Context: an optimization exercise on an open-source flow, tuned for small area. The choices shown serve that exercise and are no tape-out recipe.
At most, simulation tests tie the RTL to the original design; equivalence was not proved.
Some runs may be left out. An edit can pass the tests and still lose a function that they never use.
For run 2, only the layout was checked, not whether the RTL still works.

==> flow/constraint.sdc <==
create_clock -name core_clock -period 13.0 [get_ports {clk}]
set_input_delay 2.6000 -clock core_clock [delete_from_list [all_inputs] [get_ports {clk}]]
set_output_delay 2.6000 -clock core_clock [all_outputs]
set_load 0.01 [all_outputs]
==> flow/design.v <==
module benc2 (input b1, input b0, input bm, output one, output two,
              output negp, output negn);
assign one = b0 ^ bm;
assign two = (b1 & ~b0 & ~bm) | (~b1 & b0 & bm);
assign negp = b1 & ~(b0 & bm);
assign negn = ~b1 & (b0 | bm);
endmodule
module benc (input b1, input b0, input bm, output one, output two, output negp);
assign one = b0 ^ bm;
assign two = (b1 & ~b0 & ~bm) | (~b1 & b0 & bm);
assign negp = b1 & ~(b0 & bm);
endmodule
module brow (input [25:0] x, input one, input two, input neg, output [26:0] p);
wire [25:0] xv;
bxorv ux (.a(x), .n({26{neg}}), .y(xv));
bselv us (.one({26{one}}), .a(xv[25:0]), .two({26{two}}), .b({xv[24:0], neg}), .y(p[25:0]));
bsgn ug (.one(one), .two(two), .a(xv[25]), .yn(p[26]));
endmodule
module bxorv (input [25:0] a, input [25:0] n, output [25:0] y);
assign y = a ^ n;
endmodule
module bselv (input [25:0] one, input [25:0] a, input [25:0] two, input [25:0] b, output [25:0] y);
assign y = (one & a) | (two & b);
endmodule
module bsgn (input one, input two, input a, output yn);
assign yn = ~((one | two) & a);
endmodule
module xnr (input a, input b, output y);
assign y = ~(a ^ b);
endmodule
module orr (input a, input b, output y);
assign y = a | b;
endmodule
module cmult (
    input  [25:0] xr, xi,
    input  [15:0] wr, wi,
    output [26:0] zr, zi);
wire [26:0] nv57;
wire [26:0] nv58;
wire [26:0] nv59;
wire [26:0] nv60;
wire [26:0] nv61;
wire [26:0] nv62;
wire [26:0] nv63;
wire [26:0] nv64;
wire [26:0] nv65;
wire [26:0] nv66;
wire [26:0] nv67;
wire [26:0] nv68;
wire [26:0] nv69;
wire [26:0] nv70;
wire [26:0] nv71;
wire [26:0] nv72;
wire [60:0] nv81;
wire [60:0] nv82;
wire [93:0] nv87;
wire [93:0] nv88;
wire [68:0] nv91;
wire [68:0] nv92;
wire [21:0] nv93;
wire [21:0] nv94;
wire [65:0] nv97;
wire [65:0] nv98;
wire [4:0] nv99;
wire [4:0] nv100;
wire [38:0] nv103;
wire [38:0] nv104;
wire [35:0] nv105;
wire [35:0] nv106;
wire [3:0] nv107;
wire [3:0] nv108;
wire [26:0] nv222;
wire [26:0] nv223;
wire [26:0] nv224;
wire [26:0] nv225;
wire [26:0] nv226;
wire [26:0] nv227;
wire [26:0] nv228;
wire [26:0] nv229;
wire [26:0] nv230;
wire [26:0] nv231;
wire [26:0] nv232;
wire [26:0] nv233;
wire [26:0] nv234;
wire [26:0] nv235;
wire [26:0] nv236;
wire [26:0] nv237;
wire [60:0] nv246;
wire [60:0] nv247;
wire [93:0] nv252;
wire [93:0] nv253;
wire [68:0] nv256;
wire [68:0] nv257;
wire [21:0] nv258;
wire [21:0] nv259;
wire [65:0] nv262;
wire [65:0] nv263;
wire [4:0] nv264;
wire [4:0] nv265;
wire [38:0] nv268;
wire [38:0] nv269;
wire [35:0] nv270;
wire [35:0] nv271;
wire [3:0] nv272;
wire [3:0] nv273;
wire n1, n2, n3, n4, n5, n6, n7, n8, n9, n10, n11, n12, n13, n14, n15, n16;
wire n17, n18, n19, n20, n21, n22, n23, n24, n25, n26, n27, n28, n29, n30, n31, n32;
wire n33, n34, n35, n36, n37, n38, n39, n40, n41, n42, n43, n44, n45, n46, n47, n48;
wire n49, n50, n51, n52, n53, n54, n55, n56, n73, n74, n75, n76, n77, n78, n79, n80;
wire n83, n84, n85, n86, n89, n90, n95, n96, n101, n102, n109, n110, n111, n112, n113, n114;
wire n115, n116, n117, n118, n119, n120, n121, n122, n123, n124, n125, n126, n127, n128, n129, n130;
wire n131, n132, n133, n134, n135, n136, n137, n138, n139, n140, n141, n142, n143, n144, n145, n146;
wire n147, n148, n149, n150, n151, n152, n153, n154, n155, n156, n157, n158, n159, n160, n161, n162;
wire n163, n164, n165, n166, n167, n168, n169, n170, n171, n172, n173, n174, n175, n176, n177, n178;
wire n179, n180, n181, n182, n183, n184, n185, n186, n187, n188, n189, n190, n191, n192, n193, n194;
wire n195, n196, n197, n198, n199, n200, n201, n202, n203, n204, n205, n206, n207, n208, n209, n210;
wire n211, n212, n213, n214, n215, n216, n217, n218, n219, n220, n221, n238, n239, n240, n241, n242;
wire n243, n244, n245, n248, n249, n250, n251, n254, n255, n260, n261, n266, n267, n274, n275, n276;
wire n277, n278, n279, n280, n281, n282, n283, n284, n285, n286, n287, n288, n289, n290, n291, n292;
wire n293, n294, n295, n296, n297, n298, n299, n300, n301, n302, n303, n304, n305, n306, n307, n308;
wire n309, n310, n311, n312, n313, n314, n315, n316, n317, n318, n319, n320, n321, n322, n323, n324;
wire n325, n326, n327, n328, n329, n330, n331, n332, n333, n334, n335, n336, n337, n338, n339, n340;
wire n341, n342, n343, n344, n345, n346, n347, n348, n349, n350, n351, n352, n353, n354, n355, n356;
wire n357, n358, n359, n360, n361, n362, n363, n364, n365, n366, n367, n368, n369, n370, n371, n372;
wire n373, n374, n375, n376, n377, n378, n379, n380, n381, n382, n383, n384, n385, n386;
benc u1 (.b1(wr[1]), .b0(wr[0]), .bm(1'b0), .one(n1), .two(n2), .negp(n3));
benc u2 (.b1(wr[3]), .b0(wr[2]), .bm(wr[1]), .one(n4), .two(n5), .negp(n6));
benc u3 (.b1(wr[5]), .b0(wr[4]), .bm(wr[3]), .one(n7), .two(n8), .negp(n9));
benc u4 (.b1(wr[7]), .b0(wr[6]), .bm(wr[5]), .one(n10), .two(n11), .negp(n12));
benc u5 (.b1(wr[9]), .b0(wr[8]), .bm(wr[7]), .one(n13), .two(n14), .negp(n15));
benc u6 (.b1(wr[11]), .b0(wr[10]), .bm(wr[9]), .one(n16), .two(n17), .negp(n18));
benc u7 (.b1(wr[13]), .b0(wr[12]), .bm(wr[11]), .one(n19), .two(n20), .negp(n21));
benc u8 (.b1(wr[15]), .b0(wr[14]), .bm(wr[13]), .one(n22), .two(n23), .negp(n24));
benc2 u9 (.b1(wi[1]), .b0(wi[0]), .bm(1'b0), .one(n25), .two(n26), .negp(n27), .negn(n28));
benc2 u10 (.b1(wi[3]), .b0(wi[2]), .bm(wi[1]), .one(n29), .two(n30), .negp(n31), .negn(n32));
benc2 u11 (.b1(wi[5]), .b0(wi[4]), .bm(wi[3]), .one(n33), .two(n34), .negp(n35), .negn(n36));
benc2 u12 (.b1(wi[7]), .b0(wi[6]), .bm(wi[5]), .one(n37), .two(n38), .negp(n39), .negn(n40));
benc2 u13 (.b1(wi[9]), .b0(wi[8]), .bm(wi[7]), .one(n41), .two(n42), .negp(n43), .negn(n44));
benc2 u14 (.b1(wi[11]), .b0(wi[10]), .bm(wi[9]), .one(n45), .two(n46), .negp(n47), .negn(n48));
benc2 u15 (.b1(wi[13]), .b0(wi[12]), .bm(wi[11]), .one(n49), .two(n50), .negp(n51), .negn(n52));
benc2 u16 (.b1(wi[15]), .b0(wi[14]), .bm(wi[13]), .one(n53), .two(n54), .negp(n55), .negn(n56));
brow u_rnv57 (.x(xr), .one(n1), .two(n2), .neg(n3), .p(nv57));
brow u_rnv58 (.x(xr), .one(n4), .two(n5), .neg(n6), .p(nv58));
brow u_rnv59 (.x(xr), .one(n7), .two(n8), .neg(n9), .p(nv59));
brow u_rnv60 (.x(xr), .one(n10), .two(n11), .neg(n12), .p(nv60));
brow u_rnv61 (.x(xr), .one(n13), .two(n14), .neg(n15), .p(nv61));
brow u_rnv62 (.x(xr), .one(n16), .two(n17), .neg(n18), .p(nv62));
brow u_rnv63 (.x(xr), .one(n19), .two(n20), .neg(n21), .p(nv63));
brow u_rnv64 (.x(xr), .one(n22), .two(n23), .neg(n24), .p(nv64));
brow u_rnv65 (.x(xi), .one(n25), .two(n26), .neg(n28), .p(nv65));
brow u_rnv66 (.x(xi), .one(n29), .two(n30), .neg(n32), .p(nv66));
brow u_rnv67 (.x(xi), .one(n33), .two(n34), .neg(n36), .p(nv67));
brow u_rnv68 (.x(xi), .one(n37), .two(n38), .neg(n40), .p(nv68));
brow u_rnv69 (.x(xi), .one(n41), .two(n42), .neg(n44), .p(nv69));
brow u_rnv70 (.x(xi), .one(n45), .two(n46), .neg(n48), .p(nv70));
brow u_rnv71 (.x(xi), .one(n49), .two(n50), .neg(n52), .p(nv71));
brow u_rnv72 (.x(xi), .one(n53), .two(n54), .neg(n56), .p(nv72));
xnr u17 (.a(nv57[13]), .b(nv58[11]), .y(n73));
orr u18 (.a(nv57[13]), .b(nv58[11]), .y(n74));
xnr u19 (.a(nv58[25]), .b(nv59[23]), .y(n75));
orr u20 (.a(nv58[25]), .b(nv59[23]), .y(n76));
xnr u21 (.a(nv58[26]), .b(nv59[24]), .y(n77));
orr u22 (.a(nv58[26]), .b(nv59[24]), .y(n78));
xnr u23 (.a(nv59[26]), .b(nv60[24]), .y(n79));
orr u24 (.a(nv59[26]), .b(nv60[24]), .y(n80));
fav #(61) u_fanv81 (.a({nv59[25], nv63[16], nv60[22], nv63[15], nv60[21], nv66[24], nv63[14], nv60[20], nv57[26], nv66[23], nv63[13], nv60[19], nv57[25], nv66[22], nv63[12], nv60[18], nv57[24], nv66[21], nv63[11], nv60[17], nv57[23], nv66[20], nv63[10], nv60[16], nv57[22], nv66[19], nv63[9], nv60[15], nv57[21], nv66[18], nv63[8], nv60[14], nv57[20], nv66[17], nv63[7], nv60[13], nv57[19], nv66[16], nv63[6], nv60[12], nv57[18], nv66[15], nv63[5], nv60[11], nv57[17], nv66[14], nv63[4], nv60[10], nv57[16], nv66[13], nv63[3], nv60[9], nv57[15], nv65[14], nv63[2], nv60[8], nv57[14], nv59[9], nv60[6], nv57[12], nv57[10]}), .b({nv60[23], nv64[14], nv61[20], nv64[13], nv61[19], nv67[22], nv64[12], nv61[18], nv58[24], nv67[21], nv64[11], nv61[17], nv58[23], nv67[20], nv64[10], nv61[16], nv58[22], nv67[19], nv64[9], nv61[15], nv58[21], nv67[18], nv64[8], nv61[14], nv58[20], nv67[17], nv64[7], nv61[13], nv58[19], nv67[16], nv64[6], nv61[12], nv58[18], nv67[15], nv64[5], nv61[11], nv58[17], nv67[14], nv64[4], nv61[10], nv58[16], nv67[13], nv64[3], nv61[9], nv58[15], nv67[12], nv64[2], nv61[8], nv58[14], nv67[11], nv64[1], nv61[7], nv58[13], nv66[12], nv64[0], nv61[6], nv58[12], nv60[7], nv61[4], nv58[10], nv58[8]}), .c({nv61[21], nv66[26], nv62[18], nv66[25], nv62[17], nv68[20], nv65[26], nv62[16], nv59[22], nv68[19], nv65[25], nv62[15], nv59[21], nv68[18], nv65[24], nv62[14], nv59[20], nv68[17], nv65[23], nv62[13], nv59[19], nv68[16], nv65[22], nv62[12], nv59[18], nv68[15], nv65[21], nv62[11], nv59[17], nv68[14], nv65[20], nv62[10], nv59[16], nv68[13], nv65[19], nv62[9], nv59[15], nv68[12], nv65[18], nv62[8], nv59[14], nv68[11], nv65[17], nv62[7], nv59[13], nv68[10], nv65[16], nv62[6], nv59[12], nv68[9], nv65[15], nv62[5], nv59[11], nv67[10], n24, nv62[4], nv59[10], nv61[5], nv62[2], nv59[8], nv59[6]}), .s(nv81), .co(nv82));
xnr u25 (.a(nv60[26]), .b(nv61[24]), .y(n83));
orr u26 (.a(nv60[26]), .b(nv61[24]), .y(n84));
xnr u27 (.a(nv61[26]), .b(nv62[24]), .y(n85));
orr u28 (.a(nv61[26]), .b(nv62[24]), .y(n86));
fav #(94) u_fanv87 (.a({nv61[25], nv68[26], nv62[22], nv69[23], nv63[19], nv60[25], nv72[16], nv69[22], nv64[16], nv61[22], n78, nv70[19], nv67[25], nv62[19], n77, n76, nv70[18], nv67[24], nv82[55], nv82[52], nv70[17], nv67[23], nv81[53], nv82[50], nv72[12], nv69[18], nv81[49], nv82[46], nv72[11], nv69[17], nv81[45], nv82[42], nv72[10], nv69[16], nv81[41], nv82[38], nv72[9], nv69[15], nv81[37], nv82[34], nv72[8], nv69[14], nv81[33], nv82[30], nv72[7], nv69[13], nv81[29], nv82[26], nv72[6], nv69[12], nv81[25], nv82[22], nv72[5], nv69[11], nv81[21], nv82[18], nv72[4], nv69[10], nv81[17], nv82[14], nv72[3], nv69[9], nv81[13], nv82[10], nv72[2], nv69[8], nv81[9], nv82[6], nv72[1], nv69[7], nv81[5], n74, nv71[2], nv68[8], nv82[1], nv69[5], nv66[11], nv62[3], n52, nv69[4], nv66[10], nv63[0], nv68[5], nv65[11], nv60[5], nv57[11], nv67[6], n18, nv60[4], nv60[3], nv57[9], nv60[2], nv57[8], nv57[6]}), .b({nv62[23], nv69[24], nv63[20], nv70[21], nv64[17], nv61[23], nv82[60], nv70[20], nv67[26], nv62[20], nv82[58], nv71[17], nv68[23], nv63[17], nv81[58], nv82[56], nv71[16], nv68[22], n75, nv82[53], nv71[15], nv68[21], nv81[54], nv82[51], nv82[48], nv70[16], nv81[50], nv82[47], nv82[44], nv70[15], nv81[46], nv82[43], nv82[40], nv70[14], nv81[42], nv82[39], nv82[36], nv70[13], nv81[38], nv82[35], nv82[32], nv70[12], nv81[34], nv82[31], nv82[28], nv70[11], nv81[30], nv82[27], nv82[24], nv70[10], nv81[26], nv82[23], nv82[20], nv70[9], nv81[22], nv82[19], nv82[16], nv70[8], nv81[18], nv82[15], nv82[12], nv70[7], nv81[14], nv82[11], nv82[8], nv70[6], nv81[10], nv82[7], nv82[4], nv70[5], nv81[6], nv82[3], nv72[0], nv69[6], nv82[2], nv70[3], nv67[9], nv63[1], nv81[1], nv70[2], nv67[8], n21, nv69[3], nv66[9], nv61[3], nv58[9], nv68[4], nv65[10], nv61[2], nv61[1], nv58[7], nv61[0], nv58[6], nv58[4]}), .c({nv63[21], nv70[22], nv64[18], nv71[19], nv68[25], nv62[21], n79, nv71[18], nv68[24], nv63[18], nv82[59], nv72[15], nv69[21], nv64[15], nv81[59], nv82[57], nv72[14], nv69[20], nv81[56], nv82[54], nv72[13], nv69[19], nv81[55], nv81[52], nv82[49], nv71[14], nv81[51], nv81[48], nv82[45], nv71[13], nv81[47], nv81[44], nv82[41], nv71[12], nv81[43], nv81[40], nv82[37], nv71[11], nv81[39], nv81[36], nv82[33], nv71[10], nv81[35], nv81[32], nv82[29], nv71[9], nv81[31], nv81[28], nv82[25], nv71[8], nv81[27], nv81[24], nv82[21], nv71[7], nv81[23], nv81[20], nv82[17], nv71[6], nv81[19], nv81[16], nv82[13], nv71[5], nv81[15], nv81[12], nv82[9], nv71[4], nv81[11], nv81[8], nv82[5], nv71[3], nv81[7], nv81[4], n56, nv70[4], n73, nv71[1], nv68[7], nv65[13], nv81[2], nv71[0], nv68[6], nv65[12], nv70[1], nv67[7], nv62[1], nv59[7], nv69[2], nv66[8], nv62[0], nv65[9], nv59[5], n15, nv59[4], nv59[2]}), .s(nv87), .co(nv88));
xnr u29 (.a(nv62[26]), .b(nv63[24]), .y(n89));
orr u30 (.a(nv62[26]), .b(nv63[24]), .y(n90));
fav #(69) u_fanv91 (.a({nv64[22], nv70[25], nv62[25], nv70[24], nv63[22], nv88[91], nv71[21], nv64[19], nv88[89], nv71[20], nv87[89], nv88[85], nv72[17], nv87[84], nv88[80], nv88[78], nv87[80], nv88[76], nv87[77], nv88[72], nv88[71], nv87[73], nv88[68], nv88[66], nv88[64], nv88[62], nv88[60], nv88[58], nv88[56], nv88[54], nv88[52], nv88[50], nv88[48], nv88[46], nv88[44], nv88[42], nv88[40], nv88[38], nv88[36], nv88[34], nv88[32], nv88[30], nv88[28], nv88[26], nv88[24], nv88[22], nv88[20], nv87[20], nv88[16], nv87[18], nv81[3], nv88[12], nv88[11], nv88[8], nv88[7], nv82[0], nv88[4], nv70[0], nv69[1], nv66[7], nv68[2], nv65[8], nv67[3], nv60[1], nv57[7], nv66[4], nv60[0], nv57[5], nv57[4]}), .b({nv70[26], nv71[23], nv63[23], nv71[22], nv64[20], nv88[92], nv72[19], nv69[25], nv88[90], nv72[18], nv87[90], nv88[86], n80, nv87[85], nv88[81], nv88[79], nv87[81], nv88[77], nv88[74], nv88[73], nv87[74], nv88[69], nv81[57], nv88[67], nv87[68], nv88[63], nv87[64], nv88[59], nv87[60], nv88[55], nv87[56], nv88[51], nv87[52], nv88[47], nv87[48], nv88[43], nv87[44], nv88[39], nv87[40], nv88[35], nv87[36], nv88[31], nv87[32], nv88[27], nv87[28], nv88[23], nv88[21], nv87[21], nv88[17], nv88[15], nv87[16], nv88[13], nv87[12], nv88[9], nv87[8], nv88[5], nv81[0], n48, nv88[1], nv67[5], nv69[0], nv66[6], nv68[1], nv65[7], nv58[5], nv67[2], n12, nv58[3], nv58[2]}), .c({nv71[24], nv72[21], nv64[21], nv72[20], nv69[26], nv87[93], n84, nv70[23], n83, nv88[88], nv88[87], nv87[88], nv88[84], nv87[86], nv88[82], nv87[83], nv87[82], nv81[60], nv88[75], nv87[76], nv87[75], nv88[70], nv87[72], nv87[69], nv88[65], nv87[65], nv88[61], nv87[61], nv88[57], nv87[57], nv88[53], nv87[53], nv88[49], nv87[49], nv88[45], nv87[45], nv88[41], nv87[41], nv88[37], nv87[37], nv88[33], nv87[33], nv88[29], nv87[29], nv88[25], nv87[25], nv87[24], nv88[19], nv88[18], nv87[19], nv87[17], nv88[14], nv87[13], nv88[10], nv87[9], nv88[6], nv87[5], nv88[3], nv88[2], nv68[3], n44, nv67[4], nv88[0], nv66[5], nv59[3], nv68[0], nv65[6], nv59[1], nv59[0]}), .s(nv91), .co(nv92));
hav #(22) u_hanv93 (.a({nv88[93], nv87[91], nv88[83], nv87[78], nv87[70], nv87[66], nv87[62], nv87[58], nv87[54], nv87[50], nv87[46], nv87[42], nv87[38], nv87[34], nv87[30], nv87[26], nv87[22], nv87[14], nv87[10], nv87[6], nv87[3], nv87[1]}), .b({n85, nv87[92], nv87[87], nv87[79], nv87[71], nv87[67], nv87[63], nv87[59], nv87[55], nv87[51], nv87[47], nv87[43], nv87[39], nv87[35], nv87[31], nv87[27], nv87[23], nv87[15], nv87[11], nv87[7], nv87[4], nv87[2]}), .s(nv93), .co(nv94));
xnr u31 (.a(nv63[26]), .b(nv64[24]), .y(n95));
orr u32 (.a(nv63[26]), .b(nv64[24]), .y(n96));
fav #(66) u_fanv97 (.a({nv72[23], nv63[25], nv72[22], nv91[66], n86, nv92[62], nv92[61], nv92[60], nv91[61], nv91[59], nv92[56], nv91[57], nv92[54], nv91[55], nv92[51], nv94[18], nv92[49], nv93[18], nv92[46], nv92[45], nv91[46], nv91[44], nv92[42], nv91[42], nv92[40], nv91[40], nv92[38], nv91[38], nv92[36], nv91[36], nv92[34], nv91[34], nv92[32], nv91[32], nv92[30], nv91[30], nv92[28], nv91[28], nv92[26], nv91[26], nv92[24], nv91[24], nv92[22], nv92[21], nv92[20], nv93[5], nv92[17], nv91[18], nv92[15], nv91[15], nv94[3], nv92[12], nv94[2], nv93[2], nv92[9], nv94[0], nv92[7], nv91[8], nv92[4], nv92[2], n40, nv65[5], nv67[0], n9, nv57[3], nv57[2]}), .b({n90, nv64[23], nv92[66], nv91[67], nv92[64], nv93[21], nv91[64], nv91[62], nv94[20], nv91[60], nv93[20], nv94[19], nv92[55], nv92[53], nv92[52], nv92[50], nv91[51], nv92[48], nv91[49], nv91[47], nv92[44], nv93[17], nv94[16], nv93[16], nv94[15], nv93[15], nv94[14], nv93[14], nv94[13], nv93[13], nv94[12], nv93[12], nv94[11], nv93[11], nv94[10], nv93[10], nv94[9], nv93[9], nv94[8], nv93[8], nv94[7], nv93[7], nv94[6], nv93[6], nv91[22], nv92[19], nv92[18], nv94[4], nv92[16], nv91[16], nv92[13], nv91[13], nv92[11], nv91[11], nv94[1], nv93[1], nv92[8], nv92[6], nv92[5], nv92[3], nv92[1], nv66[3], n36, nv65[4], nv58[1], nv58[0]}), .c({nv92[68], nv71[25], nv92[67], nv94[21], nv92[65], nv92[63], nv91[65], nv91[63], nv92[59], nv92[58], nv92[57], nv91[58], nv91[56], nv93[19], nv91[54], nv91[53], nv91[52], nv91[50], nv92[47], nv91[48], nv94[17], nv91[45], nv92[43], nv91[43], nv92[41], nv91[41], nv92[39], nv91[39], nv92[37], nv91[37], nv92[35], nv91[35], nv92[33], nv91[33], nv92[31], nv91[31], nv92[29], nv91[29], nv92[27], nv91[27], nv92[25], nv91[25], nv92[23], nv91[23], nv94[5], nv91[21], nv91[20], nv91[19], nv91[17], nv93[4], nv92[14], nv91[14], nv93[3], nv91[12], nv92[10], nv91[10], nv91[9], nv93[0], nv91[7], nv91[4], nv87[0], nv67[1], nv91[0], nv66[2], nv65[3], n6}), .s(nv97), .co(nv98));
hav #(5) u_hanv99 (.a({nv71[26], n89, nv91[5], nv91[2], nv92[0]}), .b({nv72[24], nv91[68], nv91[6], nv91[3], nv91[1]}), .s(nv99), .co(nv100));
xnr u33 (.a(nv64[26]), .b(nv72[26]), .y(n101));
orr u34 (.a(nv64[26]), .b(nv72[26]), .y(n102));
fav #(39) u_fanv103 (.a({nv64[25], nv99[4], nv97[64], nv98[61], nv98[59], nv97[59], nv98[55], nv98[53], nv98[51], nv98[49], nv97[49], nv98[45], nv98[43], nv98[41], nv98[39], nv98[37], nv98[35], nv98[33], nv98[31], nv98[29], nv98[27], nv98[25], nv98[23], nv98[21], nv98[19], nv98[17], nv98[15], nv98[13], nv98[11], nv98[9], nv98[7], nv98[6], nv100[1], nv98[4], nv98[2], nv98[1], nv66[1], nv65[2], nv57[0]}), .b({nv72[25], nv98[64], nv100[3], nv99[3], nv97[61], nv98[57], nv97[57], nv97[55], nv97[53], nv97[51], nv98[47], nv97[47], nv97[45], nv98[42], nv98[40], nv98[38], nv98[36], nv98[34], nv98[32], nv98[30], nv98[28], nv98[26], nv98[24], nv98[22], nv97[21], nv97[19], nv97[17], nv98[14], nv97[13], nv98[10], nv97[9], nv97[7], nv98[5], nv100[0], nv97[4], nv97[2], nv98[0], nv66[0], n3}), .c({nv100[4], n95, nv98[63], nv97[63], nv97[62], nv98[58], nv97[58], nv98[54], nv98[52], nv98[50], nv98[48], nv98[46], nv98[44], nv97[43], nv97[41], nv97[39], nv97[37], nv97[35], nv97[33], nv97[31], nv97[29], nv97[27], nv97[25], nv97[23], nv98[20], nv98[18], nv98[16], nv97[15], nv98[12], nv97[11], nv98[8], nv100[2], nv97[6], nv99[1], nv99[0], nv97[3], nv97[1], n32, nv65[0]}), .s(nv103), .co(nv104));
fav #(36) u_fanv105 (.a({n96, nv98[65], nv97[65], nv98[62], nv98[60], nv97[60], nv98[56], nv97[56], nv97[54], nv97[52], nv97[50], nv97[48], nv97[46], nv97[44], nv97[42], nv97[40], nv97[38], nv97[36], nv97[34], nv97[32], nv97[30], nv97[28], nv97[26], nv97[24], nv97[22], nv97[20], nv104[11], nv97[16], nv97[14], nv97[12], nv97[10], nv97[8], nv99[2], nv97[5], nv98[3], nv57[1]}), .b({nv103[38], nv103[37], nv104[35], nv103[35], nv103[34], nv104[32], nv103[32], nv104[30], nv104[29], nv104[28], nv103[28], nv104[26], nv104[25], nv104[24], nv104[23], nv104[22], nv104[21], nv104[20], nv104[19], nv104[18], nv104[17], nv104[16], nv104[15], nv104[14], nv103[14], nv104[12], nv97[18], nv104[10], nv104[9], nv104[8], nv104[7], nv104[6], nv104[5], nv104[4], nv103[4], nv65[1]}), .c({nv104[37], nv104[36], nv103[36], nv104[34], nv104[33], nv103[33], nv104[31], nv103[31], nv103[30], nv103[29], nv104[27], nv103[27], nv103[26], nv103[25], nv103[24], nv103[23], nv103[22], nv103[21], nv103[20], nv103[19], nv103[18], nv103[17], nv103[16], nv103[15], nv104[13], nv103[13], nv103[12], nv103[11], nv103[10], nv103[9], nv103[8], nv103[7], nv103[6], nv103[5], nv104[3], nv104[0]}), .s(nv105), .co(nv106));
hav #(4) u_hanv107 (.a({n101, nv104[2], nv104[1], nv97[0]}), .b({nv104[38], nv103[3], nv103[2], nv103[1]}), .s(nv107), .co(nv108));
assign n109 = (n28 & nv103[0]) | ((n28 | nv103[0]) & 1'b0);
assign n110 = (n28 | nv103[0]) & 1'b1;
assign n111 = (nv105[0] & 1'b0) | ((nv105[0] | 1'b0) & n109);
assign n112 = (nv105[0] | 1'b0) & n110;
assign n113 = (nv106[0] & nv107[0]) | ((nv106[0] | nv107[0]) & n111);
assign n114 = (nv106[0] | nv107[0]) & n112;
assign n115 = (nv108[0] & nv107[1]) | ((nv108[0] | nv107[1]) & n113);
assign n116 = (nv108[0] | nv107[1]) & n114;
assign n117 = (nv108[1] & nv107[2]) | ((nv108[1] | nv107[2]) & n115);
assign n118 = (nv108[1] | nv107[2]) & n116;
assign n119 = (nv105[1] & nv108[2]) | ((nv105[1] | nv108[2]) & n117);
assign n120 = (nv105[1] | nv108[2]) & n118;
assign n121 = (nv106[1] & nv105[2]) | ((nv106[1] | nv105[2]) & n119);
assign n122 = (nv106[1] | nv105[2]) & n120;
assign n123 = (nv106[2] & nv105[3]) | ((nv106[2] | nv105[3]) & n121);
assign n124 = (nv106[2] | nv105[3]) & n122;
assign n125 = (nv106[3] & nv105[4]) | ((nv106[3] | nv105[4]) & n123);
assign n126 = (nv106[3] | nv105[4]) & n124;
assign n127 = (nv106[4] & nv105[5]) | ((nv106[4] | nv105[5]) & n125);
assign n128 = (nv106[4] | nv105[5]) & n126;
assign n129 = (nv106[5] & nv105[6]) | ((nv106[5] | nv105[6]) & n127);
assign n130 = (nv106[5] | nv105[6]) & n128;
assign n131 = (nv106[6] & nv105[7]) | ((nv106[6] | nv105[7]) & n129);
assign n132 = (nv106[6] | nv105[7]) & n130;
assign n133 = (nv106[7] & nv105[8]) | ((nv106[7] | nv105[8]) & n131);
assign n134 = (nv106[7] | nv105[8]) & n132;
assign n135 = (nv106[8] & nv105[9]) | ((nv106[8] | nv105[9]) & n133);
assign n136 = (nv106[8] | nv105[9]) & n134;
assign n137 = n135 | (n136 & 1'b0);
assign n138 = (nv106[9] & nv105[10]) | ((nv106[9] | nv105[10]) & 1'b0);
assign n139 = (nv106[9] | nv105[10]) & 1'b1;
assign n140 = (nv106[10] & nv105[11]) | ((nv106[10] | nv105[11]) & n138);
assign n141 = (nv106[10] | nv105[11]) & n139;
assign n142 = (nv106[11] & nv105[12]) | ((nv106[11] | nv105[12]) & n140);
assign n143 = (nv106[11] | nv105[12]) & n141;
assign n144 = (nv106[12] & nv105[13]) | ((nv106[12] | nv105[13]) & n142);
assign n145 = (nv106[12] | nv105[13]) & n143;
assign n146 = (nv106[13] & nv105[14]) | ((nv106[13] | nv105[14]) & n144);
assign n147 = (nv106[13] | nv105[14]) & n145;
assign n148 = (nv106[14] & nv105[15]) | ((nv106[14] | nv105[15]) & n146);
assign n149 = (nv106[14] | nv105[15]) & n147;
assign n150 = (nv106[15] & nv105[16]) | ((nv106[15] | nv105[16]) & n148);
assign n151 = (nv106[15] | nv105[16]) & n149;
assign n152 = (nv106[16] & nv105[17]) | ((nv106[16] | nv105[17]) & n150);
assign n153 = (nv106[16] | nv105[17]) & n151;
assign n154 = (nv106[17] & nv105[18]) | ((nv106[17] | nv105[18]) & n152);
assign n155 = (nv106[17] | nv105[18]) & n153;
fa u35 (.a(nv106[9]), .b(nv105[10]), .c(n137), .s(zr[0]), .co(n156));
fa u36 (.a(nv106[10]), .b(nv105[11]), .c(n156), .s(zr[1]), .co(n157));
fa u37 (.a(nv106[11]), .b(nv105[12]), .c(n157), .s(zr[2]), .co(n158));
fa u38 (.a(nv106[12]), .b(nv105[13]), .c(n158), .s(zr[3]), .co(n159));
fa u39 (.a(nv106[13]), .b(nv105[14]), .c(n159), .s(zr[4]), .co(n160));
fa u40 (.a(nv106[14]), .b(nv105[15]), .c(n160), .s(zr[5]), .co(n161));
fa u41 (.a(nv106[15]), .b(nv105[16]), .c(n161), .s(zr[6]), .co(n162));
fa u42 (.a(nv106[16]), .b(nv105[17]), .c(n162), .s(zr[7]), .co(n163));
fa u43 (.a(nv106[17]), .b(nv105[18]), .c(n163), .s(zr[8]), .co(n164));
assign n165 = n154 | (n155 & n137);
assign n166 = (nv106[18] & nv105[19]) | ((nv106[18] | nv105[19]) & 1'b0);
assign n167 = (nv106[18] | nv105[19]) & 1'b1;
assign n168 = (nv106[19] & nv105[20]) | ((nv106[19] | nv105[20]) & n166);
assign n169 = (nv106[19] | nv105[20]) & n167;
assign n170 = (nv106[20] & nv105[21]) | ((nv106[20] | nv105[21]) & n168);
assign n171 = (nv106[20] | nv105[21]) & n169;
assign n172 = (nv106[21] & nv105[22]) | ((nv106[21] | nv105[22]) & n170);
assign n173 = (nv106[21] | nv105[22]) & n171;
assign n174 = (nv106[22] & nv105[23]) | ((nv106[22] | nv105[23]) & n172);
assign n175 = (nv106[22] | nv105[23]) & n173;
assign n176 = (nv106[23] & nv105[24]) | ((nv106[23] | nv105[24]) & n174);
assign n177 = (nv106[23] | nv105[24]) & n175;
assign n178 = (nv106[24] & nv105[25]) | ((nv106[24] | nv105[25]) & n176);
assign n179 = (nv106[24] | nv105[25]) & n177;
assign n180 = (nv106[25] & nv105[26]) | ((nv106[25] | nv105[26]) & n178);
assign n181 = (nv106[25] | nv105[26]) & n179;
assign n182 = (nv106[26] & nv105[27]) | ((nv106[26] | nv105[27]) & n180);
assign n183 = (nv106[26] | nv105[27]) & n181;
fa u44 (.a(nv106[18]), .b(nv105[19]), .c(n165), .s(zr[9]), .co(n184));
fa u45 (.a(nv106[19]), .b(nv105[20]), .c(n184), .s(zr[10]), .co(n185));
fa u46 (.a(nv106[20]), .b(nv105[21]), .c(n185), .s(zr[11]), .co(n186));
fa u47 (.a(nv106[21]), .b(nv105[22]), .c(n186), .s(zr[12]), .co(n187));
fa u48 (.a(nv106[22]), .b(nv105[23]), .c(n187), .s(zr[13]), .co(n188));
fa u49 (.a(nv106[23]), .b(nv105[24]), .c(n188), .s(zr[14]), .co(n189));
fa u50 (.a(nv106[24]), .b(nv105[25]), .c(n189), .s(zr[15]), .co(n190));
fa u51 (.a(nv106[25]), .b(nv105[26]), .c(n190), .s(zr[16]), .co(n191));
fa u52 (.a(nv106[26]), .b(nv105[27]), .c(n191), .s(zr[17]), .co(n192));
assign n193 = n182 | (n183 & n165);
assign n194 = (nv106[27] & nv105[28]) | ((nv106[27] | nv105[28]) & 1'b0);
assign n195 = (nv106[27] | nv105[28]) & 1'b1;
assign n196 = (nv106[28] & nv105[29]) | ((nv106[28] | nv105[29]) & n194);
assign n197 = (nv106[28] | nv105[29]) & n195;
assign n198 = (nv106[29] & nv105[30]) | ((nv106[29] | nv105[30]) & n196);
assign n199 = (nv106[29] | nv105[30]) & n197;
assign n200 = (nv106[30] & nv105[31]) | ((nv106[30] | nv105[31]) & n198);
assign n201 = (nv106[30] | nv105[31]) & n199;
assign n202 = (nv106[31] & nv105[32]) | ((nv106[31] | nv105[32]) & n200);
assign n203 = (nv106[31] | nv105[32]) & n201;
assign n204 = (nv106[32] & nv105[33]) | ((nv106[32] | nv105[33]) & n202);
assign n205 = (nv106[32] | nv105[33]) & n203;
assign n206 = (nv106[33] & nv105[34]) | ((nv106[33] | nv105[34]) & n204);
assign n207 = (nv106[33] | nv105[34]) & n205;
assign n208 = (nv106[34] & nv105[35]) | ((nv106[34] | nv105[35]) & n206);
assign n209 = (nv106[34] | nv105[35]) & n207;
assign n210 = (nv106[35] & nv107[3]) | ((nv106[35] | nv107[3]) & n208);
assign n211 = (nv106[35] | nv107[3]) & n209;
fa u53 (.a(nv106[27]), .b(nv105[28]), .c(n193), .s(zr[18]), .co(n212));
fa u54 (.a(nv106[28]), .b(nv105[29]), .c(n212), .s(zr[19]), .co(n213));
fa u55 (.a(nv106[29]), .b(nv105[30]), .c(n213), .s(zr[20]), .co(n214));
fa u56 (.a(nv106[30]), .b(nv105[31]), .c(n214), .s(zr[21]), .co(n215));
fa u57 (.a(nv106[31]), .b(nv105[32]), .c(n215), .s(zr[22]), .co(n216));
fa u58 (.a(nv106[32]), .b(nv105[33]), .c(n216), .s(zr[23]), .co(n217));
fa u59 (.a(nv106[33]), .b(nv105[34]), .c(n217), .s(zr[24]), .co(n218));
fa u60 (.a(nv106[34]), .b(nv105[35]), .c(n218), .s(zr[25]), .co(n219));
fa u61 (.a(nv106[35]), .b(nv107[3]), .c(n219), .s(zr[26]), .co(n220));
assign n221 = n210 | (n211 & n193);
brow u_rnv222 (.x(xr), .one(n25), .two(n26), .neg(n27), .p(nv222));
brow u_rnv223 (.x(xr), .one(n29), .two(n30), .neg(n31), .p(nv223));
brow u_rnv224 (.x(xr), .one(n33), .two(n34), .neg(n35), .p(nv224));
brow u_rnv225 (.x(xr), .one(n37), .two(n38), .neg(n39), .p(nv225));
brow u_rnv226 (.x(xr), .one(n41), .two(n42), .neg(n43), .p(nv226));
brow u_rnv227 (.x(xr), .one(n45), .two(n46), .neg(n47), .p(nv227));
brow u_rnv228 (.x(xr), .one(n49), .two(n50), .neg(n51), .p(nv228));
brow u_rnv229 (.x(xr), .one(n53), .two(n54), .neg(n55), .p(nv229));
brow u_rnv230 (.x(xi), .one(n1), .two(n2), .neg(n3), .p(nv230));
brow u_rnv231 (.x(xi), .one(n4), .two(n5), .neg(n6), .p(nv231));
brow u_rnv232 (.x(xi), .one(n7), .two(n8), .neg(n9), .p(nv232));
brow u_rnv233 (.x(xi), .one(n10), .two(n11), .neg(n12), .p(nv233));
brow u_rnv234 (.x(xi), .one(n13), .two(n14), .neg(n15), .p(nv234));
brow u_rnv235 (.x(xi), .one(n16), .two(n17), .neg(n18), .p(nv235));
brow u_rnv236 (.x(xi), .one(n19), .two(n20), .neg(n21), .p(nv236));
brow u_rnv237 (.x(xi), .one(n22), .two(n23), .neg(n24), .p(nv237));
xnr u62 (.a(nv222[13]), .b(nv223[11]), .y(n238));
orr u63 (.a(nv222[13]), .b(nv223[11]), .y(n239));
xnr u64 (.a(nv223[25]), .b(nv224[23]), .y(n240));
orr u65 (.a(nv223[25]), .b(nv224[23]), .y(n241));
xnr u66 (.a(nv223[26]), .b(nv224[24]), .y(n242));
orr u67 (.a(nv223[26]), .b(nv224[24]), .y(n243));
xnr u68 (.a(nv224[26]), .b(nv225[24]), .y(n244));
orr u69 (.a(nv224[26]), .b(nv225[24]), .y(n245));
fav #(61) u_fanv246 (.a({nv224[25], nv228[16], nv225[22], nv228[15], nv225[21], nv231[24], nv228[14], nv225[20], nv222[26], nv231[23], nv228[13], nv225[19], nv222[25], nv231[22], nv228[12], nv225[18], nv222[24], nv231[21], nv228[11], nv225[17], nv222[23], nv231[20], nv228[10], nv225[16], nv222[22], nv231[19], nv228[9], nv225[15], nv222[21], nv231[18], nv228[8], nv225[14], nv222[20], nv231[17], nv228[7], nv225[13], nv222[19], nv231[16], nv228[6], nv225[12], nv222[18], nv231[15], nv228[5], nv225[11], nv222[17], nv231[14], nv228[4], nv225[10], nv222[16], nv231[13], nv228[3], nv225[9], nv222[15], nv230[14], nv228[2], nv225[8], nv222[14], nv224[9], nv225[6], nv222[12], nv222[10]}), .b({nv225[23], nv229[14], nv226[20], nv229[13], nv226[19], nv232[22], nv229[12], nv226[18], nv223[24], nv232[21], nv229[11], nv226[17], nv223[23], nv232[20], nv229[10], nv226[16], nv223[22], nv232[19], nv229[9], nv226[15], nv223[21], nv232[18], nv229[8], nv226[14], nv223[20], nv232[17], nv229[7], nv226[13], nv223[19], nv232[16], nv229[6], nv226[12], nv223[18], nv232[15], nv229[5], nv226[11], nv223[17], nv232[14], nv229[4], nv226[10], nv223[16], nv232[13], nv229[3], nv226[9], nv223[15], nv232[12], nv229[2], nv226[8], nv223[14], nv232[11], nv229[1], nv226[7], nv223[13], nv231[12], nv229[0], nv226[6], nv223[12], nv225[7], nv226[4], nv223[10], nv223[8]}), .c({nv226[21], nv231[26], nv227[18], nv231[25], nv227[17], nv233[20], nv230[26], nv227[16], nv224[22], nv233[19], nv230[25], nv227[15], nv224[21], nv233[18], nv230[24], nv227[14], nv224[20], nv233[17], nv230[23], nv227[13], nv224[19], nv233[16], nv230[22], nv227[12], nv224[18], nv233[15], nv230[21], nv227[11], nv224[17], nv233[14], nv230[20], nv227[10], nv224[16], nv233[13], nv230[19], nv227[9], nv224[15], nv233[12], nv230[18], nv227[8], nv224[14], nv233[11], nv230[17], nv227[7], nv224[13], nv233[10], nv230[16], nv227[6], nv224[12], nv233[9], nv230[15], nv227[5], nv224[11], nv232[10], n55, nv227[4], nv224[10], nv226[5], nv227[2], nv224[8], nv224[6]}), .s(nv246), .co(nv247));
xnr u70 (.a(nv225[26]), .b(nv226[24]), .y(n248));
orr u71 (.a(nv225[26]), .b(nv226[24]), .y(n249));
xnr u72 (.a(nv226[26]), .b(nv227[24]), .y(n250));
orr u73 (.a(nv226[26]), .b(nv227[24]), .y(n251));
fav #(94) u_fanv252 (.a({nv226[25], nv233[26], nv227[22], nv234[23], nv228[19], nv225[25], nv237[16], nv234[22], nv229[16], nv226[22], n243, nv235[19], nv232[25], nv227[19], n242, n241, nv235[18], nv232[24], nv247[55], nv247[52], nv235[17], nv232[23], nv246[53], nv247[50], nv237[12], nv234[18], nv246[49], nv247[46], nv237[11], nv234[17], nv246[45], nv247[42], nv237[10], nv234[16], nv246[41], nv247[38], nv237[9], nv234[15], nv246[37], nv247[34], nv237[8], nv234[14], nv246[33], nv247[30], nv237[7], nv234[13], nv246[29], nv247[26], nv237[6], nv234[12], nv246[25], nv247[22], nv237[5], nv234[11], nv246[21], nv247[18], nv237[4], nv234[10], nv246[17], nv247[14], nv237[3], nv234[9], nv246[13], nv247[10], nv237[2], nv234[8], nv246[9], nv247[6], nv237[1], nv234[7], nv246[5], n239, nv236[2], nv233[8], nv247[1], nv234[5], nv231[11], nv227[3], n21, nv234[4], nv231[10], nv228[0], nv233[5], nv230[11], nv225[5], nv222[11], nv232[6], n47, nv225[4], nv225[3], nv222[9], nv225[2], nv222[8], nv222[6]}), .b({nv227[23], nv234[24], nv228[20], nv235[21], nv229[17], nv226[23], nv247[60], nv235[20], nv232[26], nv227[20], nv247[58], nv236[17], nv233[23], nv228[17], nv246[58], nv247[56], nv236[16], nv233[22], n240, nv247[53], nv236[15], nv233[21], nv246[54], nv247[51], nv247[48], nv235[16], nv246[50], nv247[47], nv247[44], nv235[15], nv246[46], nv247[43], nv247[40], nv235[14], nv246[42], nv247[39], nv247[36], nv235[13], nv246[38], nv247[35], nv247[32], nv235[12], nv246[34], nv247[31], nv247[28], nv235[11], nv246[30], nv247[27], nv247[24], nv235[10], nv246[26], nv247[23], nv247[20], nv235[9], nv246[22], nv247[19], nv247[16], nv235[8], nv246[18], nv247[15], nv247[12], nv235[7], nv246[14], nv247[11], nv247[8], nv235[6], nv246[10], nv247[7], nv247[4], nv235[5], nv246[6], nv247[3], nv237[0], nv234[6], nv247[2], nv235[3], nv232[9], nv228[1], nv246[1], nv235[2], nv232[8], n51, nv234[3], nv231[9], nv226[3], nv223[9], nv233[4], nv230[10], nv226[2], nv226[1], nv223[7], nv226[0], nv223[6], nv223[4]}), .c({nv228[21], nv235[22], nv229[18], nv236[19], nv233[25], nv227[21], n244, nv236[18], nv233[24], nv228[18], nv247[59], nv237[15], nv234[21], nv229[15], nv246[59], nv247[57], nv237[14], nv234[20], nv246[56], nv247[54], nv237[13], nv234[19], nv246[55], nv246[52], nv247[49], nv236[14], nv246[51], nv246[48], nv247[45], nv236[13], nv246[47], nv246[44], nv247[41], nv236[12], nv246[43], nv246[40], nv247[37], nv236[11], nv246[39], nv246[36], nv247[33], nv236[10], nv246[35], nv246[32], nv247[29], nv236[9], nv246[31], nv246[28], nv247[25], nv236[8], nv246[27], nv246[24], nv247[21], nv236[7], nv246[23], nv246[20], nv247[17], nv236[6], nv246[19], nv246[16], nv247[13], nv236[5], nv246[15], nv246[12], nv247[9], nv236[4], nv246[11], nv246[8], nv247[5], nv236[3], nv246[7], nv246[4], n24, nv235[4], n238, nv236[1], nv233[7], nv230[13], nv246[2], nv236[0], nv233[6], nv230[12], nv235[1], nv232[7], nv227[1], nv224[7], nv234[2], nv231[8], nv227[0], nv230[9], nv224[5], n43, nv224[4], nv224[2]}), .s(nv252), .co(nv253));
xnr u74 (.a(nv227[26]), .b(nv228[24]), .y(n254));
orr u75 (.a(nv227[26]), .b(nv228[24]), .y(n255));
fav #(69) u_fanv256 (.a({nv229[22], nv235[25], nv227[25], nv235[24], nv228[22], nv253[91], nv236[21], nv229[19], nv253[89], nv236[20], nv252[89], nv253[85], nv237[17], nv252[84], nv253[80], nv253[78], nv252[80], nv253[76], nv252[77], nv253[72], nv253[71], nv252[73], nv253[68], nv253[66], nv253[64], nv253[62], nv253[60], nv253[58], nv253[56], nv253[54], nv253[52], nv253[50], nv253[48], nv253[46], nv253[44], nv253[42], nv253[40], nv253[38], nv253[36], nv253[34], nv253[32], nv253[30], nv253[28], nv253[26], nv253[24], nv253[22], nv253[20], nv252[20], nv253[16], nv252[18], nv246[3], nv253[12], nv253[11], nv253[8], nv253[7], nv247[0], nv253[4], nv235[0], nv234[1], nv231[7], nv233[2], nv230[8], nv232[3], nv225[1], nv222[7], nv231[4], nv225[0], nv222[5], nv222[4]}), .b({nv235[26], nv236[23], nv228[23], nv236[22], nv229[20], nv253[92], nv237[19], nv234[25], nv253[90], nv237[18], nv252[90], nv253[86], n245, nv252[85], nv253[81], nv253[79], nv252[81], nv253[77], nv253[74], nv253[73], nv252[74], nv253[69], nv246[57], nv253[67], nv252[68], nv253[63], nv252[64], nv253[59], nv252[60], nv253[55], nv252[56], nv253[51], nv252[52], nv253[47], nv252[48], nv253[43], nv252[44], nv253[39], nv252[40], nv253[35], nv252[36], nv253[31], nv252[32], nv253[27], nv252[28], nv253[23], nv253[21], nv252[21], nv253[17], nv253[15], nv252[16], nv253[13], nv252[12], nv253[9], nv252[8], nv253[5], nv246[0], n18, nv253[1], nv232[5], nv234[0], nv231[6], nv233[1], nv230[7], nv223[5], nv232[2], n39, nv223[3], nv223[2]}), .c({nv236[24], nv237[21], nv229[21], nv237[20], nv234[26], nv252[93], n249, nv235[23], n248, nv253[88], nv253[87], nv252[88], nv253[84], nv252[86], nv253[82], nv252[83], nv252[82], nv246[60], nv253[75], nv252[76], nv252[75], nv253[70], nv252[72], nv252[69], nv253[65], nv252[65], nv253[61], nv252[61], nv253[57], nv252[57], nv253[53], nv252[53], nv253[49], nv252[49], nv253[45], nv252[45], nv253[41], nv252[41], nv253[37], nv252[37], nv253[33], nv252[33], nv253[29], nv252[29], nv253[25], nv252[25], nv252[24], nv253[19], nv253[18], nv252[19], nv252[17], nv253[14], nv252[13], nv253[10], nv252[9], nv253[6], nv252[5], nv253[3], nv253[2], nv233[3], n15, nv232[4], nv253[0], nv231[5], nv224[3], nv233[0], nv230[6], nv224[1], nv224[0]}), .s(nv256), .co(nv257));
hav #(22) u_hanv258 (.a({nv253[93], nv252[91], nv253[83], nv252[78], nv252[70], nv252[66], nv252[62], nv252[58], nv252[54], nv252[50], nv252[46], nv252[42], nv252[38], nv252[34], nv252[30], nv252[26], nv252[22], nv252[14], nv252[10], nv252[6], nv252[3], nv252[1]}), .b({n250, nv252[92], nv252[87], nv252[79], nv252[71], nv252[67], nv252[63], nv252[59], nv252[55], nv252[51], nv252[47], nv252[43], nv252[39], nv252[35], nv252[31], nv252[27], nv252[23], nv252[15], nv252[11], nv252[7], nv252[4], nv252[2]}), .s(nv258), .co(nv259));
xnr u76 (.a(nv228[26]), .b(nv229[24]), .y(n260));
orr u77 (.a(nv228[26]), .b(nv229[24]), .y(n261));
fav #(66) u_fanv262 (.a({nv237[23], nv228[25], nv237[22], nv256[66], n251, nv257[62], nv257[61], nv257[60], nv256[61], nv256[59], nv257[56], nv256[57], nv257[54], nv256[55], nv257[51], nv259[18], nv257[49], nv258[18], nv257[46], nv257[45], nv256[46], nv256[44], nv257[42], nv256[42], nv257[40], nv256[40], nv257[38], nv256[38], nv257[36], nv256[36], nv257[34], nv256[34], nv257[32], nv256[32], nv257[30], nv256[30], nv257[28], nv256[28], nv257[26], nv256[26], nv257[24], nv256[24], nv257[22], nv257[21], nv257[20], nv258[5], nv257[17], nv256[18], nv257[15], nv256[15], nv259[3], nv257[12], nv259[2], nv258[2], nv257[9], nv259[0], nv257[7], nv256[8], nv257[4], nv257[2], n12, nv230[5], nv232[0], n35, nv222[3], nv222[2]}), .b({n255, nv229[23], nv257[66], nv256[67], nv257[64], nv258[21], nv256[64], nv256[62], nv259[20], nv256[60], nv258[20], nv259[19], nv257[55], nv257[53], nv257[52], nv257[50], nv256[51], nv257[48], nv256[49], nv256[47], nv257[44], nv258[17], nv259[16], nv258[16], nv259[15], nv258[15], nv259[14], nv258[14], nv259[13], nv258[13], nv259[12], nv258[12], nv259[11], nv258[11], nv259[10], nv258[10], nv259[9], nv258[9], nv259[8], nv258[8], nv259[7], nv258[7], nv259[6], nv258[6], nv256[22], nv257[19], nv257[18], nv259[4], nv257[16], nv256[16], nv257[13], nv256[13], nv257[11], nv256[11], nv259[1], nv258[1], nv257[8], nv257[6], nv257[5], nv257[3], nv257[1], nv231[3], n9, nv230[4], nv223[1], nv223[0]}), .c({nv257[68], nv236[25], nv257[67], nv259[21], nv257[65], nv257[63], nv256[65], nv256[63], nv257[59], nv257[58], nv257[57], nv256[58], nv256[56], nv258[19], nv256[54], nv256[53], nv256[52], nv256[50], nv257[47], nv256[48], nv259[17], nv256[45], nv257[43], nv256[43], nv257[41], nv256[41], nv257[39], nv256[39], nv257[37], nv256[37], nv257[35], nv256[35], nv257[33], nv256[33], nv257[31], nv256[31], nv257[29], nv256[29], nv257[27], nv256[27], nv257[25], nv256[25], nv257[23], nv256[23], nv259[5], nv256[21], nv256[20], nv256[19], nv256[17], nv258[4], nv257[14], nv256[14], nv258[3], nv256[12], nv257[10], nv256[10], nv256[9], nv258[0], nv256[7], nv256[4], nv252[0], nv232[1], nv256[0], nv231[2], nv230[3], n31}), .s(nv262), .co(nv263));
hav #(5) u_hanv264 (.a({nv236[26], n254, nv256[5], nv256[2], nv257[0]}), .b({nv237[24], nv256[68], nv256[6], nv256[3], nv256[1]}), .s(nv264), .co(nv265));
xnr u78 (.a(nv229[26]), .b(nv237[26]), .y(n266));
orr u79 (.a(nv229[26]), .b(nv237[26]), .y(n267));
fav #(39) u_fanv268 (.a({nv229[25], nv264[4], nv262[64], nv263[61], nv263[59], nv262[59], nv263[55], nv263[53], nv263[51], nv263[49], nv262[49], nv263[45], nv263[43], nv263[41], nv263[39], nv263[37], nv263[35], nv263[33], nv263[31], nv263[29], nv263[27], nv263[25], nv263[23], nv263[21], nv263[19], nv263[17], nv263[15], nv263[13], nv263[11], nv263[9], nv263[7], nv263[6], nv265[1], nv263[4], nv263[2], nv263[1], nv231[1], nv230[2], nv222[0]}), .b({nv237[25], nv263[64], nv265[3], nv264[3], nv262[61], nv263[57], nv262[57], nv262[55], nv262[53], nv262[51], nv263[47], nv262[47], nv262[45], nv263[42], nv263[40], nv263[38], nv263[36], nv263[34], nv263[32], nv263[30], nv263[28], nv263[26], nv263[24], nv263[22], nv262[21], nv262[19], nv262[17], nv263[14], nv262[13], nv263[10], nv262[9], nv262[7], nv263[5], nv265[0], nv262[4], nv262[2], nv263[0], nv231[0], n27}), .c({nv265[4], n260, nv263[63], nv262[63], nv262[62], nv263[58], nv262[58], nv263[54], nv263[52], nv263[50], nv263[48], nv263[46], nv263[44], nv262[43], nv262[41], nv262[39], nv262[37], nv262[35], nv262[33], nv262[31], nv262[29], nv262[27], nv262[25], nv262[23], nv263[20], nv263[18], nv263[16], nv262[15], nv263[12], nv262[11], nv263[8], nv265[2], nv262[6], nv264[1], nv264[0], nv262[3], nv262[1], n6, nv230[0]}), .s(nv268), .co(nv269));
fav #(36) u_fanv270 (.a({n261, nv263[65], nv262[65], nv263[62], nv263[60], nv262[60], nv263[56], nv262[56], nv262[54], nv262[52], nv262[50], nv262[48], nv262[46], nv262[44], nv262[42], nv262[40], nv262[38], nv262[36], nv262[34], nv262[32], nv262[30], nv262[28], nv262[26], nv262[24], nv262[22], nv262[20], nv269[11], nv262[16], nv262[14], nv262[12], nv262[10], nv262[8], nv264[2], nv262[5], nv263[3], nv222[1]}), .b({nv268[38], nv268[37], nv269[35], nv268[35], nv268[34], nv269[32], nv268[32], nv269[30], nv269[29], nv269[28], nv268[28], nv269[26], nv269[25], nv269[24], nv269[23], nv269[22], nv269[21], nv269[20], nv269[19], nv269[18], nv269[17], nv269[16], nv269[15], nv269[14], nv268[14], nv269[12], nv262[18], nv269[10], nv269[9], nv269[8], nv269[7], nv269[6], nv269[5], nv269[4], nv268[4], nv230[1]}), .c({nv269[37], nv269[36], nv268[36], nv269[34], nv269[33], nv268[33], nv269[31], nv268[31], nv268[30], nv268[29], nv269[27], nv268[27], nv268[26], nv268[25], nv268[24], nv268[23], nv268[22], nv268[21], nv268[20], nv268[19], nv268[18], nv268[17], nv268[16], nv268[15], nv269[13], nv268[13], nv268[12], nv268[11], nv268[10], nv268[9], nv268[8], nv268[7], nv268[6], nv268[5], nv269[3], nv269[0]}), .s(nv270), .co(nv271));
hav #(4) u_hanv272 (.a({n266, nv269[2], nv269[1], nv262[0]}), .b({nv269[38], nv268[3], nv268[2], nv268[1]}), .s(nv272), .co(nv273));
assign n274 = (n3 & nv268[0]) | ((n3 | nv268[0]) & 1'b0);
assign n275 = (n3 | nv268[0]) & 1'b1;
assign n276 = (nv270[0] & 1'b0) | ((nv270[0] | 1'b0) & n274);
assign n277 = (nv270[0] | 1'b0) & n275;
assign n278 = (nv271[0] & nv272[0]) | ((nv271[0] | nv272[0]) & n276);
assign n279 = (nv271[0] | nv272[0]) & n277;
assign n280 = (nv273[0] & nv272[1]) | ((nv273[0] | nv272[1]) & n278);
assign n281 = (nv273[0] | nv272[1]) & n279;
assign n282 = (nv273[1] & nv272[2]) | ((nv273[1] | nv272[2]) & n280);
assign n283 = (nv273[1] | nv272[2]) & n281;
assign n284 = (nv270[1] & nv273[2]) | ((nv270[1] | nv273[2]) & n282);
assign n285 = (nv270[1] | nv273[2]) & n283;
assign n286 = (nv271[1] & nv270[2]) | ((nv271[1] | nv270[2]) & n284);
assign n287 = (nv271[1] | nv270[2]) & n285;
assign n288 = (nv271[2] & nv270[3]) | ((nv271[2] | nv270[3]) & n286);
assign n289 = (nv271[2] | nv270[3]) & n287;
assign n290 = (nv271[3] & nv270[4]) | ((nv271[3] | nv270[4]) & n288);
assign n291 = (nv271[3] | nv270[4]) & n289;
assign n292 = (nv271[4] & nv270[5]) | ((nv271[4] | nv270[5]) & n290);
assign n293 = (nv271[4] | nv270[5]) & n291;
assign n294 = (nv271[5] & nv270[6]) | ((nv271[5] | nv270[6]) & n292);
assign n295 = (nv271[5] | nv270[6]) & n293;
assign n296 = (nv271[6] & nv270[7]) | ((nv271[6] | nv270[7]) & n294);
assign n297 = (nv271[6] | nv270[7]) & n295;
assign n298 = (nv271[7] & nv270[8]) | ((nv271[7] | nv270[8]) & n296);
assign n299 = (nv271[7] | nv270[8]) & n297;
assign n300 = (nv271[8] & nv270[9]) | ((nv271[8] | nv270[9]) & n298);
assign n301 = (nv271[8] | nv270[9]) & n299;
assign n302 = n300 | (n301 & 1'b0);
assign n303 = (nv271[9] & nv270[10]) | ((nv271[9] | nv270[10]) & 1'b0);
assign n304 = (nv271[9] | nv270[10]) & 1'b1;
assign n305 = (nv271[10] & nv270[11]) | ((nv271[10] | nv270[11]) & n303);
assign n306 = (nv271[10] | nv270[11]) & n304;
assign n307 = (nv271[11] & nv270[12]) | ((nv271[11] | nv270[12]) & n305);
assign n308 = (nv271[11] | nv270[12]) & n306;
assign n309 = (nv271[12] & nv270[13]) | ((nv271[12] | nv270[13]) & n307);
assign n310 = (nv271[12] | nv270[13]) & n308;
assign n311 = (nv271[13] & nv270[14]) | ((nv271[13] | nv270[14]) & n309);
assign n312 = (nv271[13] | nv270[14]) & n310;
assign n313 = (nv271[14] & nv270[15]) | ((nv271[14] | nv270[15]) & n311);
assign n314 = (nv271[14] | nv270[15]) & n312;
assign n315 = (nv271[15] & nv270[16]) | ((nv271[15] | nv270[16]) & n313);
assign n316 = (nv271[15] | nv270[16]) & n314;
assign n317 = (nv271[16] & nv270[17]) | ((nv271[16] | nv270[17]) & n315);
assign n318 = (nv271[16] | nv270[17]) & n316;
assign n319 = (nv271[17] & nv270[18]) | ((nv271[17] | nv270[18]) & n317);
assign n320 = (nv271[17] | nv270[18]) & n318;
fa u80 (.a(nv271[9]), .b(nv270[10]), .c(n302), .s(zi[0]), .co(n321));
fa u81 (.a(nv271[10]), .b(nv270[11]), .c(n321), .s(zi[1]), .co(n322));
fa u82 (.a(nv271[11]), .b(nv270[12]), .c(n322), .s(zi[2]), .co(n323));
fa u83 (.a(nv271[12]), .b(nv270[13]), .c(n323), .s(zi[3]), .co(n324));
fa u84 (.a(nv271[13]), .b(nv270[14]), .c(n324), .s(zi[4]), .co(n325));
fa u85 (.a(nv271[14]), .b(nv270[15]), .c(n325), .s(zi[5]), .co(n326));
fa u86 (.a(nv271[15]), .b(nv270[16]), .c(n326), .s(zi[6]), .co(n327));
fa u87 (.a(nv271[16]), .b(nv270[17]), .c(n327), .s(zi[7]), .co(n328));
fa u88 (.a(nv271[17]), .b(nv270[18]), .c(n328), .s(zi[8]), .co(n329));
assign n330 = n319 | (n320 & n302);
assign n331 = (nv271[18] & nv270[19]) | ((nv271[18] | nv270[19]) & 1'b0);
assign n332 = (nv271[18] | nv270[19]) & 1'b1;
assign n333 = (nv271[19] & nv270[20]) | ((nv271[19] | nv270[20]) & n331);
assign n334 = (nv271[19] | nv270[20]) & n332;
assign n335 = (nv271[20] & nv270[21]) | ((nv271[20] | nv270[21]) & n333);
assign n336 = (nv271[20] | nv270[21]) & n334;
assign n337 = (nv271[21] & nv270[22]) | ((nv271[21] | nv270[22]) & n335);
assign n338 = (nv271[21] | nv270[22]) & n336;
assign n339 = (nv271[22] & nv270[23]) | ((nv271[22] | nv270[23]) & n337);
assign n340 = (nv271[22] | nv270[23]) & n338;
assign n341 = (nv271[23] & nv270[24]) | ((nv271[23] | nv270[24]) & n339);
assign n342 = (nv271[23] | nv270[24]) & n340;
assign n343 = (nv271[24] & nv270[25]) | ((nv271[24] | nv270[25]) & n341);
assign n344 = (nv271[24] | nv270[25]) & n342;
assign n345 = (nv271[25] & nv270[26]) | ((nv271[25] | nv270[26]) & n343);
assign n346 = (nv271[25] | nv270[26]) & n344;
assign n347 = (nv271[26] & nv270[27]) | ((nv271[26] | nv270[27]) & n345);
assign n348 = (nv271[26] | nv270[27]) & n346;
fa u89 (.a(nv271[18]), .b(nv270[19]), .c(n330), .s(zi[9]), .co(n349));
fa u90 (.a(nv271[19]), .b(nv270[20]), .c(n349), .s(zi[10]), .co(n350));
fa u91 (.a(nv271[20]), .b(nv270[21]), .c(n350), .s(zi[11]), .co(n351));
fa u92 (.a(nv271[21]), .b(nv270[22]), .c(n351), .s(zi[12]), .co(n352));
fa u93 (.a(nv271[22]), .b(nv270[23]), .c(n352), .s(zi[13]), .co(n353));
fa u94 (.a(nv271[23]), .b(nv270[24]), .c(n353), .s(zi[14]), .co(n354));
fa u95 (.a(nv271[24]), .b(nv270[25]), .c(n354), .s(zi[15]), .co(n355));
fa u96 (.a(nv271[25]), .b(nv270[26]), .c(n355), .s(zi[16]), .co(n356));
fa u97 (.a(nv271[26]), .b(nv270[27]), .c(n356), .s(zi[17]), .co(n357));
assign n358 = n347 | (n348 & n330);
assign n359 = (nv271[27] & nv270[28]) | ((nv271[27] | nv270[28]) & 1'b0);
assign n360 = (nv271[27] | nv270[28]) & 1'b1;
assign n361 = (nv271[28] & nv270[29]) | ((nv271[28] | nv270[29]) & n359);
assign n362 = (nv271[28] | nv270[29]) & n360;
assign n363 = (nv271[29] & nv270[30]) | ((nv271[29] | nv270[30]) & n361);
assign n364 = (nv271[29] | nv270[30]) & n362;
assign n365 = (nv271[30] & nv270[31]) | ((nv271[30] | nv270[31]) & n363);
assign n366 = (nv271[30] | nv270[31]) & n364;
assign n367 = (nv271[31] & nv270[32]) | ((nv271[31] | nv270[32]) & n365);
assign n368 = (nv271[31] | nv270[32]) & n366;
assign n369 = (nv271[32] & nv270[33]) | ((nv271[32] | nv270[33]) & n367);
assign n370 = (nv271[32] | nv270[33]) & n368;
assign n371 = (nv271[33] & nv270[34]) | ((nv271[33] | nv270[34]) & n369);
assign n372 = (nv271[33] | nv270[34]) & n370;
assign n373 = (nv271[34] & nv270[35]) | ((nv271[34] | nv270[35]) & n371);
assign n374 = (nv271[34] | nv270[35]) & n372;
assign n375 = (nv271[35] & nv272[3]) | ((nv271[35] | nv272[3]) & n373);
assign n376 = (nv271[35] | nv272[3]) & n374;
fa u98 (.a(nv271[27]), .b(nv270[28]), .c(n358), .s(zi[18]), .co(n377));
fa u99 (.a(nv271[28]), .b(nv270[29]), .c(n377), .s(zi[19]), .co(n378));
fa u100 (.a(nv271[29]), .b(nv270[30]), .c(n378), .s(zi[20]), .co(n379));
fa u101 (.a(nv271[30]), .b(nv270[31]), .c(n379), .s(zi[21]), .co(n380));
fa u102 (.a(nv271[31]), .b(nv270[32]), .c(n380), .s(zi[22]), .co(n381));
fa u103 (.a(nv271[32]), .b(nv270[33]), .c(n381), .s(zi[23]), .co(n382));
fa u104 (.a(nv271[33]), .b(nv270[34]), .c(n382), .s(zi[24]), .co(n383));
fa u105 (.a(nv271[34]), .b(nv270[35]), .c(n383), .s(zi[25]), .co(n384));
fa u106 (.a(nv271[35]), .b(nv272[3]), .c(n384), .s(zi[26]), .co(n385));
assign n386 = n375 | (n376 & n358);
endmodule
module radix_4#(
    parameter WIDTH=26
)(
    input clk, start, rst_n,
    input signed [WIDTH-1:0] A_r, A_i, B_r, B_i, C_r, C_i, D_r, D_i,
    input signed [15:0] W0_r, W0_i, W1_r, W1_i, W2_r, W2_i,
    output reg done,
    output signed [WIDTH+1:0] Q0_r, Q0_i, Q1_r, Q1_i, Q2_r, Q2_i, Q3_r, Q3_i
);
reg [1:0] valid;
always @(posedge clk or negedge rst_n)
    if (!rst_n) begin
        valid <= 2'b0;
        done  <= 1'b0;
    end else begin
        valid <= {valid[0], start};
        done  <= valid[1];
    end
wire [26:0] m0_r, m0_i, m1_r, m1_i, m2_r, m2_i;
cmult U0(.xr(B_r), .xi(B_i), .wr(W0_r), .wi(W0_i), .zr(m0_r), .zi(m0_i));
cmult U1(.xr(C_r), .xi(C_i), .wr(W1_r), .wi(W1_i), .zr(m1_r), .zi(m1_i));
cmult U2(.xr(D_r), .xi(D_i), .wr(W2_r), .wi(W2_i), .zr(m2_r), .zi(m2_i));
wire [26:1] a2_r, a2_i;
inc2 i0 (.a(A_r[25:1]), .s(a2_r));
inc2 i1 (.a(A_i[25:1]), .s(a2_i));
reg [26:0] z0_r, z0_i, z1_r, z1_i, z2_r, z2_i, ap_r, ap_i;
always @(posedge clk) begin
    z0_r <= m0_r; z0_i <= m0_i;
    z1_r <= m1_r; z1_i <= m1_i;
    z2_r <= m2_r; z2_i <= m2_i;
    ap_r <= {a2_r, A_r[0]}; ap_i <= {a2_i, A_i[0]};
end
wire [27:0] t1_r, t1_i, t2_r, t2_i, t3_r, t3_i, t4_r, t4_i;
bf_add a0 (.a({ap_r[26], ap_r}), .b({z1_r[26], z1_r}),   .cin(1'b0), .s(t1_r));
bf_add a1 (.a({ap_i[26], ap_i}), .b({z1_i[26], z1_i}),   .cin(1'b0), .s(t1_i));
bf_add a2 (.a({ap_r[26], ap_r}), .b(~{z1_r[26], z1_r}),  .cin(1'b1), .s(t3_r));
bf_add a3 (.a({ap_i[26], ap_i}), .b(~{z1_i[26], z1_i}),  .cin(1'b1), .s(t3_i));
bf_add a4 (.a({z0_r[26], z0_r}), .b({z2_r[26], z2_r}),   .cin(1'b0), .s(t2_r));
bf_add a5 (.a({z0_i[26], z0_i}), .b({z2_i[26], z2_i}),   .cin(1'b0), .s(t2_i));
bf_add a6 (.a({z0_r[26], z0_r}), .b(~{z2_r[26], z2_r}),  .cin(1'b1), .s(t4_r));
bf_add a7 (.a({z0_i[26], z0_i}), .b(~{z2_i[26], z2_i}),  .cin(1'b1), .s(t4_i));
reg [27:0] u1_r, u1_i, u2_r, u2_i, u3_r, u3_i, u4_r, u4_i;
always @(posedge clk) begin
    u1_r <= t1_r; u1_i <= t1_i; u2_r <= t2_r; u2_i <= t2_i;
    u3_r <= t3_r; u3_i <= t3_i; u4_r <= t4_r; u4_i <= t4_i;
end
wire [26:0] q0_r, q0_i, q1_r, q1_i, q2_r, q2_i, q3_r, q3_i;
bf_addq b0 (.a({u1_r[27], u1_r}), .b({u2_r[27], u2_r}),   .cin(1'b0), .s(q0_r));
bf_addq b1 (.a({u1_i[27], u1_i}), .b({u2_i[27], u2_i}),   .cin(1'b0), .s(q0_i));
bf_addq b2 (.a({u1_r[27], u1_r}), .b(~{u2_r[27], u2_r}),  .cin(1'b1), .s(q2_r));
bf_addq b3 (.a({u1_i[27], u1_i}), .b(~{u2_i[27], u2_i}),  .cin(1'b1), .s(q2_i));
bf_addq b4 (.a({u3_r[27], u3_r}), .b({u4_i[27], u4_i}),   .cin(1'b0), .s(q1_r));
bf_addq b5 (.a({u3_i[27], u3_i}), .b(~{u4_r[27], u4_r}),  .cin(1'b1), .s(q1_i));
bf_addq b6 (.a({u3_r[27], u3_r}), .b(~{u4_i[27], u4_i}),  .cin(1'b1), .s(q3_r));
bf_addq b7 (.a({u3_i[27], u3_i}), .b({u4_r[27], u4_r}),   .cin(1'b0), .s(q3_i));
reg [26:0] r0_r, r0_i, r1_r, r1_i, r2_r, r2_i, r3_r, r3_i;
always @(posedge clk) begin
    r0_r <= q0_r; r0_i <= q0_i; r1_r <= q1_r; r1_i <= q1_i;
    r2_r <= q2_r; r2_i <= q2_i; r3_r <= q3_r; r3_i <= q3_i;
end
assign Q0_r = {r0_r[26], r0_r}; assign Q0_i = {r0_i[26], r0_i};
assign Q1_r = {r1_r[26], r1_r}; assign Q1_i = {r1_i[26], r1_i};
assign Q2_r = {r2_r[26], r2_r}; assign Q2_i = {r2_i[26], r2_i};
assign Q3_r = {r3_r[26], r3_r}; assign Q3_i = {r3_i[26], r3_i};
endmodule
module inc2 (input [25:1] a, output [26:1] s);
wire [26:2] c;
assign s[1] = ~a[1];
assign c[2] = a[1];
genvar i;
generate for (i = 2; i < 26; i = i + 1) begin : g
    ha h (.a(a[i]), .b(c[i]), .s(s[i]), .co(c[i+1]));
end endgenerate
assign s[26] = a[25] ^ c[26];
endmodule
module bf_add (input [27:0] a, input [27:0] b, input cin, output [27:0] s);
wire n1, n2, n3, n4, n5, n6, n7, n8, n9, n10, n11, n12, n13, n14, n15, n16;
wire n17, n18, n19, n20, n21, n22, n23, n24, n25, n26, n27, n28, n29, n30, n31, n32;
wire n33, n34, n35, n36, n37, n38, n39, n40, n41, n42, n43, n44, n45, n46, n47, n48;
wire n49, n50, n51, n52, n53, n54, n55, n56, n57, n58, n59, n60, n61, n62, n63, n64;
wire n65, n66, n67, n68, n69, n70, n71, n72, n73, n74, n75, n76, n77, n78, n79, n80;
wire n81, n82, n83, n84, n85;
assign n1 = (a[0] & b[0]) | ((a[0] | b[0]) & 1'b0);
assign n2 = (a[0] | b[0]) & 1'b1;
assign n3 = (a[1] & b[1]) | ((a[1] | b[1]) & n1);
assign n4 = (a[1] | b[1]) & n2;
assign n5 = (a[2] & b[2]) | ((a[2] | b[2]) & n3);
assign n6 = (a[2] | b[2]) & n4;
assign n7 = (a[3] & b[3]) | ((a[3] | b[3]) & n5);
assign n8 = (a[3] | b[3]) & n6;
assign n9 = (a[4] & b[4]) | ((a[4] | b[4]) & n7);
assign n10 = (a[4] | b[4]) & n8;
assign n11 = (a[5] & b[5]) | ((a[5] | b[5]) & n9);
assign n12 = (a[5] | b[5]) & n10;
assign n13 = (a[6] & b[6]) | ((a[6] | b[6]) & n11);
assign n14 = (a[6] | b[6]) & n12;
assign n15 = (a[7] & b[7]) | ((a[7] | b[7]) & n13);
assign n16 = (a[7] | b[7]) & n14;
assign n17 = (a[8] & b[8]) | ((a[8] | b[8]) & n15);
assign n18 = (a[8] | b[8]) & n16;
assign n19 = (a[9] & b[9]) | ((a[9] | b[9]) & n17);
assign n20 = (a[9] | b[9]) & n18;
assign n21 = (a[10] & b[10]) | ((a[10] | b[10]) & n19);
assign n22 = (a[10] | b[10]) & n20;
assign n23 = (a[11] & b[11]) | ((a[11] | b[11]) & n21);
assign n24 = (a[11] | b[11]) & n22;
assign n25 = (a[12] & b[12]) | ((a[12] | b[12]) & n23);
assign n26 = (a[12] | b[12]) & n24;
assign n27 = (a[13] & b[13]) | ((a[13] | b[13]) & n25);
assign n28 = (a[13] | b[13]) & n26;
assign n29 = (a[14] & b[14]) | ((a[14] | b[14]) & n27);
assign n30 = (a[14] | b[14]) & n28;
assign n31 = (a[15] & b[15]) | ((a[15] | b[15]) & n29);
assign n32 = (a[15] | b[15]) & n30;
assign n33 = (a[16] & b[16]) | ((a[16] | b[16]) & n31);
assign n34 = (a[16] | b[16]) & n32;
assign n35 = (a[17] & b[17]) | ((a[17] | b[17]) & n33);
assign n36 = (a[17] | b[17]) & n34;
assign n37 = (a[18] & b[18]) | ((a[18] | b[18]) & n35);
assign n38 = (a[18] | b[18]) & n36;
assign n39 = (a[19] & b[19]) | ((a[19] | b[19]) & n37);
assign n40 = (a[19] | b[19]) & n38;
assign n41 = (a[20] & b[20]) | ((a[20] | b[20]) & n39);
assign n42 = (a[20] | b[20]) & n40;
assign n43 = (a[21] & b[21]) | ((a[21] | b[21]) & n41);
assign n44 = (a[21] | b[21]) & n42;
assign n45 = (a[22] & b[22]) | ((a[22] | b[22]) & n43);
assign n46 = (a[22] | b[22]) & n44;
assign n47 = (a[23] & b[23]) | ((a[23] | b[23]) & n45);
assign n48 = (a[23] | b[23]) & n46;
assign n49 = (a[24] & b[24]) | ((a[24] | b[24]) & n47);
assign n50 = (a[24] | b[24]) & n48;
assign n51 = (a[25] & b[25]) | ((a[25] | b[25]) & n49);
assign n52 = (a[25] | b[25]) & n50;
assign n53 = (a[26] & b[26]) | ((a[26] | b[26]) & n51);
assign n54 = (a[26] | b[26]) & n52;
assign n55 = (a[27] & b[27]) | ((a[27] | b[27]) & n53);
assign n56 = (a[27] | b[27]) & n54;
fa u1 (.a(a[0]), .b(b[0]), .c(cin), .s(s[0]), .co(n57));
fa u2 (.a(a[1]), .b(b[1]), .c(n57), .s(s[1]), .co(n58));
fa u3 (.a(a[2]), .b(b[2]), .c(n58), .s(s[2]), .co(n59));
fa u4 (.a(a[3]), .b(b[3]), .c(n59), .s(s[3]), .co(n60));
fa u5 (.a(a[4]), .b(b[4]), .c(n60), .s(s[4]), .co(n61));
fa u6 (.a(a[5]), .b(b[5]), .c(n61), .s(s[5]), .co(n62));
fa u7 (.a(a[6]), .b(b[6]), .c(n62), .s(s[6]), .co(n63));
fa u8 (.a(a[7]), .b(b[7]), .c(n63), .s(s[7]), .co(n64));
fa u9 (.a(a[8]), .b(b[8]), .c(n64), .s(s[8]), .co(n65));
fa u10 (.a(a[9]), .b(b[9]), .c(n65), .s(s[9]), .co(n66));
fa u11 (.a(a[10]), .b(b[10]), .c(n66), .s(s[10]), .co(n67));
fa u12 (.a(a[11]), .b(b[11]), .c(n67), .s(s[11]), .co(n68));
fa u13 (.a(a[12]), .b(b[12]), .c(n68), .s(s[12]), .co(n69));
fa u14 (.a(a[13]), .b(b[13]), .c(n69), .s(s[13]), .co(n70));
fa u15 (.a(a[14]), .b(b[14]), .c(n70), .s(s[14]), .co(n71));
fa u16 (.a(a[15]), .b(b[15]), .c(n71), .s(s[15]), .co(n72));
fa u17 (.a(a[16]), .b(b[16]), .c(n72), .s(s[16]), .co(n73));
fa u18 (.a(a[17]), .b(b[17]), .c(n73), .s(s[17]), .co(n74));
fa u19 (.a(a[18]), .b(b[18]), .c(n74), .s(s[18]), .co(n75));
fa u20 (.a(a[19]), .b(b[19]), .c(n75), .s(s[19]), .co(n76));
fa u21 (.a(a[20]), .b(b[20]), .c(n76), .s(s[20]), .co(n77));
fa u22 (.a(a[21]), .b(b[21]), .c(n77), .s(s[21]), .co(n78));
fa u23 (.a(a[22]), .b(b[22]), .c(n78), .s(s[22]), .co(n79));
fa u24 (.a(a[23]), .b(b[23]), .c(n79), .s(s[23]), .co(n80));
fa u25 (.a(a[24]), .b(b[24]), .c(n80), .s(s[24]), .co(n81));
fa u26 (.a(a[25]), .b(b[25]), .c(n81), .s(s[25]), .co(n82));
fa u27 (.a(a[26]), .b(b[26]), .c(n82), .s(s[26]), .co(n83));
fa u28 (.a(a[27]), .b(b[27]), .c(n83), .s(s[27]), .co(n84));
assign n85 = n55 | (n56 & cin);
endmodule
module bf_addq (input [28:0] a, input [28:0] b, input cin, output [26:0] s);
wire n1, n2, n3, n4, n5, n6, n7, n8, n9, n10, n11, n12, n13, n14, n15, n16;
wire n17, n18, n19, n20, n21, n22, n23, n24, n25, n26, n27, n28, n29, n30, n31, n32;
wire n33, n34, n35, n36, n37, n38, n39, n40, n41, n42, n43, n44, n45, n46, n47, n48;
wire n49, n50, n51, n52, n53, n54, n55, n56, n57, n58, n59, n60, n61, n62, n63, n64;
wire n65, n66, n67, n68, n69, n70, n71, n72, n73, n74, n75, n76, n77, n78, n79, n80;
wire n81, n82, n83, n84, n85, n86, n87;
assign n1 = (a[0] & b[0]) | ((a[0] | b[0]) & 1'b0);
assign n2 = (a[0] | b[0]) & 1'b1;
assign n3 = (a[1] & b[1]) | ((a[1] | b[1]) & n1);
assign n4 = (a[1] | b[1]) & n2;
assign n5 = n3 | (n4 & cin);
assign n6 = (a[2] & b[2]) | ((a[2] | b[2]) & 1'b0);
assign n7 = (a[2] | b[2]) & 1'b1;
assign n8 = (a[3] & b[3]) | ((a[3] | b[3]) & n6);
assign n9 = (a[3] | b[3]) & n7;
assign n10 = (a[4] & b[4]) | ((a[4] | b[4]) & n8);
assign n11 = (a[4] | b[4]) & n9;
assign n12 = (a[5] & b[5]) | ((a[5] | b[5]) & n10);
assign n13 = (a[5] | b[5]) & n11;
assign n14 = (a[6] & b[6]) | ((a[6] | b[6]) & n12);
assign n15 = (a[6] | b[6]) & n13;
assign n16 = (a[7] & b[7]) | ((a[7] | b[7]) & n14);
assign n17 = (a[7] | b[7]) & n15;
assign n18 = (a[8] & b[8]) | ((a[8] | b[8]) & n16);
assign n19 = (a[8] | b[8]) & n17;
assign n20 = (a[9] & b[9]) | ((a[9] | b[9]) & n18);
assign n21 = (a[9] | b[9]) & n19;
assign n22 = (a[10] & b[10]) | ((a[10] | b[10]) & n20);
assign n23 = (a[10] | b[10]) & n21;
assign n24 = (a[11] & b[11]) | ((a[11] | b[11]) & n22);
assign n25 = (a[11] | b[11]) & n23;
assign n26 = (a[12] & b[12]) | ((a[12] | b[12]) & n24);
assign n27 = (a[12] | b[12]) & n25;
assign n28 = (a[13] & b[13]) | ((a[13] | b[13]) & n26);
assign n29 = (a[13] | b[13]) & n27;
assign n30 = (a[14] & b[14]) | ((a[14] | b[14]) & n28);
assign n31 = (a[14] | b[14]) & n29;
assign n32 = (a[15] & b[15]) | ((a[15] | b[15]) & n30);
assign n33 = (a[15] | b[15]) & n31;
assign n34 = (a[16] & b[16]) | ((a[16] | b[16]) & n32);
assign n35 = (a[16] | b[16]) & n33;
assign n36 = (a[17] & b[17]) | ((a[17] | b[17]) & n34);
assign n37 = (a[17] | b[17]) & n35;
assign n38 = (a[18] & b[18]) | ((a[18] | b[18]) & n36);
assign n39 = (a[18] | b[18]) & n37;
assign n40 = (a[19] & b[19]) | ((a[19] | b[19]) & n38);
assign n41 = (a[19] | b[19]) & n39;
assign n42 = (a[20] & b[20]) | ((a[20] | b[20]) & n40);
assign n43 = (a[20] | b[20]) & n41;
assign n44 = (a[21] & b[21]) | ((a[21] | b[21]) & n42);
assign n45 = (a[21] | b[21]) & n43;
assign n46 = (a[22] & b[22]) | ((a[22] | b[22]) & n44);
assign n47 = (a[22] | b[22]) & n45;
assign n48 = (a[23] & b[23]) | ((a[23] | b[23]) & n46);
assign n49 = (a[23] | b[23]) & n47;
assign n50 = (a[24] & b[24]) | ((a[24] | b[24]) & n48);
assign n51 = (a[24] | b[24]) & n49;
assign n52 = (a[25] & b[25]) | ((a[25] | b[25]) & n50);
assign n53 = (a[25] | b[25]) & n51;
assign n54 = (a[26] & b[26]) | ((a[26] | b[26]) & n52);
assign n55 = (a[26] | b[26]) & n53;
assign n56 = (a[27] & b[27]) | ((a[27] | b[27]) & n54);
assign n57 = (a[27] | b[27]) & n55;
assign n58 = (a[28] & b[28]) | ((a[28] | b[28]) & n56);
assign n59 = (a[28] | b[28]) & n57;
fa u1 (.a(a[2]), .b(b[2]), .c(n5), .s(s[0]), .co(n60));
fa u2 (.a(a[3]), .b(b[3]), .c(n60), .s(s[1]), .co(n61));
fa u3 (.a(a[4]), .b(b[4]), .c(n61), .s(s[2]), .co(n62));
fa u4 (.a(a[5]), .b(b[5]), .c(n62), .s(s[3]), .co(n63));
fa u5 (.a(a[6]), .b(b[6]), .c(n63), .s(s[4]), .co(n64));
fa u6 (.a(a[7]), .b(b[7]), .c(n64), .s(s[5]), .co(n65));
fa u7 (.a(a[8]), .b(b[8]), .c(n65), .s(s[6]), .co(n66));
fa u8 (.a(a[9]), .b(b[9]), .c(n66), .s(s[7]), .co(n67));
fa u9 (.a(a[10]), .b(b[10]), .c(n67), .s(s[8]), .co(n68));
fa u10 (.a(a[11]), .b(b[11]), .c(n68), .s(s[9]), .co(n69));
fa u11 (.a(a[12]), .b(b[12]), .c(n69), .s(s[10]), .co(n70));
fa u12 (.a(a[13]), .b(b[13]), .c(n70), .s(s[11]), .co(n71));
fa u13 (.a(a[14]), .b(b[14]), .c(n71), .s(s[12]), .co(n72));
fa u14 (.a(a[15]), .b(b[15]), .c(n72), .s(s[13]), .co(n73));
fa u15 (.a(a[16]), .b(b[16]), .c(n73), .s(s[14]), .co(n74));
fa u16 (.a(a[17]), .b(b[17]), .c(n74), .s(s[15]), .co(n75));
fa u17 (.a(a[18]), .b(b[18]), .c(n75), .s(s[16]), .co(n76));
fa u18 (.a(a[19]), .b(b[19]), .c(n76), .s(s[17]), .co(n77));
fa u19 (.a(a[20]), .b(b[20]), .c(n77), .s(s[18]), .co(n78));
fa u20 (.a(a[21]), .b(b[21]), .c(n78), .s(s[19]), .co(n79));
fa u21 (.a(a[22]), .b(b[22]), .c(n79), .s(s[20]), .co(n80));
fa u22 (.a(a[23]), .b(b[23]), .c(n80), .s(s[21]), .co(n81));
fa u23 (.a(a[24]), .b(b[24]), .c(n81), .s(s[22]), .co(n82));
fa u24 (.a(a[25]), .b(b[25]), .c(n82), .s(s[23]), .co(n83));
fa u25 (.a(a[26]), .b(b[26]), .c(n83), .s(s[24]), .co(n84));
fa u26 (.a(a[27]), .b(b[27]), .c(n84), .s(s[25]), .co(n85));
fa u27 (.a(a[28]), .b(b[28]), .c(n85), .s(s[26]), .co(n86));
assign n87 = n58 | (n59 & n5);
endmodule
module fa (input a, input b, input c, output s, output co);
assign s  = a ^ b ^ c;
assign co = (a & b) | (a & c) | (b & c);
endmodule
module ha (input a, input b, output s, output co);
assign s  = a ^ b;
assign co = a & b;
endmodule
module fav #(parameter W = 1) (input [W-1:0] a, input [W-1:0] b, input [W-1:0] c,
                               output [W-1:0] s, output [W-1:0] co);
assign s  = a ^ b ^ c;
assign co = (a & b) | (a & c) | (b & c);
endmodule
module hav #(parameter W = 1) (input [W-1:0] a, input [W-1:0] b,
                               output [W-1:0] s, output [W-1:0] co);
assign s  = a ^ b;
assign co = a & b;
endmodule
==> flow/run.sh <==
#!/bin/bash
# synth_recipe.tcl (not shown) runs the flow's synth.tcl, then flattens the netlist and writes it again
# the make line also repeats each setting of config.mk as NAME=value (left out here)
make -C /OpenROAD-flow-scripts/flow DESIGN_CONFIG=/design/flow/config.mk WORK_HOME=/design/flow/orfs CLKGATE_MAP_FILE= SYNTH_SCRIPT=/design/flow/synth_recipe.tcl finish
==> flow/config.mk <==
export PLATFORM = sky130hd
export DESIGN_NAME = radix_4
export DESIGN_NICKNAME = radix_4
export VERILOG_FILES = /design/flow/design.v
export SDC_FILE = /design/flow/constraint.sdc
export NUM_CORES = 4
export LEC_CHECK = 0
export CAP_MARGIN = 20
export CORE_MARGIN = 2
export CORE_UTILIZATION = 55
export CTS_BUF_LIST = sky130_fd_sc_hd__clkbuf_4
export PLACE_DENSITY = 0.7
export SLEW_MARGIN = 20
export SYNTH_HIERARCHICAL = 1
export SYNTH_MINIMUM_KEEP_SIZE = 0
**Run 1: signal wires by layer**

The bar under the picture is 100 µm long.
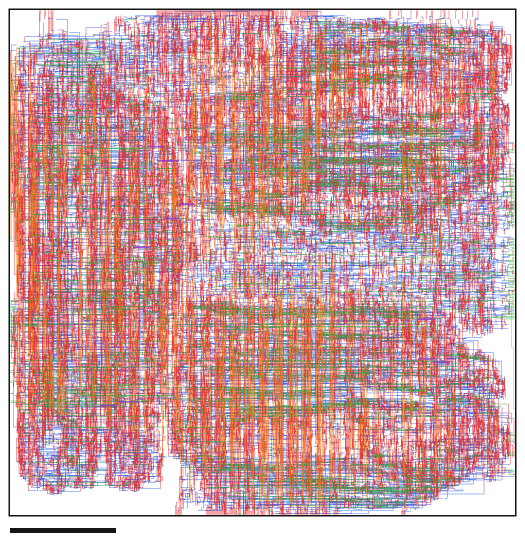
- red: metal 2 (wire length 207 mm)
- blue: metal 1 (wire length 167 mm)
- green: metal 3 (wire length 43.4 mm)
- orange: metal 4 (wire length 47.0 mm)
- purple: metal 5 (wire length 178 µm)

**Run 1: signal metal coverage by tile**

24 x 24 tiles, from dark blue (low) to red (high), scaled to the fullest tile. Values are wire area over tile area, all layers added.
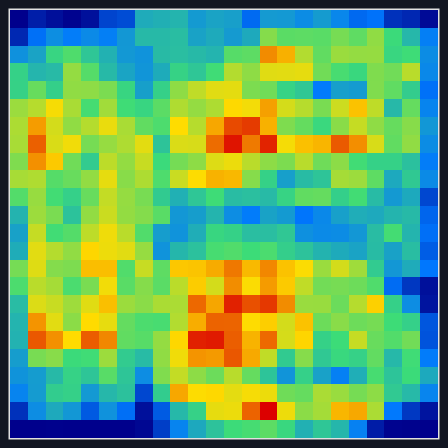
- mean over tiles: 0.36
- densest ninth of the die: bottom centre
- tiles over half the peak: 57%
DRT Wirelength: 465 mm
drt wl/cell: 32.3 µm

**Run 1: the clock tree on the layout**

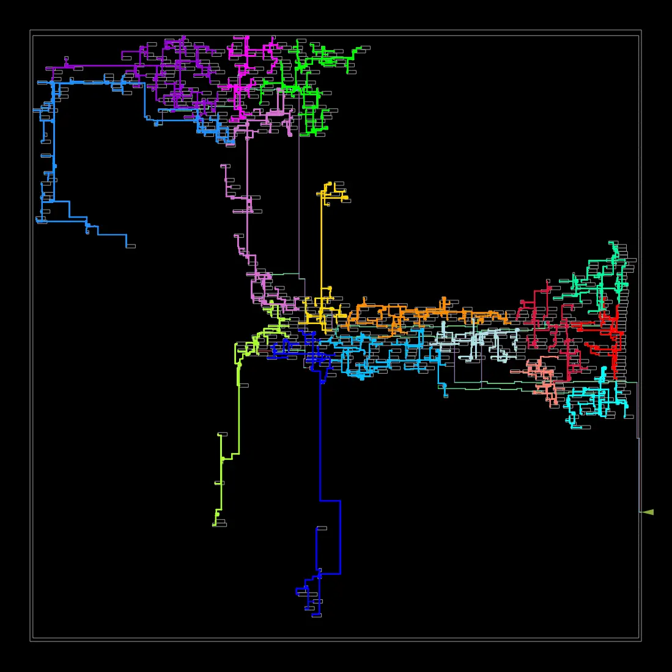
Sink Count: 659
Root Driver: clkbuf_4

run 1: layout by cell type (no fill, tap or decap), types with 86 or more instances in the layout:
cell type	instances
dfxtp_1	656
buf_4	531
clkdlybuf4s50_1	531
xor2_1	2498
inv_1	276
o21ai_1	107
a22o_1	2505
nand2_1	86
clkbuf_4	234
fa_1	2792
ha_1	258
run 1: synthesized netlist by cell type, drive strengths merged (8+ instances only):
library cell     n  share of area [%]
a21oi           59               0.24
a222oi          12              0.097
a22o          2505                 18
a22oi           21               0.13
a31oi           27               0.14
buf              8              0.049
dfxtp          656                 11
fa            2792                 45
ha             306                3.1
inv            276               0.84
nand2           86               0.26
nand2b          51               0.26
nand3b          24               0.15
nor2            63               0.19
nor2b           48               0.24
nor3            15              0.061
o211ai          12              0.073
o21ai          182               0.81
o221ai          15               0.11
o22ai           80               0.53
o31ai           21               0.13
or2             51               0.26
xnor2           54               0.38
xor2          2498                 18
run 1: modules after synthesis, one instance, submodules excluded, a selection:
module	cells	flip-flops and latches	copies in the design	cell area [µm²]
orr	1	0	48	6.26
cmult	153	0	3	925
inc2	2	0	2	12.5
radix_4	889	659	1	14100
bxorv	26	0	96	228
fa	1	0	602	20.0
==> results.json, run 1 <==
{
  "status": "complete, no violations",
  "critPathTopFamily": "adder cells",
  "final-clk-cell-share_pct": 1.51,
  "synth_mux_area_share_pct": 0,
  "clockBufferDepth": 3,
  "use_met1_pct": 50.1,
  "die-area_um2": 228000,
  "r2r_start": "z1_i[0]$_DFF_P_",
  "ctsResizeCount": 0,
  "tritoncts": "built",
  "synth-seq-cells": 659,
  "fin_cells": 14400,
  "synth_cells": 9936,
  "grt_pass1_vias": 106000,
  "hpwlAfterDp_mm": 379,
  "period_needed_ns": 12.22,
  "buffers": 1130,
  "layout-drive-gt1-share_pct": 9.06,
  "synth_xor_area_share_pct": 18.1,
  "yosys.area_share.simple_pct": 1.46,
  "finalCoreUtilization_pct": 63.3,
  "use_met3_pct": 8.29,
  "clock_skew_ns": 0.185,
  "grt_max_degree": 57,
  "yosys_warnings": 7,
  "tns_ns": 0,
  "rsz0062_at_grt": "no",
  "multi_input_area_share_pct": 78.2,
  "grt_pass1_wl_mm": 690,
  "area_growth_pct": 14.3,
  "port-buffer-count": 531,
  "min_path_type": "reg2reg",
  "place_ws_ns": 0.132,
  "timing.final.crit_share_pct": 94.0,
  "dominant_cells": "multi-input gates",
  "cp-end-kind": "flip-flop",
  "synth_top_family_by_area": "adder cells",
  "die_h_um": 478,
  "arrival_ns": 13.22,
  "crit_buf_inv": 1,
  "globalplace.congestion": 1.02,
  "maxSlewHeadroom_pct": 22.3,
  "flops_and_latches": 659,
  "wl_met3_mm": 43.4,
  "cp_slowest_stage_delay_ns": 0.51,
  "crit_start": "z1_i[0]$_DFF_P_",
  "dpl.cell_count": 14100,
  "grt_use_total_pct": 40.9,
  "register_area_um2": 13200,
  "reg2regPathDepth": 29,
  "seq_share_pct": 9.36,
  "critical_path.endpoint": "u3_i[27]$_DFF_P_",
  "grt_overflow": 0,
  "path_clk_slew_ns": 0.07,
  "clock_buffers": 234,
  "cts_setup_buffers": 0,
  "vias": 97000,
  "n_fill_cell": 17600,
  "hold_violations": 0,
  "core-area_um2": 223000,
  "antenna_left": 0
}
## Run 2: files that changed since run 1, shown whole
==> flow/design.v <==
module DW02_mult_2_stage #(
    parameter A_width = 8,
    parameter B_width = 8
)(
    input  [A_width-1:0] A,
    input  [B_width-1:0] B,
    input  TC,
    input  CLK,
    output reg [A_width+B_width-1:0] PRODUCT
);
wire signed [A_width+B_width-1:0] prod_s = $signed(A) * $signed(B);
wire        [A_width+B_width-1:0] prod_u = A * B;
always @(posedge CLK)
    PRODUCT <= TC ? prod_s : prod_u;
endmodule
module complex_mult #(
    parameter WIDTH_A=26
)(
input signed [WIDTH_A-1:0] A_r,A_i, 
input signed [15:0] B_r,B_i,
input clk,
output signed [WIDTH_A:0] I,Q);
wire signed [WIDTH_A:0] z0;
wire signed [16:0] z1,z2;
assign z0 = (A_r >>> 0) - (A_i >>> 0);
assign z1 = (B_r >>> 0) - (B_i >>> 0);
assign z2 = (B_r >>> 0) + (B_i >>> 0);
wire signed [WIDTH_A+16:0] y0,y1,y2;
wire signed [WIDTH_A+17:0] w1,w2;
mult #(16,WIDTH_A+1,WIDTH_A+17) A0(.A(B_i >>> 0) ,.B(z0 >>> 0) ,.clk(clk) ,.C(y0));
mult #(WIDTH_A,17,WIDTH_A+17) A1(.A(A_r >>> 0) ,.B(z1 >>> 0) ,.clk(clk) ,.C(y1));
mult #(WIDTH_A,17,WIDTH_A+17) A2(.A(A_i >>> 0) ,.B(z2 >>> 0) ,.clk(clk) ,.C(y2));
assign w1 = y0 + y1;
assign w2 = y0 + y2;
wire signed [WIDTH_A:0] I_tmp, Q_tmp;
wire signed [WIDTH_A+17:0] I_round = w1 + (1 << 13);
wire signed [WIDTH_A+17:0] Q_round = w2 + (1 << 13);
assign I_tmp = I_round[WIDTH_A+17 : 14];
assign Q_tmp = Q_round[WIDTH_A+17 : 14];
assign I = I_tmp;
assign Q = Q_tmp;
endmodule
module mult #(
    parameter WIDTH_A=26,
    parameter WIDTH_B=16,
    parameter WIDTH_C=26
)(
    input [WIDTH_A-1:0] A,
    input [WIDTH_B-1:0] B,
    input clk,
    output reg [WIDTH_C-1:0] C);
wire signed [WIDTH_A+WIDTH_B-1:0] Y0;
DW02_mult_2_stage #(WIDTH_A,WIDTH_B) U0 (.A(A) ,.B(B) ,.TC(1'b1), .CLK(clk) ,.PRODUCT(Y0));
always@(*)
begin
    C = Y0;
end
endmodule
module radix_4#(
    parameter WIDTH=26
)(
    input clk, start, rst_n,
    input signed [WIDTH-1:0] A_r, A_i, B_r, B_i, C_r, C_i, D_r, D_i,
    input signed [15:0] W0_r, W0_i, W1_r, W1_i, W2_r, W2_i,
    output reg done,
    output reg signed [WIDTH+1:0] Q0_r, Q0_i, Q1_r, Q1_i, Q2_r, Q2_i, Q3_r, Q3_i
);
reg [1:0] valid;
reg signed [WIDTH-1:0] A_r_d0,A_i_d0;
wire signed [WIDTH:0] z0_r, z0_i, z1_r, z1_i, z2_r, z2_i;
reg signed [WIDTH+1:0] pipe0, pipe1, pipe2, pipe3, pipe4, pipe5, pipe6, pipe7;
reg signed [WIDTH+1:0] pipe8, pipe9, pipe10, pipe11, pipe12, pipe13, pipe14, pipe15;
complex_mult #(WIDTH) U0(.clk(clk), .A_r(B_r), .A_i(B_i), .B_r(W0_r), .B_i(W0_i), .I(z0_r), .Q(z0_i));
complex_mult #(WIDTH) U1(.clk(clk), .A_r(C_r), .A_i(C_i), .B_r(W1_r), .B_i(W1_i), .I(z1_r), .Q(z1_i));
complex_mult #(WIDTH) U2(.clk(clk), .A_r(D_r), .A_i(D_i), .B_r(W2_r), .B_i(W2_i), .I(z2_r), .Q(z2_i));
always@(posedge clk or negedge rst_n)
begin
    if(!rst_n) begin
        done <= 0;
        valid <= 0;
    end
    else begin
        done <= valid[1];
        valid <= {valid[0], start};
    end
end
always@(posedge clk,negedge rst_n)
begin
    if(!rst_n) begin
        A_r_d0<=0;
        A_i_d0<=0;
    end
    else begin
        A_r_d0<=A_r;
        A_i_d0<=A_i;
    end
end
always@(posedge clk or negedge rst_n)
begin
    if(!rst_n) begin
        pipe0 <= 0; pipe1 <= 0; pipe2 <= 0; pipe3 <= 0;
        pipe4 <= 0; pipe5 <= 0; pipe6 <= 0; pipe7 <= 0;
        pipe8 <= 0; pipe9 <= 0; pipe10 <= 0; pipe11 <= 0;
        pipe12 <= 0; pipe13 <= 0; pipe14 <= 0; pipe15 <= 0;
    end
    else if(valid[0]) begin
        pipe0 <= A_r_d0 + z0_r;
        pipe1 <= z1_r + z2_r;
        pipe2 <= A_r_d0 - z0_r;
        pipe3 <= z2_r - z1_r;
        pipe4 <= A_i_d0  + z0_i ;
        pipe5 <= z1_i  + z2_i;
        pipe6 <= A_i_d0  - z0_i ;
        pipe7 <= z1_i - z2_i ;
        pipe8 <= A_r_d0 + z0_i;
        pipe9 <= z1_r + z2_i ;
        pipe10 <= A_i_d0  - z0_r ;
        pipe11 <= z2_r - z1_i;
        pipe12 <= A_r_d0  - z0_i;
        pipe13 <= z1_r - z2_i;
        pipe14 <= A_i_d0  + z0_r;
        pipe15 <= z2_r + z1_i;
    end
end
always@(posedge clk or negedge rst_n)
begin
    if(!rst_n) begin
        Q0_r <= 0; Q1_r <= 0; Q2_r <= 0; Q3_r <= 0;
        Q0_i <= 0; Q1_i <= 0; Q2_i <= 0; Q3_i <= 0;
    end
    else if(valid[1]) begin
        Q0_r <= ((pipe0 + pipe1) + 2) >>> 2;
        Q0_i <= ((pipe4 + pipe5) + 2) >>> 2;
        Q1_r <= ((pipe8 - pipe9) + 2) >>> 2;
        Q1_i <= ((pipe10 + pipe11) + 2) >>> 2;
        Q2_r <= ((pipe2 - pipe3) + 2) >>> 2;
        Q2_i <= ((pipe6 + pipe7) + 2) >>> 2;
        Q3_r <= ((pipe12 - pipe13) + 2) >>> 2;
        Q3_i <= ((pipe14 - pipe15) + 2) >>> 2;
    end
end
endmodule
==> flow/config.mk <==
export PLATFORM = sky130hd
export DESIGN_NAME = radix_4
export DESIGN_NICKNAME = radix_4
export VERILOG_FILES = /design/flow/design.v
export SDC_FILE = /design/flow/constraint.sdc
export NUM_CORES = 4
export LEC_CHECK = 0
export CAP_MARGIN = 20
export CORE_MARGIN = 2
export CORE_UTILIZATION = 40
export PLACE_DENSITY = 0.6
export SLEW_MARGIN = 20
**Run 2: signal metal coverage by tile**

37 x 37 tiles, from dark blue (low) to red (high), scaled to the fullest tile. Values are wire area over tile area, all layers added.
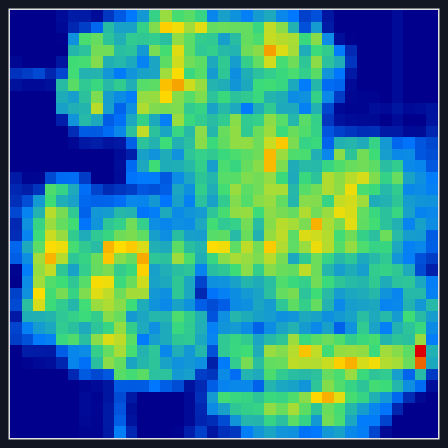
- nearly empty tiles: 15%
- emptiest ninth of the die: upper right
- tiles over half the peak: 26%
DRT Wirelength: 733 mm
vias post-DR: 168000

**Run 2: clock distribution**

The bar under the picture is 200 µm long.
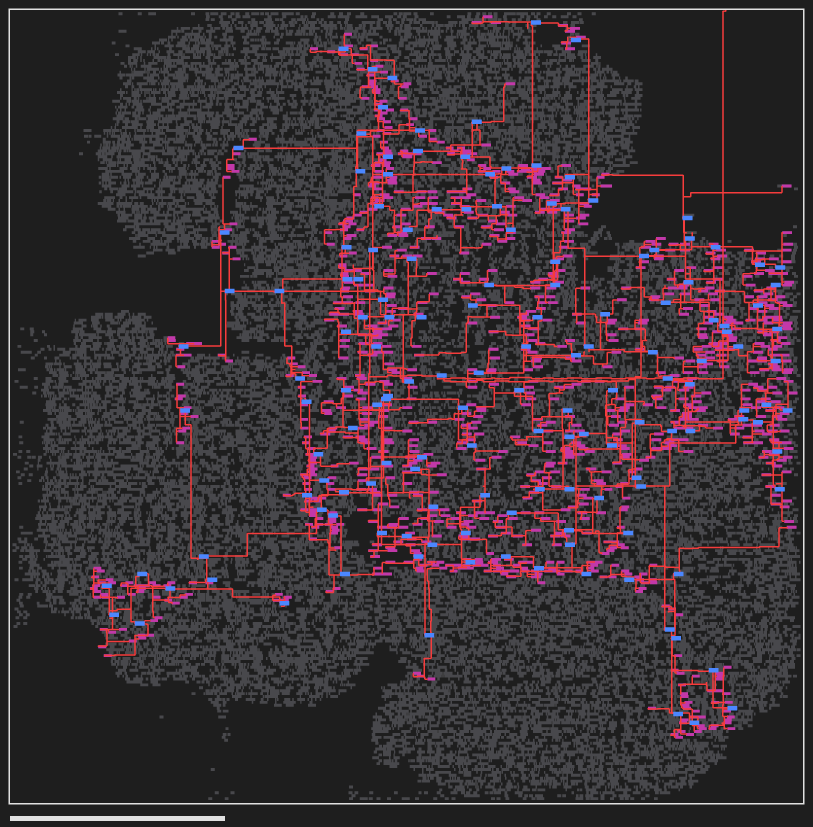
- blue: clock drivers (count 151)
- magenta: flip-flops (count 1088)
- red: clock wires (length 21.1 mm)
- routed clock nets: 152

**Run 2: placement by cell class**

Fill, decap, tap and diode cells in grey.
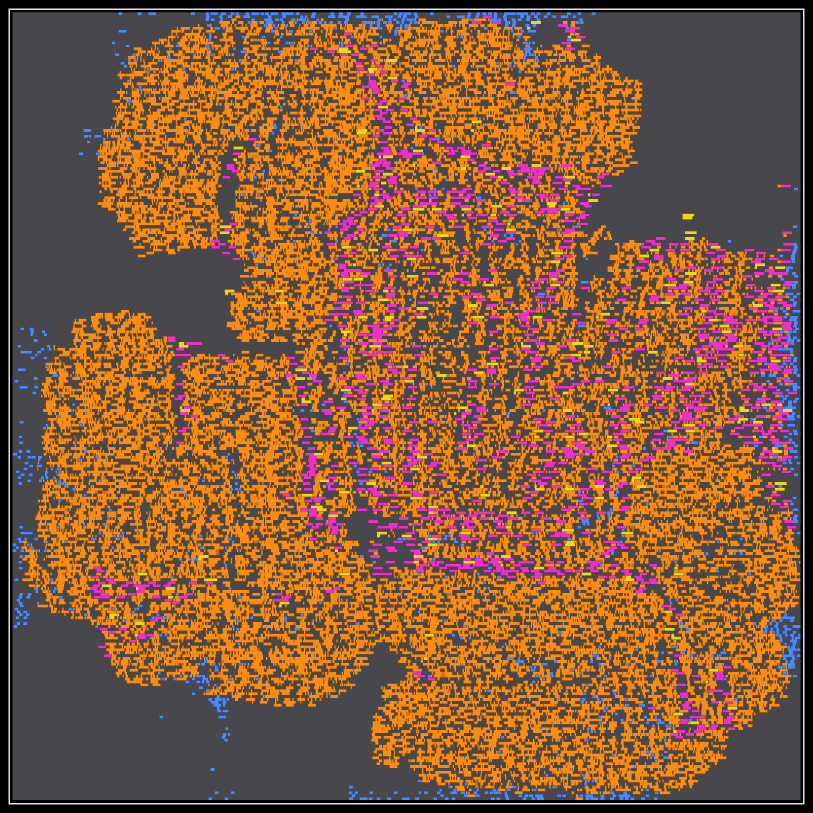
- yellow: clock drivers and dummy loads (cells 271; share of their area 2.3%)
- magenta: sequential cells (cells 1088; share of their area 11%)
- blue: remaining buffers and delay cells (cells 1057; share of their area 4.1%)
- orange: combinational and other logic (cells 22285; share of their area 82%)
design area: 238000 µm²
fin util: 44.1%

==> results.json, run 2 <==
{
  "area_growth_pct": 10.1,
  "insertion_delay_ns": 0.90,
  "critPathTopFamily": "compound AO/OA/AOI/OAI gates",
  "maxCapViolations": 0,
  "yosys.area.top_type": "fa_1",
  "grt_overflow": 0,
  "viasPerCell": 5.27,
  "min_path_type": "reg2reg",
  "dominant_cells": "multi-input gates",
  "tns_ns": 0,
  "path_max_fanout": 6,
  "grt-busiest-layer": "met2",
  "ctsResizeCount": 0,
  "netlist.area_leader.share_pct": 34.6,
  "use_met1_pct": 37.0,
  "yosys_warnings": 5,
  "final-clk-cell-share_pct": 2.25,
  "seq_share_pct": 10.7,
  "mostFrequentLayoutCells": "5020 x inv_1, 3739 x fa_1, 2727 x nand2_1",
  "grt_use_total_pct": 26.8,
  "wl_per_cell_um": 23.0,
  "cts_setup_buffers": 0,
  "setup_viol": 0,
  "postPlaceCellArea_um2": 233000,
  "cp_data_required_time_ns": 13.80,
  "wl_met3_mm": 61.7,
  "grt_pass1_vias": 174000,
  "yosysMostFrequentCell": "inv_1",
  "layout.cells.most_common": "inv_1",
  "startpoint_type": "input pin",
  "place_ws_ns": 0.285,
  "synth-seq-cells": 1088,
  "tightestPinTransition_ns": 1.26,
  "n_fill_cell": 53100,
  "yosys-top-cells-area": "fa_1 35%, ha_1 14%, inv_1 8.7%, dfrtp_1 8.3%, nand2_1 4.7%",
  "grt_max_degree": 183,
  "port-buffer-count": 531,
  "antenna_left": 0,
  "core-area_um2": 540000,
  "setup_slack_ns": 1.03,
  "register_area_um2": 25400,
  "whs_ns": 0.483,
  "initial_utilization_pct": 40.1,
  "synthTopCellsByCount": "5022 x inv_1, 3741 x fa_1, 2727 x nand2_1, 2406 x ha_1, 1391 x nor2_1",
  "buffers": 1057,
  "grt_pass1_wl_mm": 1100,
  "multi_input_area_um2": 170000,
  "dieWidth_um": 739,
  "clock_buffers": 200,
  "avgSynthCellArea_um2": 8.94,
  "synth_edf_count": 0,
  "tritoncts": "built",
  "wl_met1_mm": 316,
  "clock_tree.root_cell": "clkbuf_16",
  "layout-drive-gt1-share_pct": 5.45,
  "rsz0062_at_grt": "no",
  "async_flop_share_pct": 66.1,
  "clock_skew_ns": 0.0837,
  "multi_input_area_share_pct": 71.4,
  "slowest_stage": "a221oi_1",
  "die-area_um2": 547000,
  "flops_and_latches": 1088,
  "path_clk_slew_ns": 0.06,
  "crit_type": "in2reg",
  "dpl.cell_count": 31600,
  "cp-end-kind": "flip-flop",
  "status": "complete, no violations",
  "tap_cells": 7208,
  "globalplace.congestion": 0.978,
  "period_needed_ns": 11.97,
  "first_iter_violations": 13400,
  "htreeDepth": 4,
  "inv_count": 5025,
  "clockBufferDepth": 4,
  "hold_violations": 0,
  "synth_cells": 24200,
  "maxSlewHeadroom_pct": 15.5,
  "use_met3_pct": 5.09,
  "die_h_um": 739,
  "hpwlAfterDp_mm": 617,
  "insertedDiodeCount": 33,
  "met2_length_mm": 316,
  "fin_cells": 31900,
  "arrival_ns": 12.77,
  "cp_slowest_stage_delay_ns": 0.52,
  "crit_buf_inv": 6,
  "fmax_ghz": 0.0835,
  "clock_sinks": 1088,
  "fp-row-count": 270,
  "timing.final.crit_share_pct": 92.1
}
## run 2: logic make-up (layout without fill, tap and decap cells)
kind of cell	Yosys count	after routing	synth area share, %
and+or+nand+nor	6466	6466	13.8
adders and majority gates	6147	6147	48.6
buffers and inverters	5839	6353	10.1
AOI/OAI and AO/OA	3080	3080	9.07
xor gates and xnor gates	1255	1255	5.09
DFF	1088	1088	11.7
muxes	312	312	1.62
other	0	33	0
## run 2: final timing paths
| kind | slack, ns | to | cells past startpoint | start |
|---|---|---|---|---|
| min in group asynchronous | 1.65 | Q1_i[6]$_DFFE_PN0P_ | 1 | rst_n |
| setup reg to reg | 4.42 | pipe9[25]$_DFFE_PN0P_ | 28 | U1.A0.U0.PRODUCT[6]$_DFF_P_ |
| setup / recovery | 1.03 | U1.A0.U0.PRODUCT[39]$_DFF_P_ | 40 | C_r[0] |
| hold / removal | 0.48 | Q3_r[22]$_DFFE_PN0P_ | 2 | Q3_r[22]$_DFFE_PN0P_ |
| max in group asynchronous | 8.90 | valid[0]$_DFF_PN0_ | 3 | rst_n |
| hold reg to reg | 0.48 | Q3_r[22]$_DFFE_PN0P_ | 2 | Q3_r[22]$_DFFE_PN0P_ |
==> run 3: too many edits to list; what changed since run 2 <==
flow/design.v: 142 -> 935 lines; modules unchanged: 0
  benc2: new, 7 lines
  benc0: new, 3 lines
  benc0n: new, 4 lines
  benc: new, 5 lines
  brow: new, 6 lines
  bxorv: new, 3 lines
  bselv: new, 3 lines
  bsgn: new, 3 lines
  xnr: new, 3 lines
  orr: new, 3 lines
  cmult: new, 425 lines
  radix_4: edited, 84 -> 65 lines
  inc2: new, 10 lines
  bf_add0: new, 93 lines
  bf_add1: new, 94 lines
  bf_addq0: new, 95 lines
  bf_addq1: new, 95 lines
  fa: new, 4 lines
  ha: new, 4 lines
  fav: new, 5 lines
  hav: new, 5 lines
  removed: DW02_mult_2_stage, complex_mult, mult
==> module fa as of run 3 <==
module fa (input a, input b, input c, output s, output co);
assign s  = a ^ b ^ c;
assign co = (a & b) | (a & c) | (b & c);
endmodule
==> module orr as of run 3 <==
module orr (input a, input b, output y);
assign y = a | b;
endmodule
==> module xnr as of run 3 <==
module xnr (input a, input b, output y);
assign y = ~(a ^ b);
endmodule
==> module radix_4 as of run 3 <==
module radix_4#(
    parameter WIDTH=26
)(
    input clk, start, rst_n,
    input signed [WIDTH-1:0] A_r, A_i, B_r, B_i, C_r, C_i, D_r, D_i,
    input signed [15:0] W0_r, W0_i, W1_r, W1_i, W2_r, W2_i,
    output reg done,
    output signed [WIDTH+1:0] Q0_r, Q0_i, Q1_r, Q1_i, Q2_r, Q2_i, Q3_r, Q3_i
);
reg [1:0] valid;
always @(posedge clk or negedge rst_n)
    if (!rst_n) begin
        valid <= 2'b0;
        done  <= 1'b0;
    end else begin
        valid <= {valid[0], start};
        done  <= valid[1];
    end
wire [26:0] m0_r, m0_i, m1_r, m1_i, m2_r, m2_i;
cmult U0(.xr(B_r), .xi(B_i), .wr(W0_r), .wi(W0_i), .zr(m0_r), .zi(m0_i));
cmult U1(.xr(C_r), .xi(C_i), .wr(W1_r), .wi(W1_i), .zr(m1_r), .zi(m1_i));
cmult U2(.xr(D_r), .xi(D_i), .wr(W2_r), .wi(W2_i), .zr(m2_r), .zi(m2_i));
wire [26:1] a2_r, a2_i;
inc2 i0 (.a(A_r[25:1]), .s(a2_r));
inc2 i1 (.a(A_i[25:1]), .s(a2_i));
reg [26:0] z0_r, z0_i, z1_r, z1_i, z2_r, z2_i, ap_r, ap_i;
always @(posedge clk) begin
    z0_r <= m0_r; z0_i <= m0_i;
    z1_r <= m1_r; z1_i <= m1_i;
    z2_r <= m2_r; z2_i <= m2_i;
    ap_r <= {a2_r, A_r[0]}; ap_i <= {a2_i, A_i[0]};
end
wire [27:0] t1_r, t1_i, t2_r, t2_i, t3_r, t3_i, t4_r, t4_i;
bf_add0 a0 (.a({ap_r[26], ap_r}), .b({z1_r[26], z1_r}), .s(t1_r));
bf_add0 a1 (.a({ap_i[26], ap_i}), .b({z1_i[26], z1_i}), .s(t1_i));
bf_add1 a2 (.a({ap_r[26], ap_r}), .b(~{z1_r[26], z1_r}), .s(t3_r));
bf_add1 a3 (.a({ap_i[26], ap_i}), .b(~{z1_i[26], z1_i}), .s(t3_i));
bf_add0 a4 (.a({z0_r[26], z0_r}), .b({z2_r[26], z2_r}), .s(t2_r));
bf_add0 a5 (.a({z0_i[26], z0_i}), .b({z2_i[26], z2_i}), .s(t2_i));
bf_add1 a6 (.a({z0_r[26], z0_r}), .b(~{z2_r[26], z2_r}), .s(t4_r));
bf_add1 a7 (.a({z0_i[26], z0_i}), .b(~{z2_i[26], z2_i}), .s(t4_i));
reg [27:0] u1_r, u1_i, u2_r, u2_i, u3_r, u3_i, u4_r, u4_i;
always @(posedge clk) begin
    u1_r <= t1_r; u1_i <= t1_i; u2_r <= t2_r; u2_i <= t2_i;
    u3_r <= t3_r; u3_i <= t3_i; u4_r <= t4_r; u4_i <= t4_i;
end
wire [26:0] q0_r, q0_i, q1_r, q1_i, q2_r, q2_i, q3_r, q3_i;
bf_addq0 b0 (.a({u1_r[27], u1_r}), .b({u2_r[27], u2_r}), .s(q0_r));
bf_addq0 b1 (.a({u1_i[27], u1_i}), .b({u2_i[27], u2_i}), .s(q0_i));
bf_addq1 b2 (.a({u1_r[27], u1_r}), .b(~{u2_r[27], u2_r}), .s(q2_r));
bf_addq1 b3 (.a({u1_i[27], u1_i}), .b(~{u2_i[27], u2_i}), .s(q2_i));
bf_addq0 b4 (.a({u3_r[27], u3_r}), .b({u4_i[27], u4_i}), .s(q1_r));
bf_addq1 b5 (.a({u3_i[27], u3_i}), .b(~{u4_r[27], u4_r}), .s(q1_i));
bf_addq1 b6 (.a({u3_r[27], u3_r}), .b(~{u4_i[27], u4_i}), .s(q3_r));
bf_addq0 b7 (.a({u3_i[27], u3_i}), .b({u4_r[27], u4_r}), .s(q3_i));
reg [26:0] r0_r, r0_i, r1_r, r1_i, r2_r, r2_i, r3_r, r3_i;
always @(posedge clk) begin
    r0_r <= q0_r; r0_i <= q0_i; r1_r <= q1_r; r1_i <= q1_i;
    r2_r <= q2_r; r2_i <= q2_i; r3_r <= q3_r; r3_i <= q3_i;
end
assign Q0_r = {r0_r[26], r0_r}; assign Q0_i = {r0_i[26], r0_i};
assign Q1_r = {r1_r[26], r1_r}; assign Q1_i = {r1_i[26], r1_i};
assign Q2_r = {r2_r[26], r2_r}; assign Q2_i = {r2_i[26], r2_i};
assign Q3_r = {r3_r[26], r3_r}; assign Q3_i = {r3_i[26], r3_i};
endmodule
==> module bselv as of run 3 <==
module bselv (input [25:0] one, input [25:0] a, input [25:0] two, input [25:0] b, output [25:0] y);
assign y = (one & a) | (two & b);
endmodule
==> module bxorv as of run 3 <==
module bxorv (input [25:0] a, input [25:0] n, output [25:0] y);
assign y = a ^ n;
endmodule
==> module brow as of run 3 <==
module brow (input [25:0] x, input one, input two, input neg, output [26:0] p);
wire [25:0] xv;
bxorv ux (.a(x), .n({26{neg}}), .y(xv));
bselv us (.one({26{one}}), .a(xv[25:0]), .two({26{two}}), .b({xv[24:0], neg}), .y(p[25:0]));
bsgn ug (.one(one), .two(two), .a(xv[25]), .yn(p[26]));
endmodule
==> flow/flow/run.sh (new file) <==
#!/bin/bash
# The standard layout (standard.sh: unchanged synthesis and steps),
# with the plain sky130_fd_sc_hd__buf_1 as the buffer on every input and
# output port instead of the cell buffer_ports picks by default.
set -e
export BUFFER_PORTS_ARGS="-buffer_cell sky130_fd_sc_hd__buf_1"
bash standard.sh > standard.log 2>&1
==> flow/standard.sh (new file) <==
#!/bin/bash
# synth_recipe.tcl (not shown) runs the flow's synth.tcl, then flattens the netlist and writes it again
# the make line also repeats each setting of config.mk as NAME=value (left out here)
make -C /OpenROAD-flow-scripts/flow DESIGN_CONFIG=/design/flow/config.mk WORK_HOME=/design/flow/orfs CLKGATE_MAP_FILE= SYNTH_SCRIPT=/design/flow/synth_recipe.tcl "${@:-finish}"
--- a/flow/config.mk
+++ b/flow/config.mk
@@ -8,5 +8,10 @@
 export CAP_MARGIN = 20
 export CORE_MARGIN = 2
-export CORE_UTILIZATION = 40
-export PLACE_DENSITY = 0.6
+export CORE_UTILIZATION = 70
+export CTS_BUF_LIST = sky130_fd_sc_hd__clkbuf_8
+export CTS_CLUSTER_DIAMETER = 60
+export CTS_CLUSTER_SIZE = 16
+export PLACE_DENSITY = 0.8
 export SLEW_MARGIN = 20
+export SYNTH_HIERARCHICAL = 1
+export SYNTH_MINIMUM_KEEP_SIZE = 0
removed: flow/run.sh
**Run 3: signal metal coverage by tile**

21 x 21 tiles, from dark blue (low) to red (high), scaled to the fullest tile. Values are wire area over tile area, all layers added.
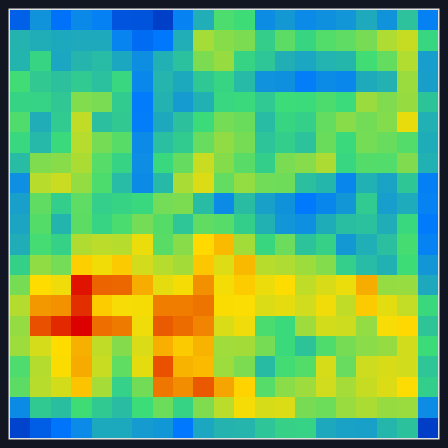
- mean over tiles: 0.59
- tiles over half the peak: 53%
- fullest tile: 1.1

**Run 3: clock distribution**

The bar under the picture is 100 µm long.
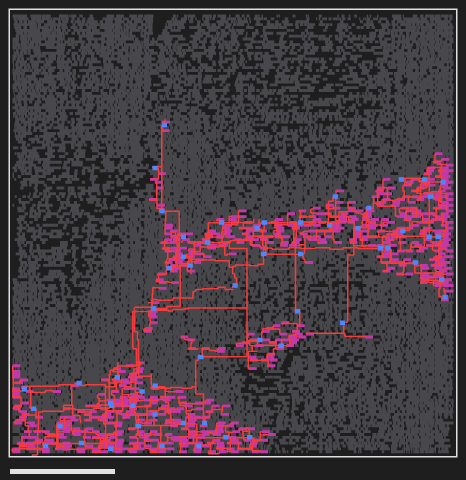
- magenta: flip-flops (count 659)
- red: clock wires (length 8230 µm)
- blue: clock drivers (count 58)
- routed clock nets: 59
Final Skew: 0.187 ns
Clock Latency Late Sink: 0.94 ns

**Run 3: signal wires by layer**

The bar under the picture is 100 µm long.
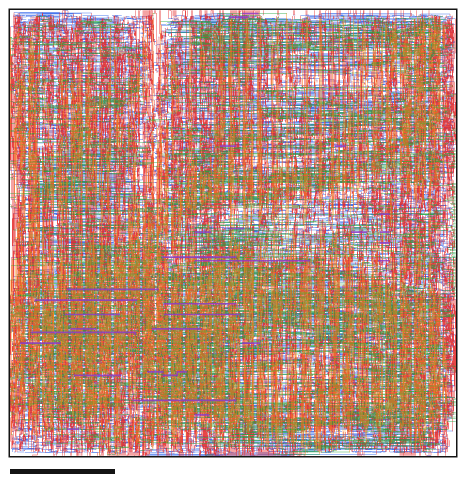
- orange: metal 4 (wire length 67.7 mm)
- green: metal 3 (wire length 91.8 mm)
- red: metal 2 (wire length 215 mm)
- blue: metal 1 (wire length 160 mm)
- purple: metal 5 (wire length 1090 µm)
drt wl/cell: 40.0 µm
GRT Util Overall: 60.4%

==> results.json, run 3 <==
{
  "violations": "negative setup slack",
  "dieWidth_um": 423,
  "tightestPinTransition_ns": 1.30,
  "finalCoreUtilization_pct": 77.2,
  "mostFrequentLayoutCells": "2807 x fa_1, 2504 x xor2_1, 2499 x a22o_1",
  "yosys.area.top_type": "fa_1",
  "grt_overflow": 0,
  "first_iter_violations": 18800,
  "synth_compound_area_share_pct": 19.9,
  "wirelength_mm": 535,
  "min_from": "u2_i[12]$_DFF_P_",
  "setup_viol": 1,
  "vias": 108000,
  "tns_ns": -0.0422,
  "yosys-top-cells-area": "fa_1 46%, xor2_1 18%, a22o_1 18%, dfxtp_1 11%, ha_1 2.8%",
  "fmax_ghz": 0.0767,
  "slowest_stage": "fa_1",
  "synth_mux_area_share_pct": 0,
  "crit_buf_inv": 2,
  "initial_utilization_pct": 70.6,
  "whs_ns": 0.387,
  "status": "complete, but fails checks",
  "crit_type": "in2reg",
  "cp_data_required_time_ns": 13.74,
  "startpoint_type": "input pin",
  "yosysMostFrequentCell": "fa_1",
  "grt-busiest-layer": "met2",
  "hold_violations": 0,
  "htreeDepth": 2,
  "ctsResizeCount": 0,
  "area_growth_pct": 9.33,
  "hpwlAfterDp_mm": 393,
  "period_needed_ns": 13.04,
  "maxCapViolations": 0,
  "grt_max_degree": 55,
  "clock_tree.root_cell": "clkbuf_8",
  "avgSynthCellArea_um2": 12.5,
  "synthAdderAreaFrac_pct": 48.6,
  "core-area_um2": 174000,
  "yosys.area_share.simple_pct": 1.66,
  "synth_edf_count": 0,
  "min_path_type": "reg2reg",
  "yosys_warnings": 7,
  "wl_met1_mm": 160,
  "cts_setup_buffers": 0,
  "use_met1_pct": 66.2,
  "synth_cells": 9876,
  "clockBufferDepth": 3,
  "clock_sinks": 659,
  "antenna_left": 0,
  "setup_slack_ns": -0.0422,
  "synthTopCellsByCount": "2808 x fa_1, 2504 x xor2_1, 2499 x a22o_1, 656 x dfxtp_1, 279 x inv_1",
  "use_met3_pct": 33.8,
  "path_clk_slew_ns": 0.10,
  "synth_xor_area_share_pct": 18.2,
  "maxSlewHeadroom_pct": 13.3,
  "grt_pass1_vias": 116000
}
==> run 3: changes by cell type in the layout (fill, tap and decap cells not counted), sizes merged, moves of 716 or more <==
cell / before / now
a22o: 8 / 2499
inv: 5030 / 297
ha: 2406 / 271
a21oi: 1121 / 58
nor2: 1391 / 88
xnor2: 994 / 58
dfrtp: 719 / 3
nand2: 2727 / 64
and2: 988 / 3
fa: 3741 / 2808
xor2: 260 / 2504
==> run 3: path summary, 6_finish.rpt <==
kind	endpoint	slack, ns	cells past startpoint
worst max-delay path	z1_i[26]$_DFF_P_	-0.04	27
worst min-delay path	r0_i[10]$_DFF_P_	0.39	1
worst max register to register	u3_i[27]$_DFF_P_	0.16	28
worst min register to register	r0_i[10]$_DFF_P_	0.39	1
max in group asynchronous	done$_DFF_PN0_	11.22	1
min in group asynchronous	valid[1]$_DFF_PN0_	1.58	1
==> run 3: area by class of cell <==
cell class                      instances  area (µm²)
Multi-Input combinational cell       8930      110000
Fill cell                           10600       39700
Sequential cell                       659       13200
Timing Repair Buffer                 1031        6430
Tap cell                             2325        2910
Inverter                              279        1050
Clock buffer                           60         826
Clock inverter                         23         303
Antenna cell                           55         138
--- run 4 (diff from run 3) ---
--- a/flow/config.mk
+++ b/flow/config.mk
@@ -8,9 +8,7 @@
 export CAP_MARGIN = 20
 export CORE_MARGIN = 2
-export CORE_UTILIZATION = 70
-export CTS_BUF_LIST = sky130_fd_sc_hd__clkbuf_8
-export CTS_CLUSTER_DIAMETER = 60
-export CTS_CLUSTER_SIZE = 16
-export PLACE_DENSITY = 0.8
+export CORE_UTILIZATION = 55
+export CTS_BUF_LIST = sky130_fd_sc_hd__clkbuf_4
+export PLACE_DENSITY = 0.7
 export SLEW_MARGIN = 20
 export SYNTH_HIERARCHICAL = 1
**Run 4: placement by cell class**

Fill, decap, tap and diode cells in grey.
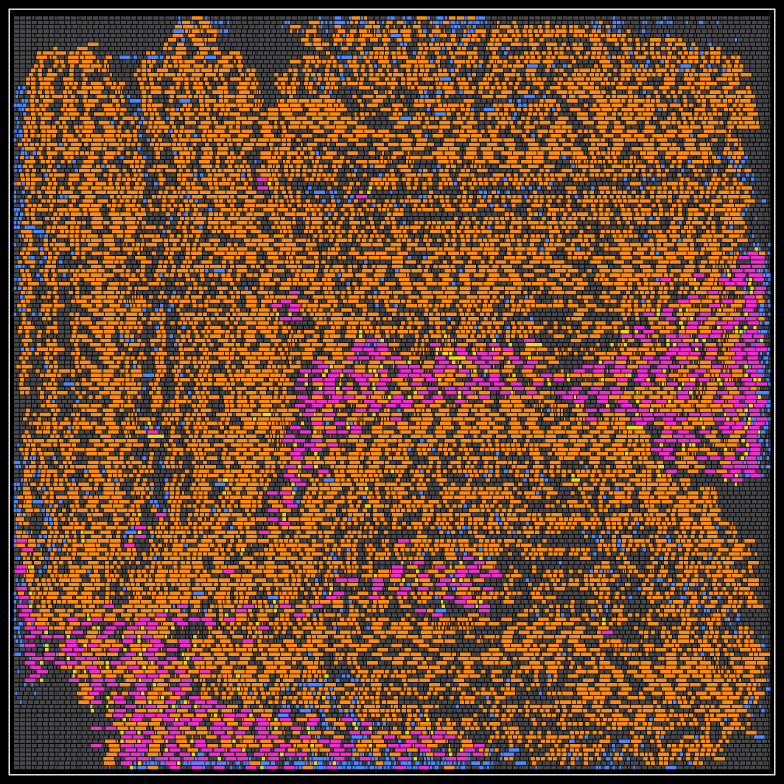
- blue: remaining buffers and delay cells (cells 1082; share of their area 5.0%)
- magenta: sequential cells (cells 659; share of their area 10%)
- yellow: clock drivers and dummy loads (cells 297; share of their area 1.6%)
- orange: combinational and other logic (cells 9209; share of their area 83%)
sequential share of cell area: 9.67%
design area: 137000 µm²
core area: 222000 µm²
site row count: 173
fin util: 61.4%

**Run 4: the clock tree on the layout**

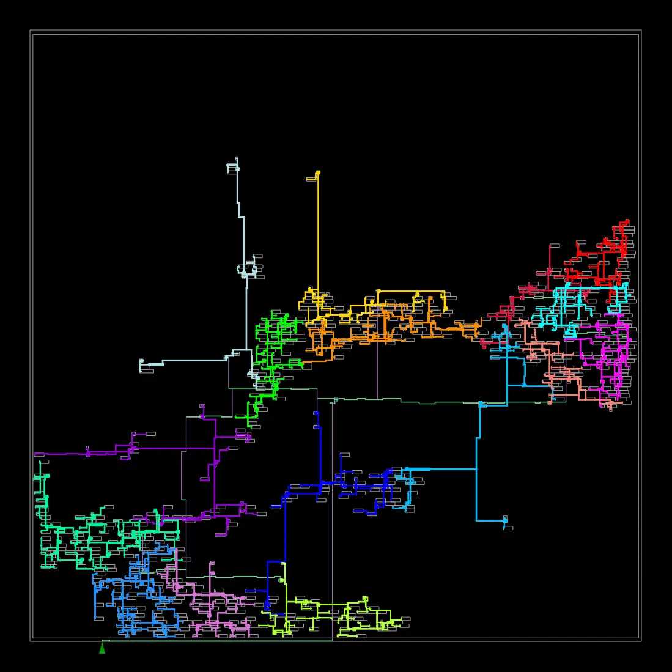
total CTS buffers: 167
H-tree level count: 4
seq_cells: 659

**Run 4: signal metal coverage by tile**

24 x 24 tiles, from dark blue (low) to red (high), scaled to the fullest tile. Values are wire area over tile area, all layers added.
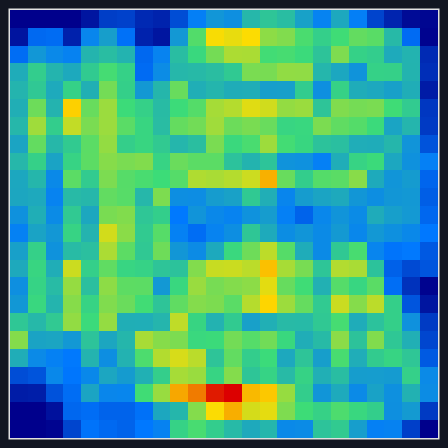
- tiles over half the peak: 30%
- mean over tiles: 0.36
- fullest tile: 0.87
- densest ninth of the die: bottom centre
- nearly empty tiles: 2.3%
GRT Util Overall: 40.9%
DRT Wirelength: 468 mm
vias post-DR: 96600
drt wl/cell: 32.8 µm

==> results.json, run 4 <==
{
  "hpwlAfterDp_mm": 387,
  "first_iter_violations": 10500,
  "synth_mux_area_share_pct": 0,
  "drc_errors": 0,
  "yosys-top-cells-area": "fa_1 46%, xor2_1 18%, a22o_1 18%, dfxtp_1 11%, ha_1 2.8%",
  "min_path_type": "reg2reg",
  "hold_violations": 0,
  "insertion_delay_ns": 1.23,
  "ctsResizeCount": 0,
  "startpoint_type": "flip-flop",
  "synth_cells": 9876,
  "antenna_left": 0,
  "cts_setup_buffers": 0,
  "setup_slack_ns": 0.750,
  "grt_overflow": 0,
  "synth_compound_area_share_pct": 19.9,
  "whs_ns": 0.357,
  "yosysMostFrequentCell": "fa_1",
  "grt_max_degree": 57,
  "arrival_ns": 13.27,
  "avgSynthCellArea_um2": 12.5,
  "wl_met1_mm": 170,
  "reg2regPathDepth": 30,
  "cp_data_required_time_ns": 14.02,
  "critical_path.endpoint": "r2_r[26]$_DFF_P_",
  "maxSlewHeadroom_pct": 18.4,
  "yosys.area_share.simple_pct": 1.66,
  "period_needed_ns": 12.25,
  "status": "complete, no violations",
  "min_from": "valid[0]$_DFF_PN0_",
  "synth_edf_count": 0,
  "setup_viol": 0,
  "use_met1_pct": 51.2,
  "area_growth_pct": 11.0,
  "rrSetupSlack_ns": 0.75,
  "slowest_stage": "fa_1",
  "tns_ns": 0,
  "crit_buf_inv": 1,
  "synth_xor_area_share_pct": 18.2,
  "whs_endpoint": "valid[1]$_DFF_PN0_",
  "clock_tree.root_cell": "clkbuf_4",
  "synthAdderAreaFrac_pct": 48.6,
  "mostFrequentLayoutCells": "2808 x fa_1, 2504 x xor2_1, 2499 x a22o_1",
  "n_fill_cell": 18100,
  "tightestPinTransition_ns": 1.22,
  "dieWidth_um": 477,
  "fmax_ghz": 0.0816,
  "path_clk_slew_ns": 0.06,
  "hold_depth": 0,
  "r2r_end": "r2_r[26]$_DFF_P_",
  "clockBufferDepth": 3,
  "crit_cells": 30,
  "grt-busiest-layer": "met2",
  "grt_pass1_vias": 104000,
  "synthTopCellsByCount": "2808 x fa_1, 2504 x xor2_1, 2499 x a22o_1, 656 x dfxtp_1, 279 x inv_1",
  "crit_type": "reg2reg",
  "use_met3_pct": 9.91,
  "initial_utilization_pct": 55.3,
  "clock_sinks": 659
}
run 4: cell count changes in the layout (fill, tap and decap cells not counted), sizes merged:
cell      previous run  this run
buf               1010      1059
bufinv               1         4
diode               55        51
clkinvlp             1         2
clkinv               3        56
inv                297       289
clkbuf              81       248
run 4: layout make-up:
cell class	count	area [µm²]	share of cell area [%]
flip-flops and latches	659	13200	9.67
repair buffers	1082	6670	4.88
clock inverters	72	497	0.364
diodes	51	128	0.0934
inverters	279	1050	0.767
clock buffers	225	1690	1.24
well taps	2975	3720	2.73
multi-input cells	8930	110000	80.3
run 4: Yosys stat by module (local to each module, per instance), a selection:
module    cells  flops+latches  times used
radix_4     887            659           1
benc0         1              0           3
bf_addq0      3              0           4
cmult       150              0           3
bselv        26              0          96
bxorv        26              0          96
ha            1              0          52
bf_addq1      3              0           4
benc0n        2              0           3

## re-timing with driven ports
The results above use ideal ports. As a check the final layouts listed here were re-extracted and re-timed, cells and wires unchanged. Step 1 (the two cells are an assumption about what drives the block):
set clk [get_ports {clk}]
set_driving_cell -lib_cell sky130_fd_sc_hd__clkbuf_16 $clk
set_driving_cell -lib_cell sky130_fd_sc_hd__buf_2 [delete_from_list [all_inputs] $clk]
Step 2 also shifts input and output timing later by t, the mid clock arrival at the registers, as if the neighbouring blocks saw the same clock. Three values: no drivers, after step 1, after step 2; two values: the first two.
| run | t (ns) | setup WS [ns] | hold slack, ns | slew at the worst register clock pin (ns) | pins driven straight from the clock port |
|---|---|---|---|---|---|
| run 1 | 1.206 | 0.780 / 0.780 / 0.078 | 0.358 / 0.358 / 0.358 | 0.10 / 0.10 | 1 |
| run 2 | 0.976 | 1.029 / 1.125 / 0.149 | 0.483 / 0.483 / 0.483 | 0.08 / 0.08 | 1 |
| run 3 | 0.932 | -0.042 / 0.026 / -0.906 | 0.387 / 0.387 / 0.387 | 0.11 / 0.11 | 1 |
| run 4 | 1.238 | 0.750 / 0.750 / -0.199 | 0.357 / 0.357 / 0.357 | 0.09 / 0.09 | 1 |
With both steps, setup timing fails in run 4, where it was met with ideal ports. The setup slack of run 4, which loses most, moves by 0.000 ns with the drivers and by -0.949 ns with both steps.
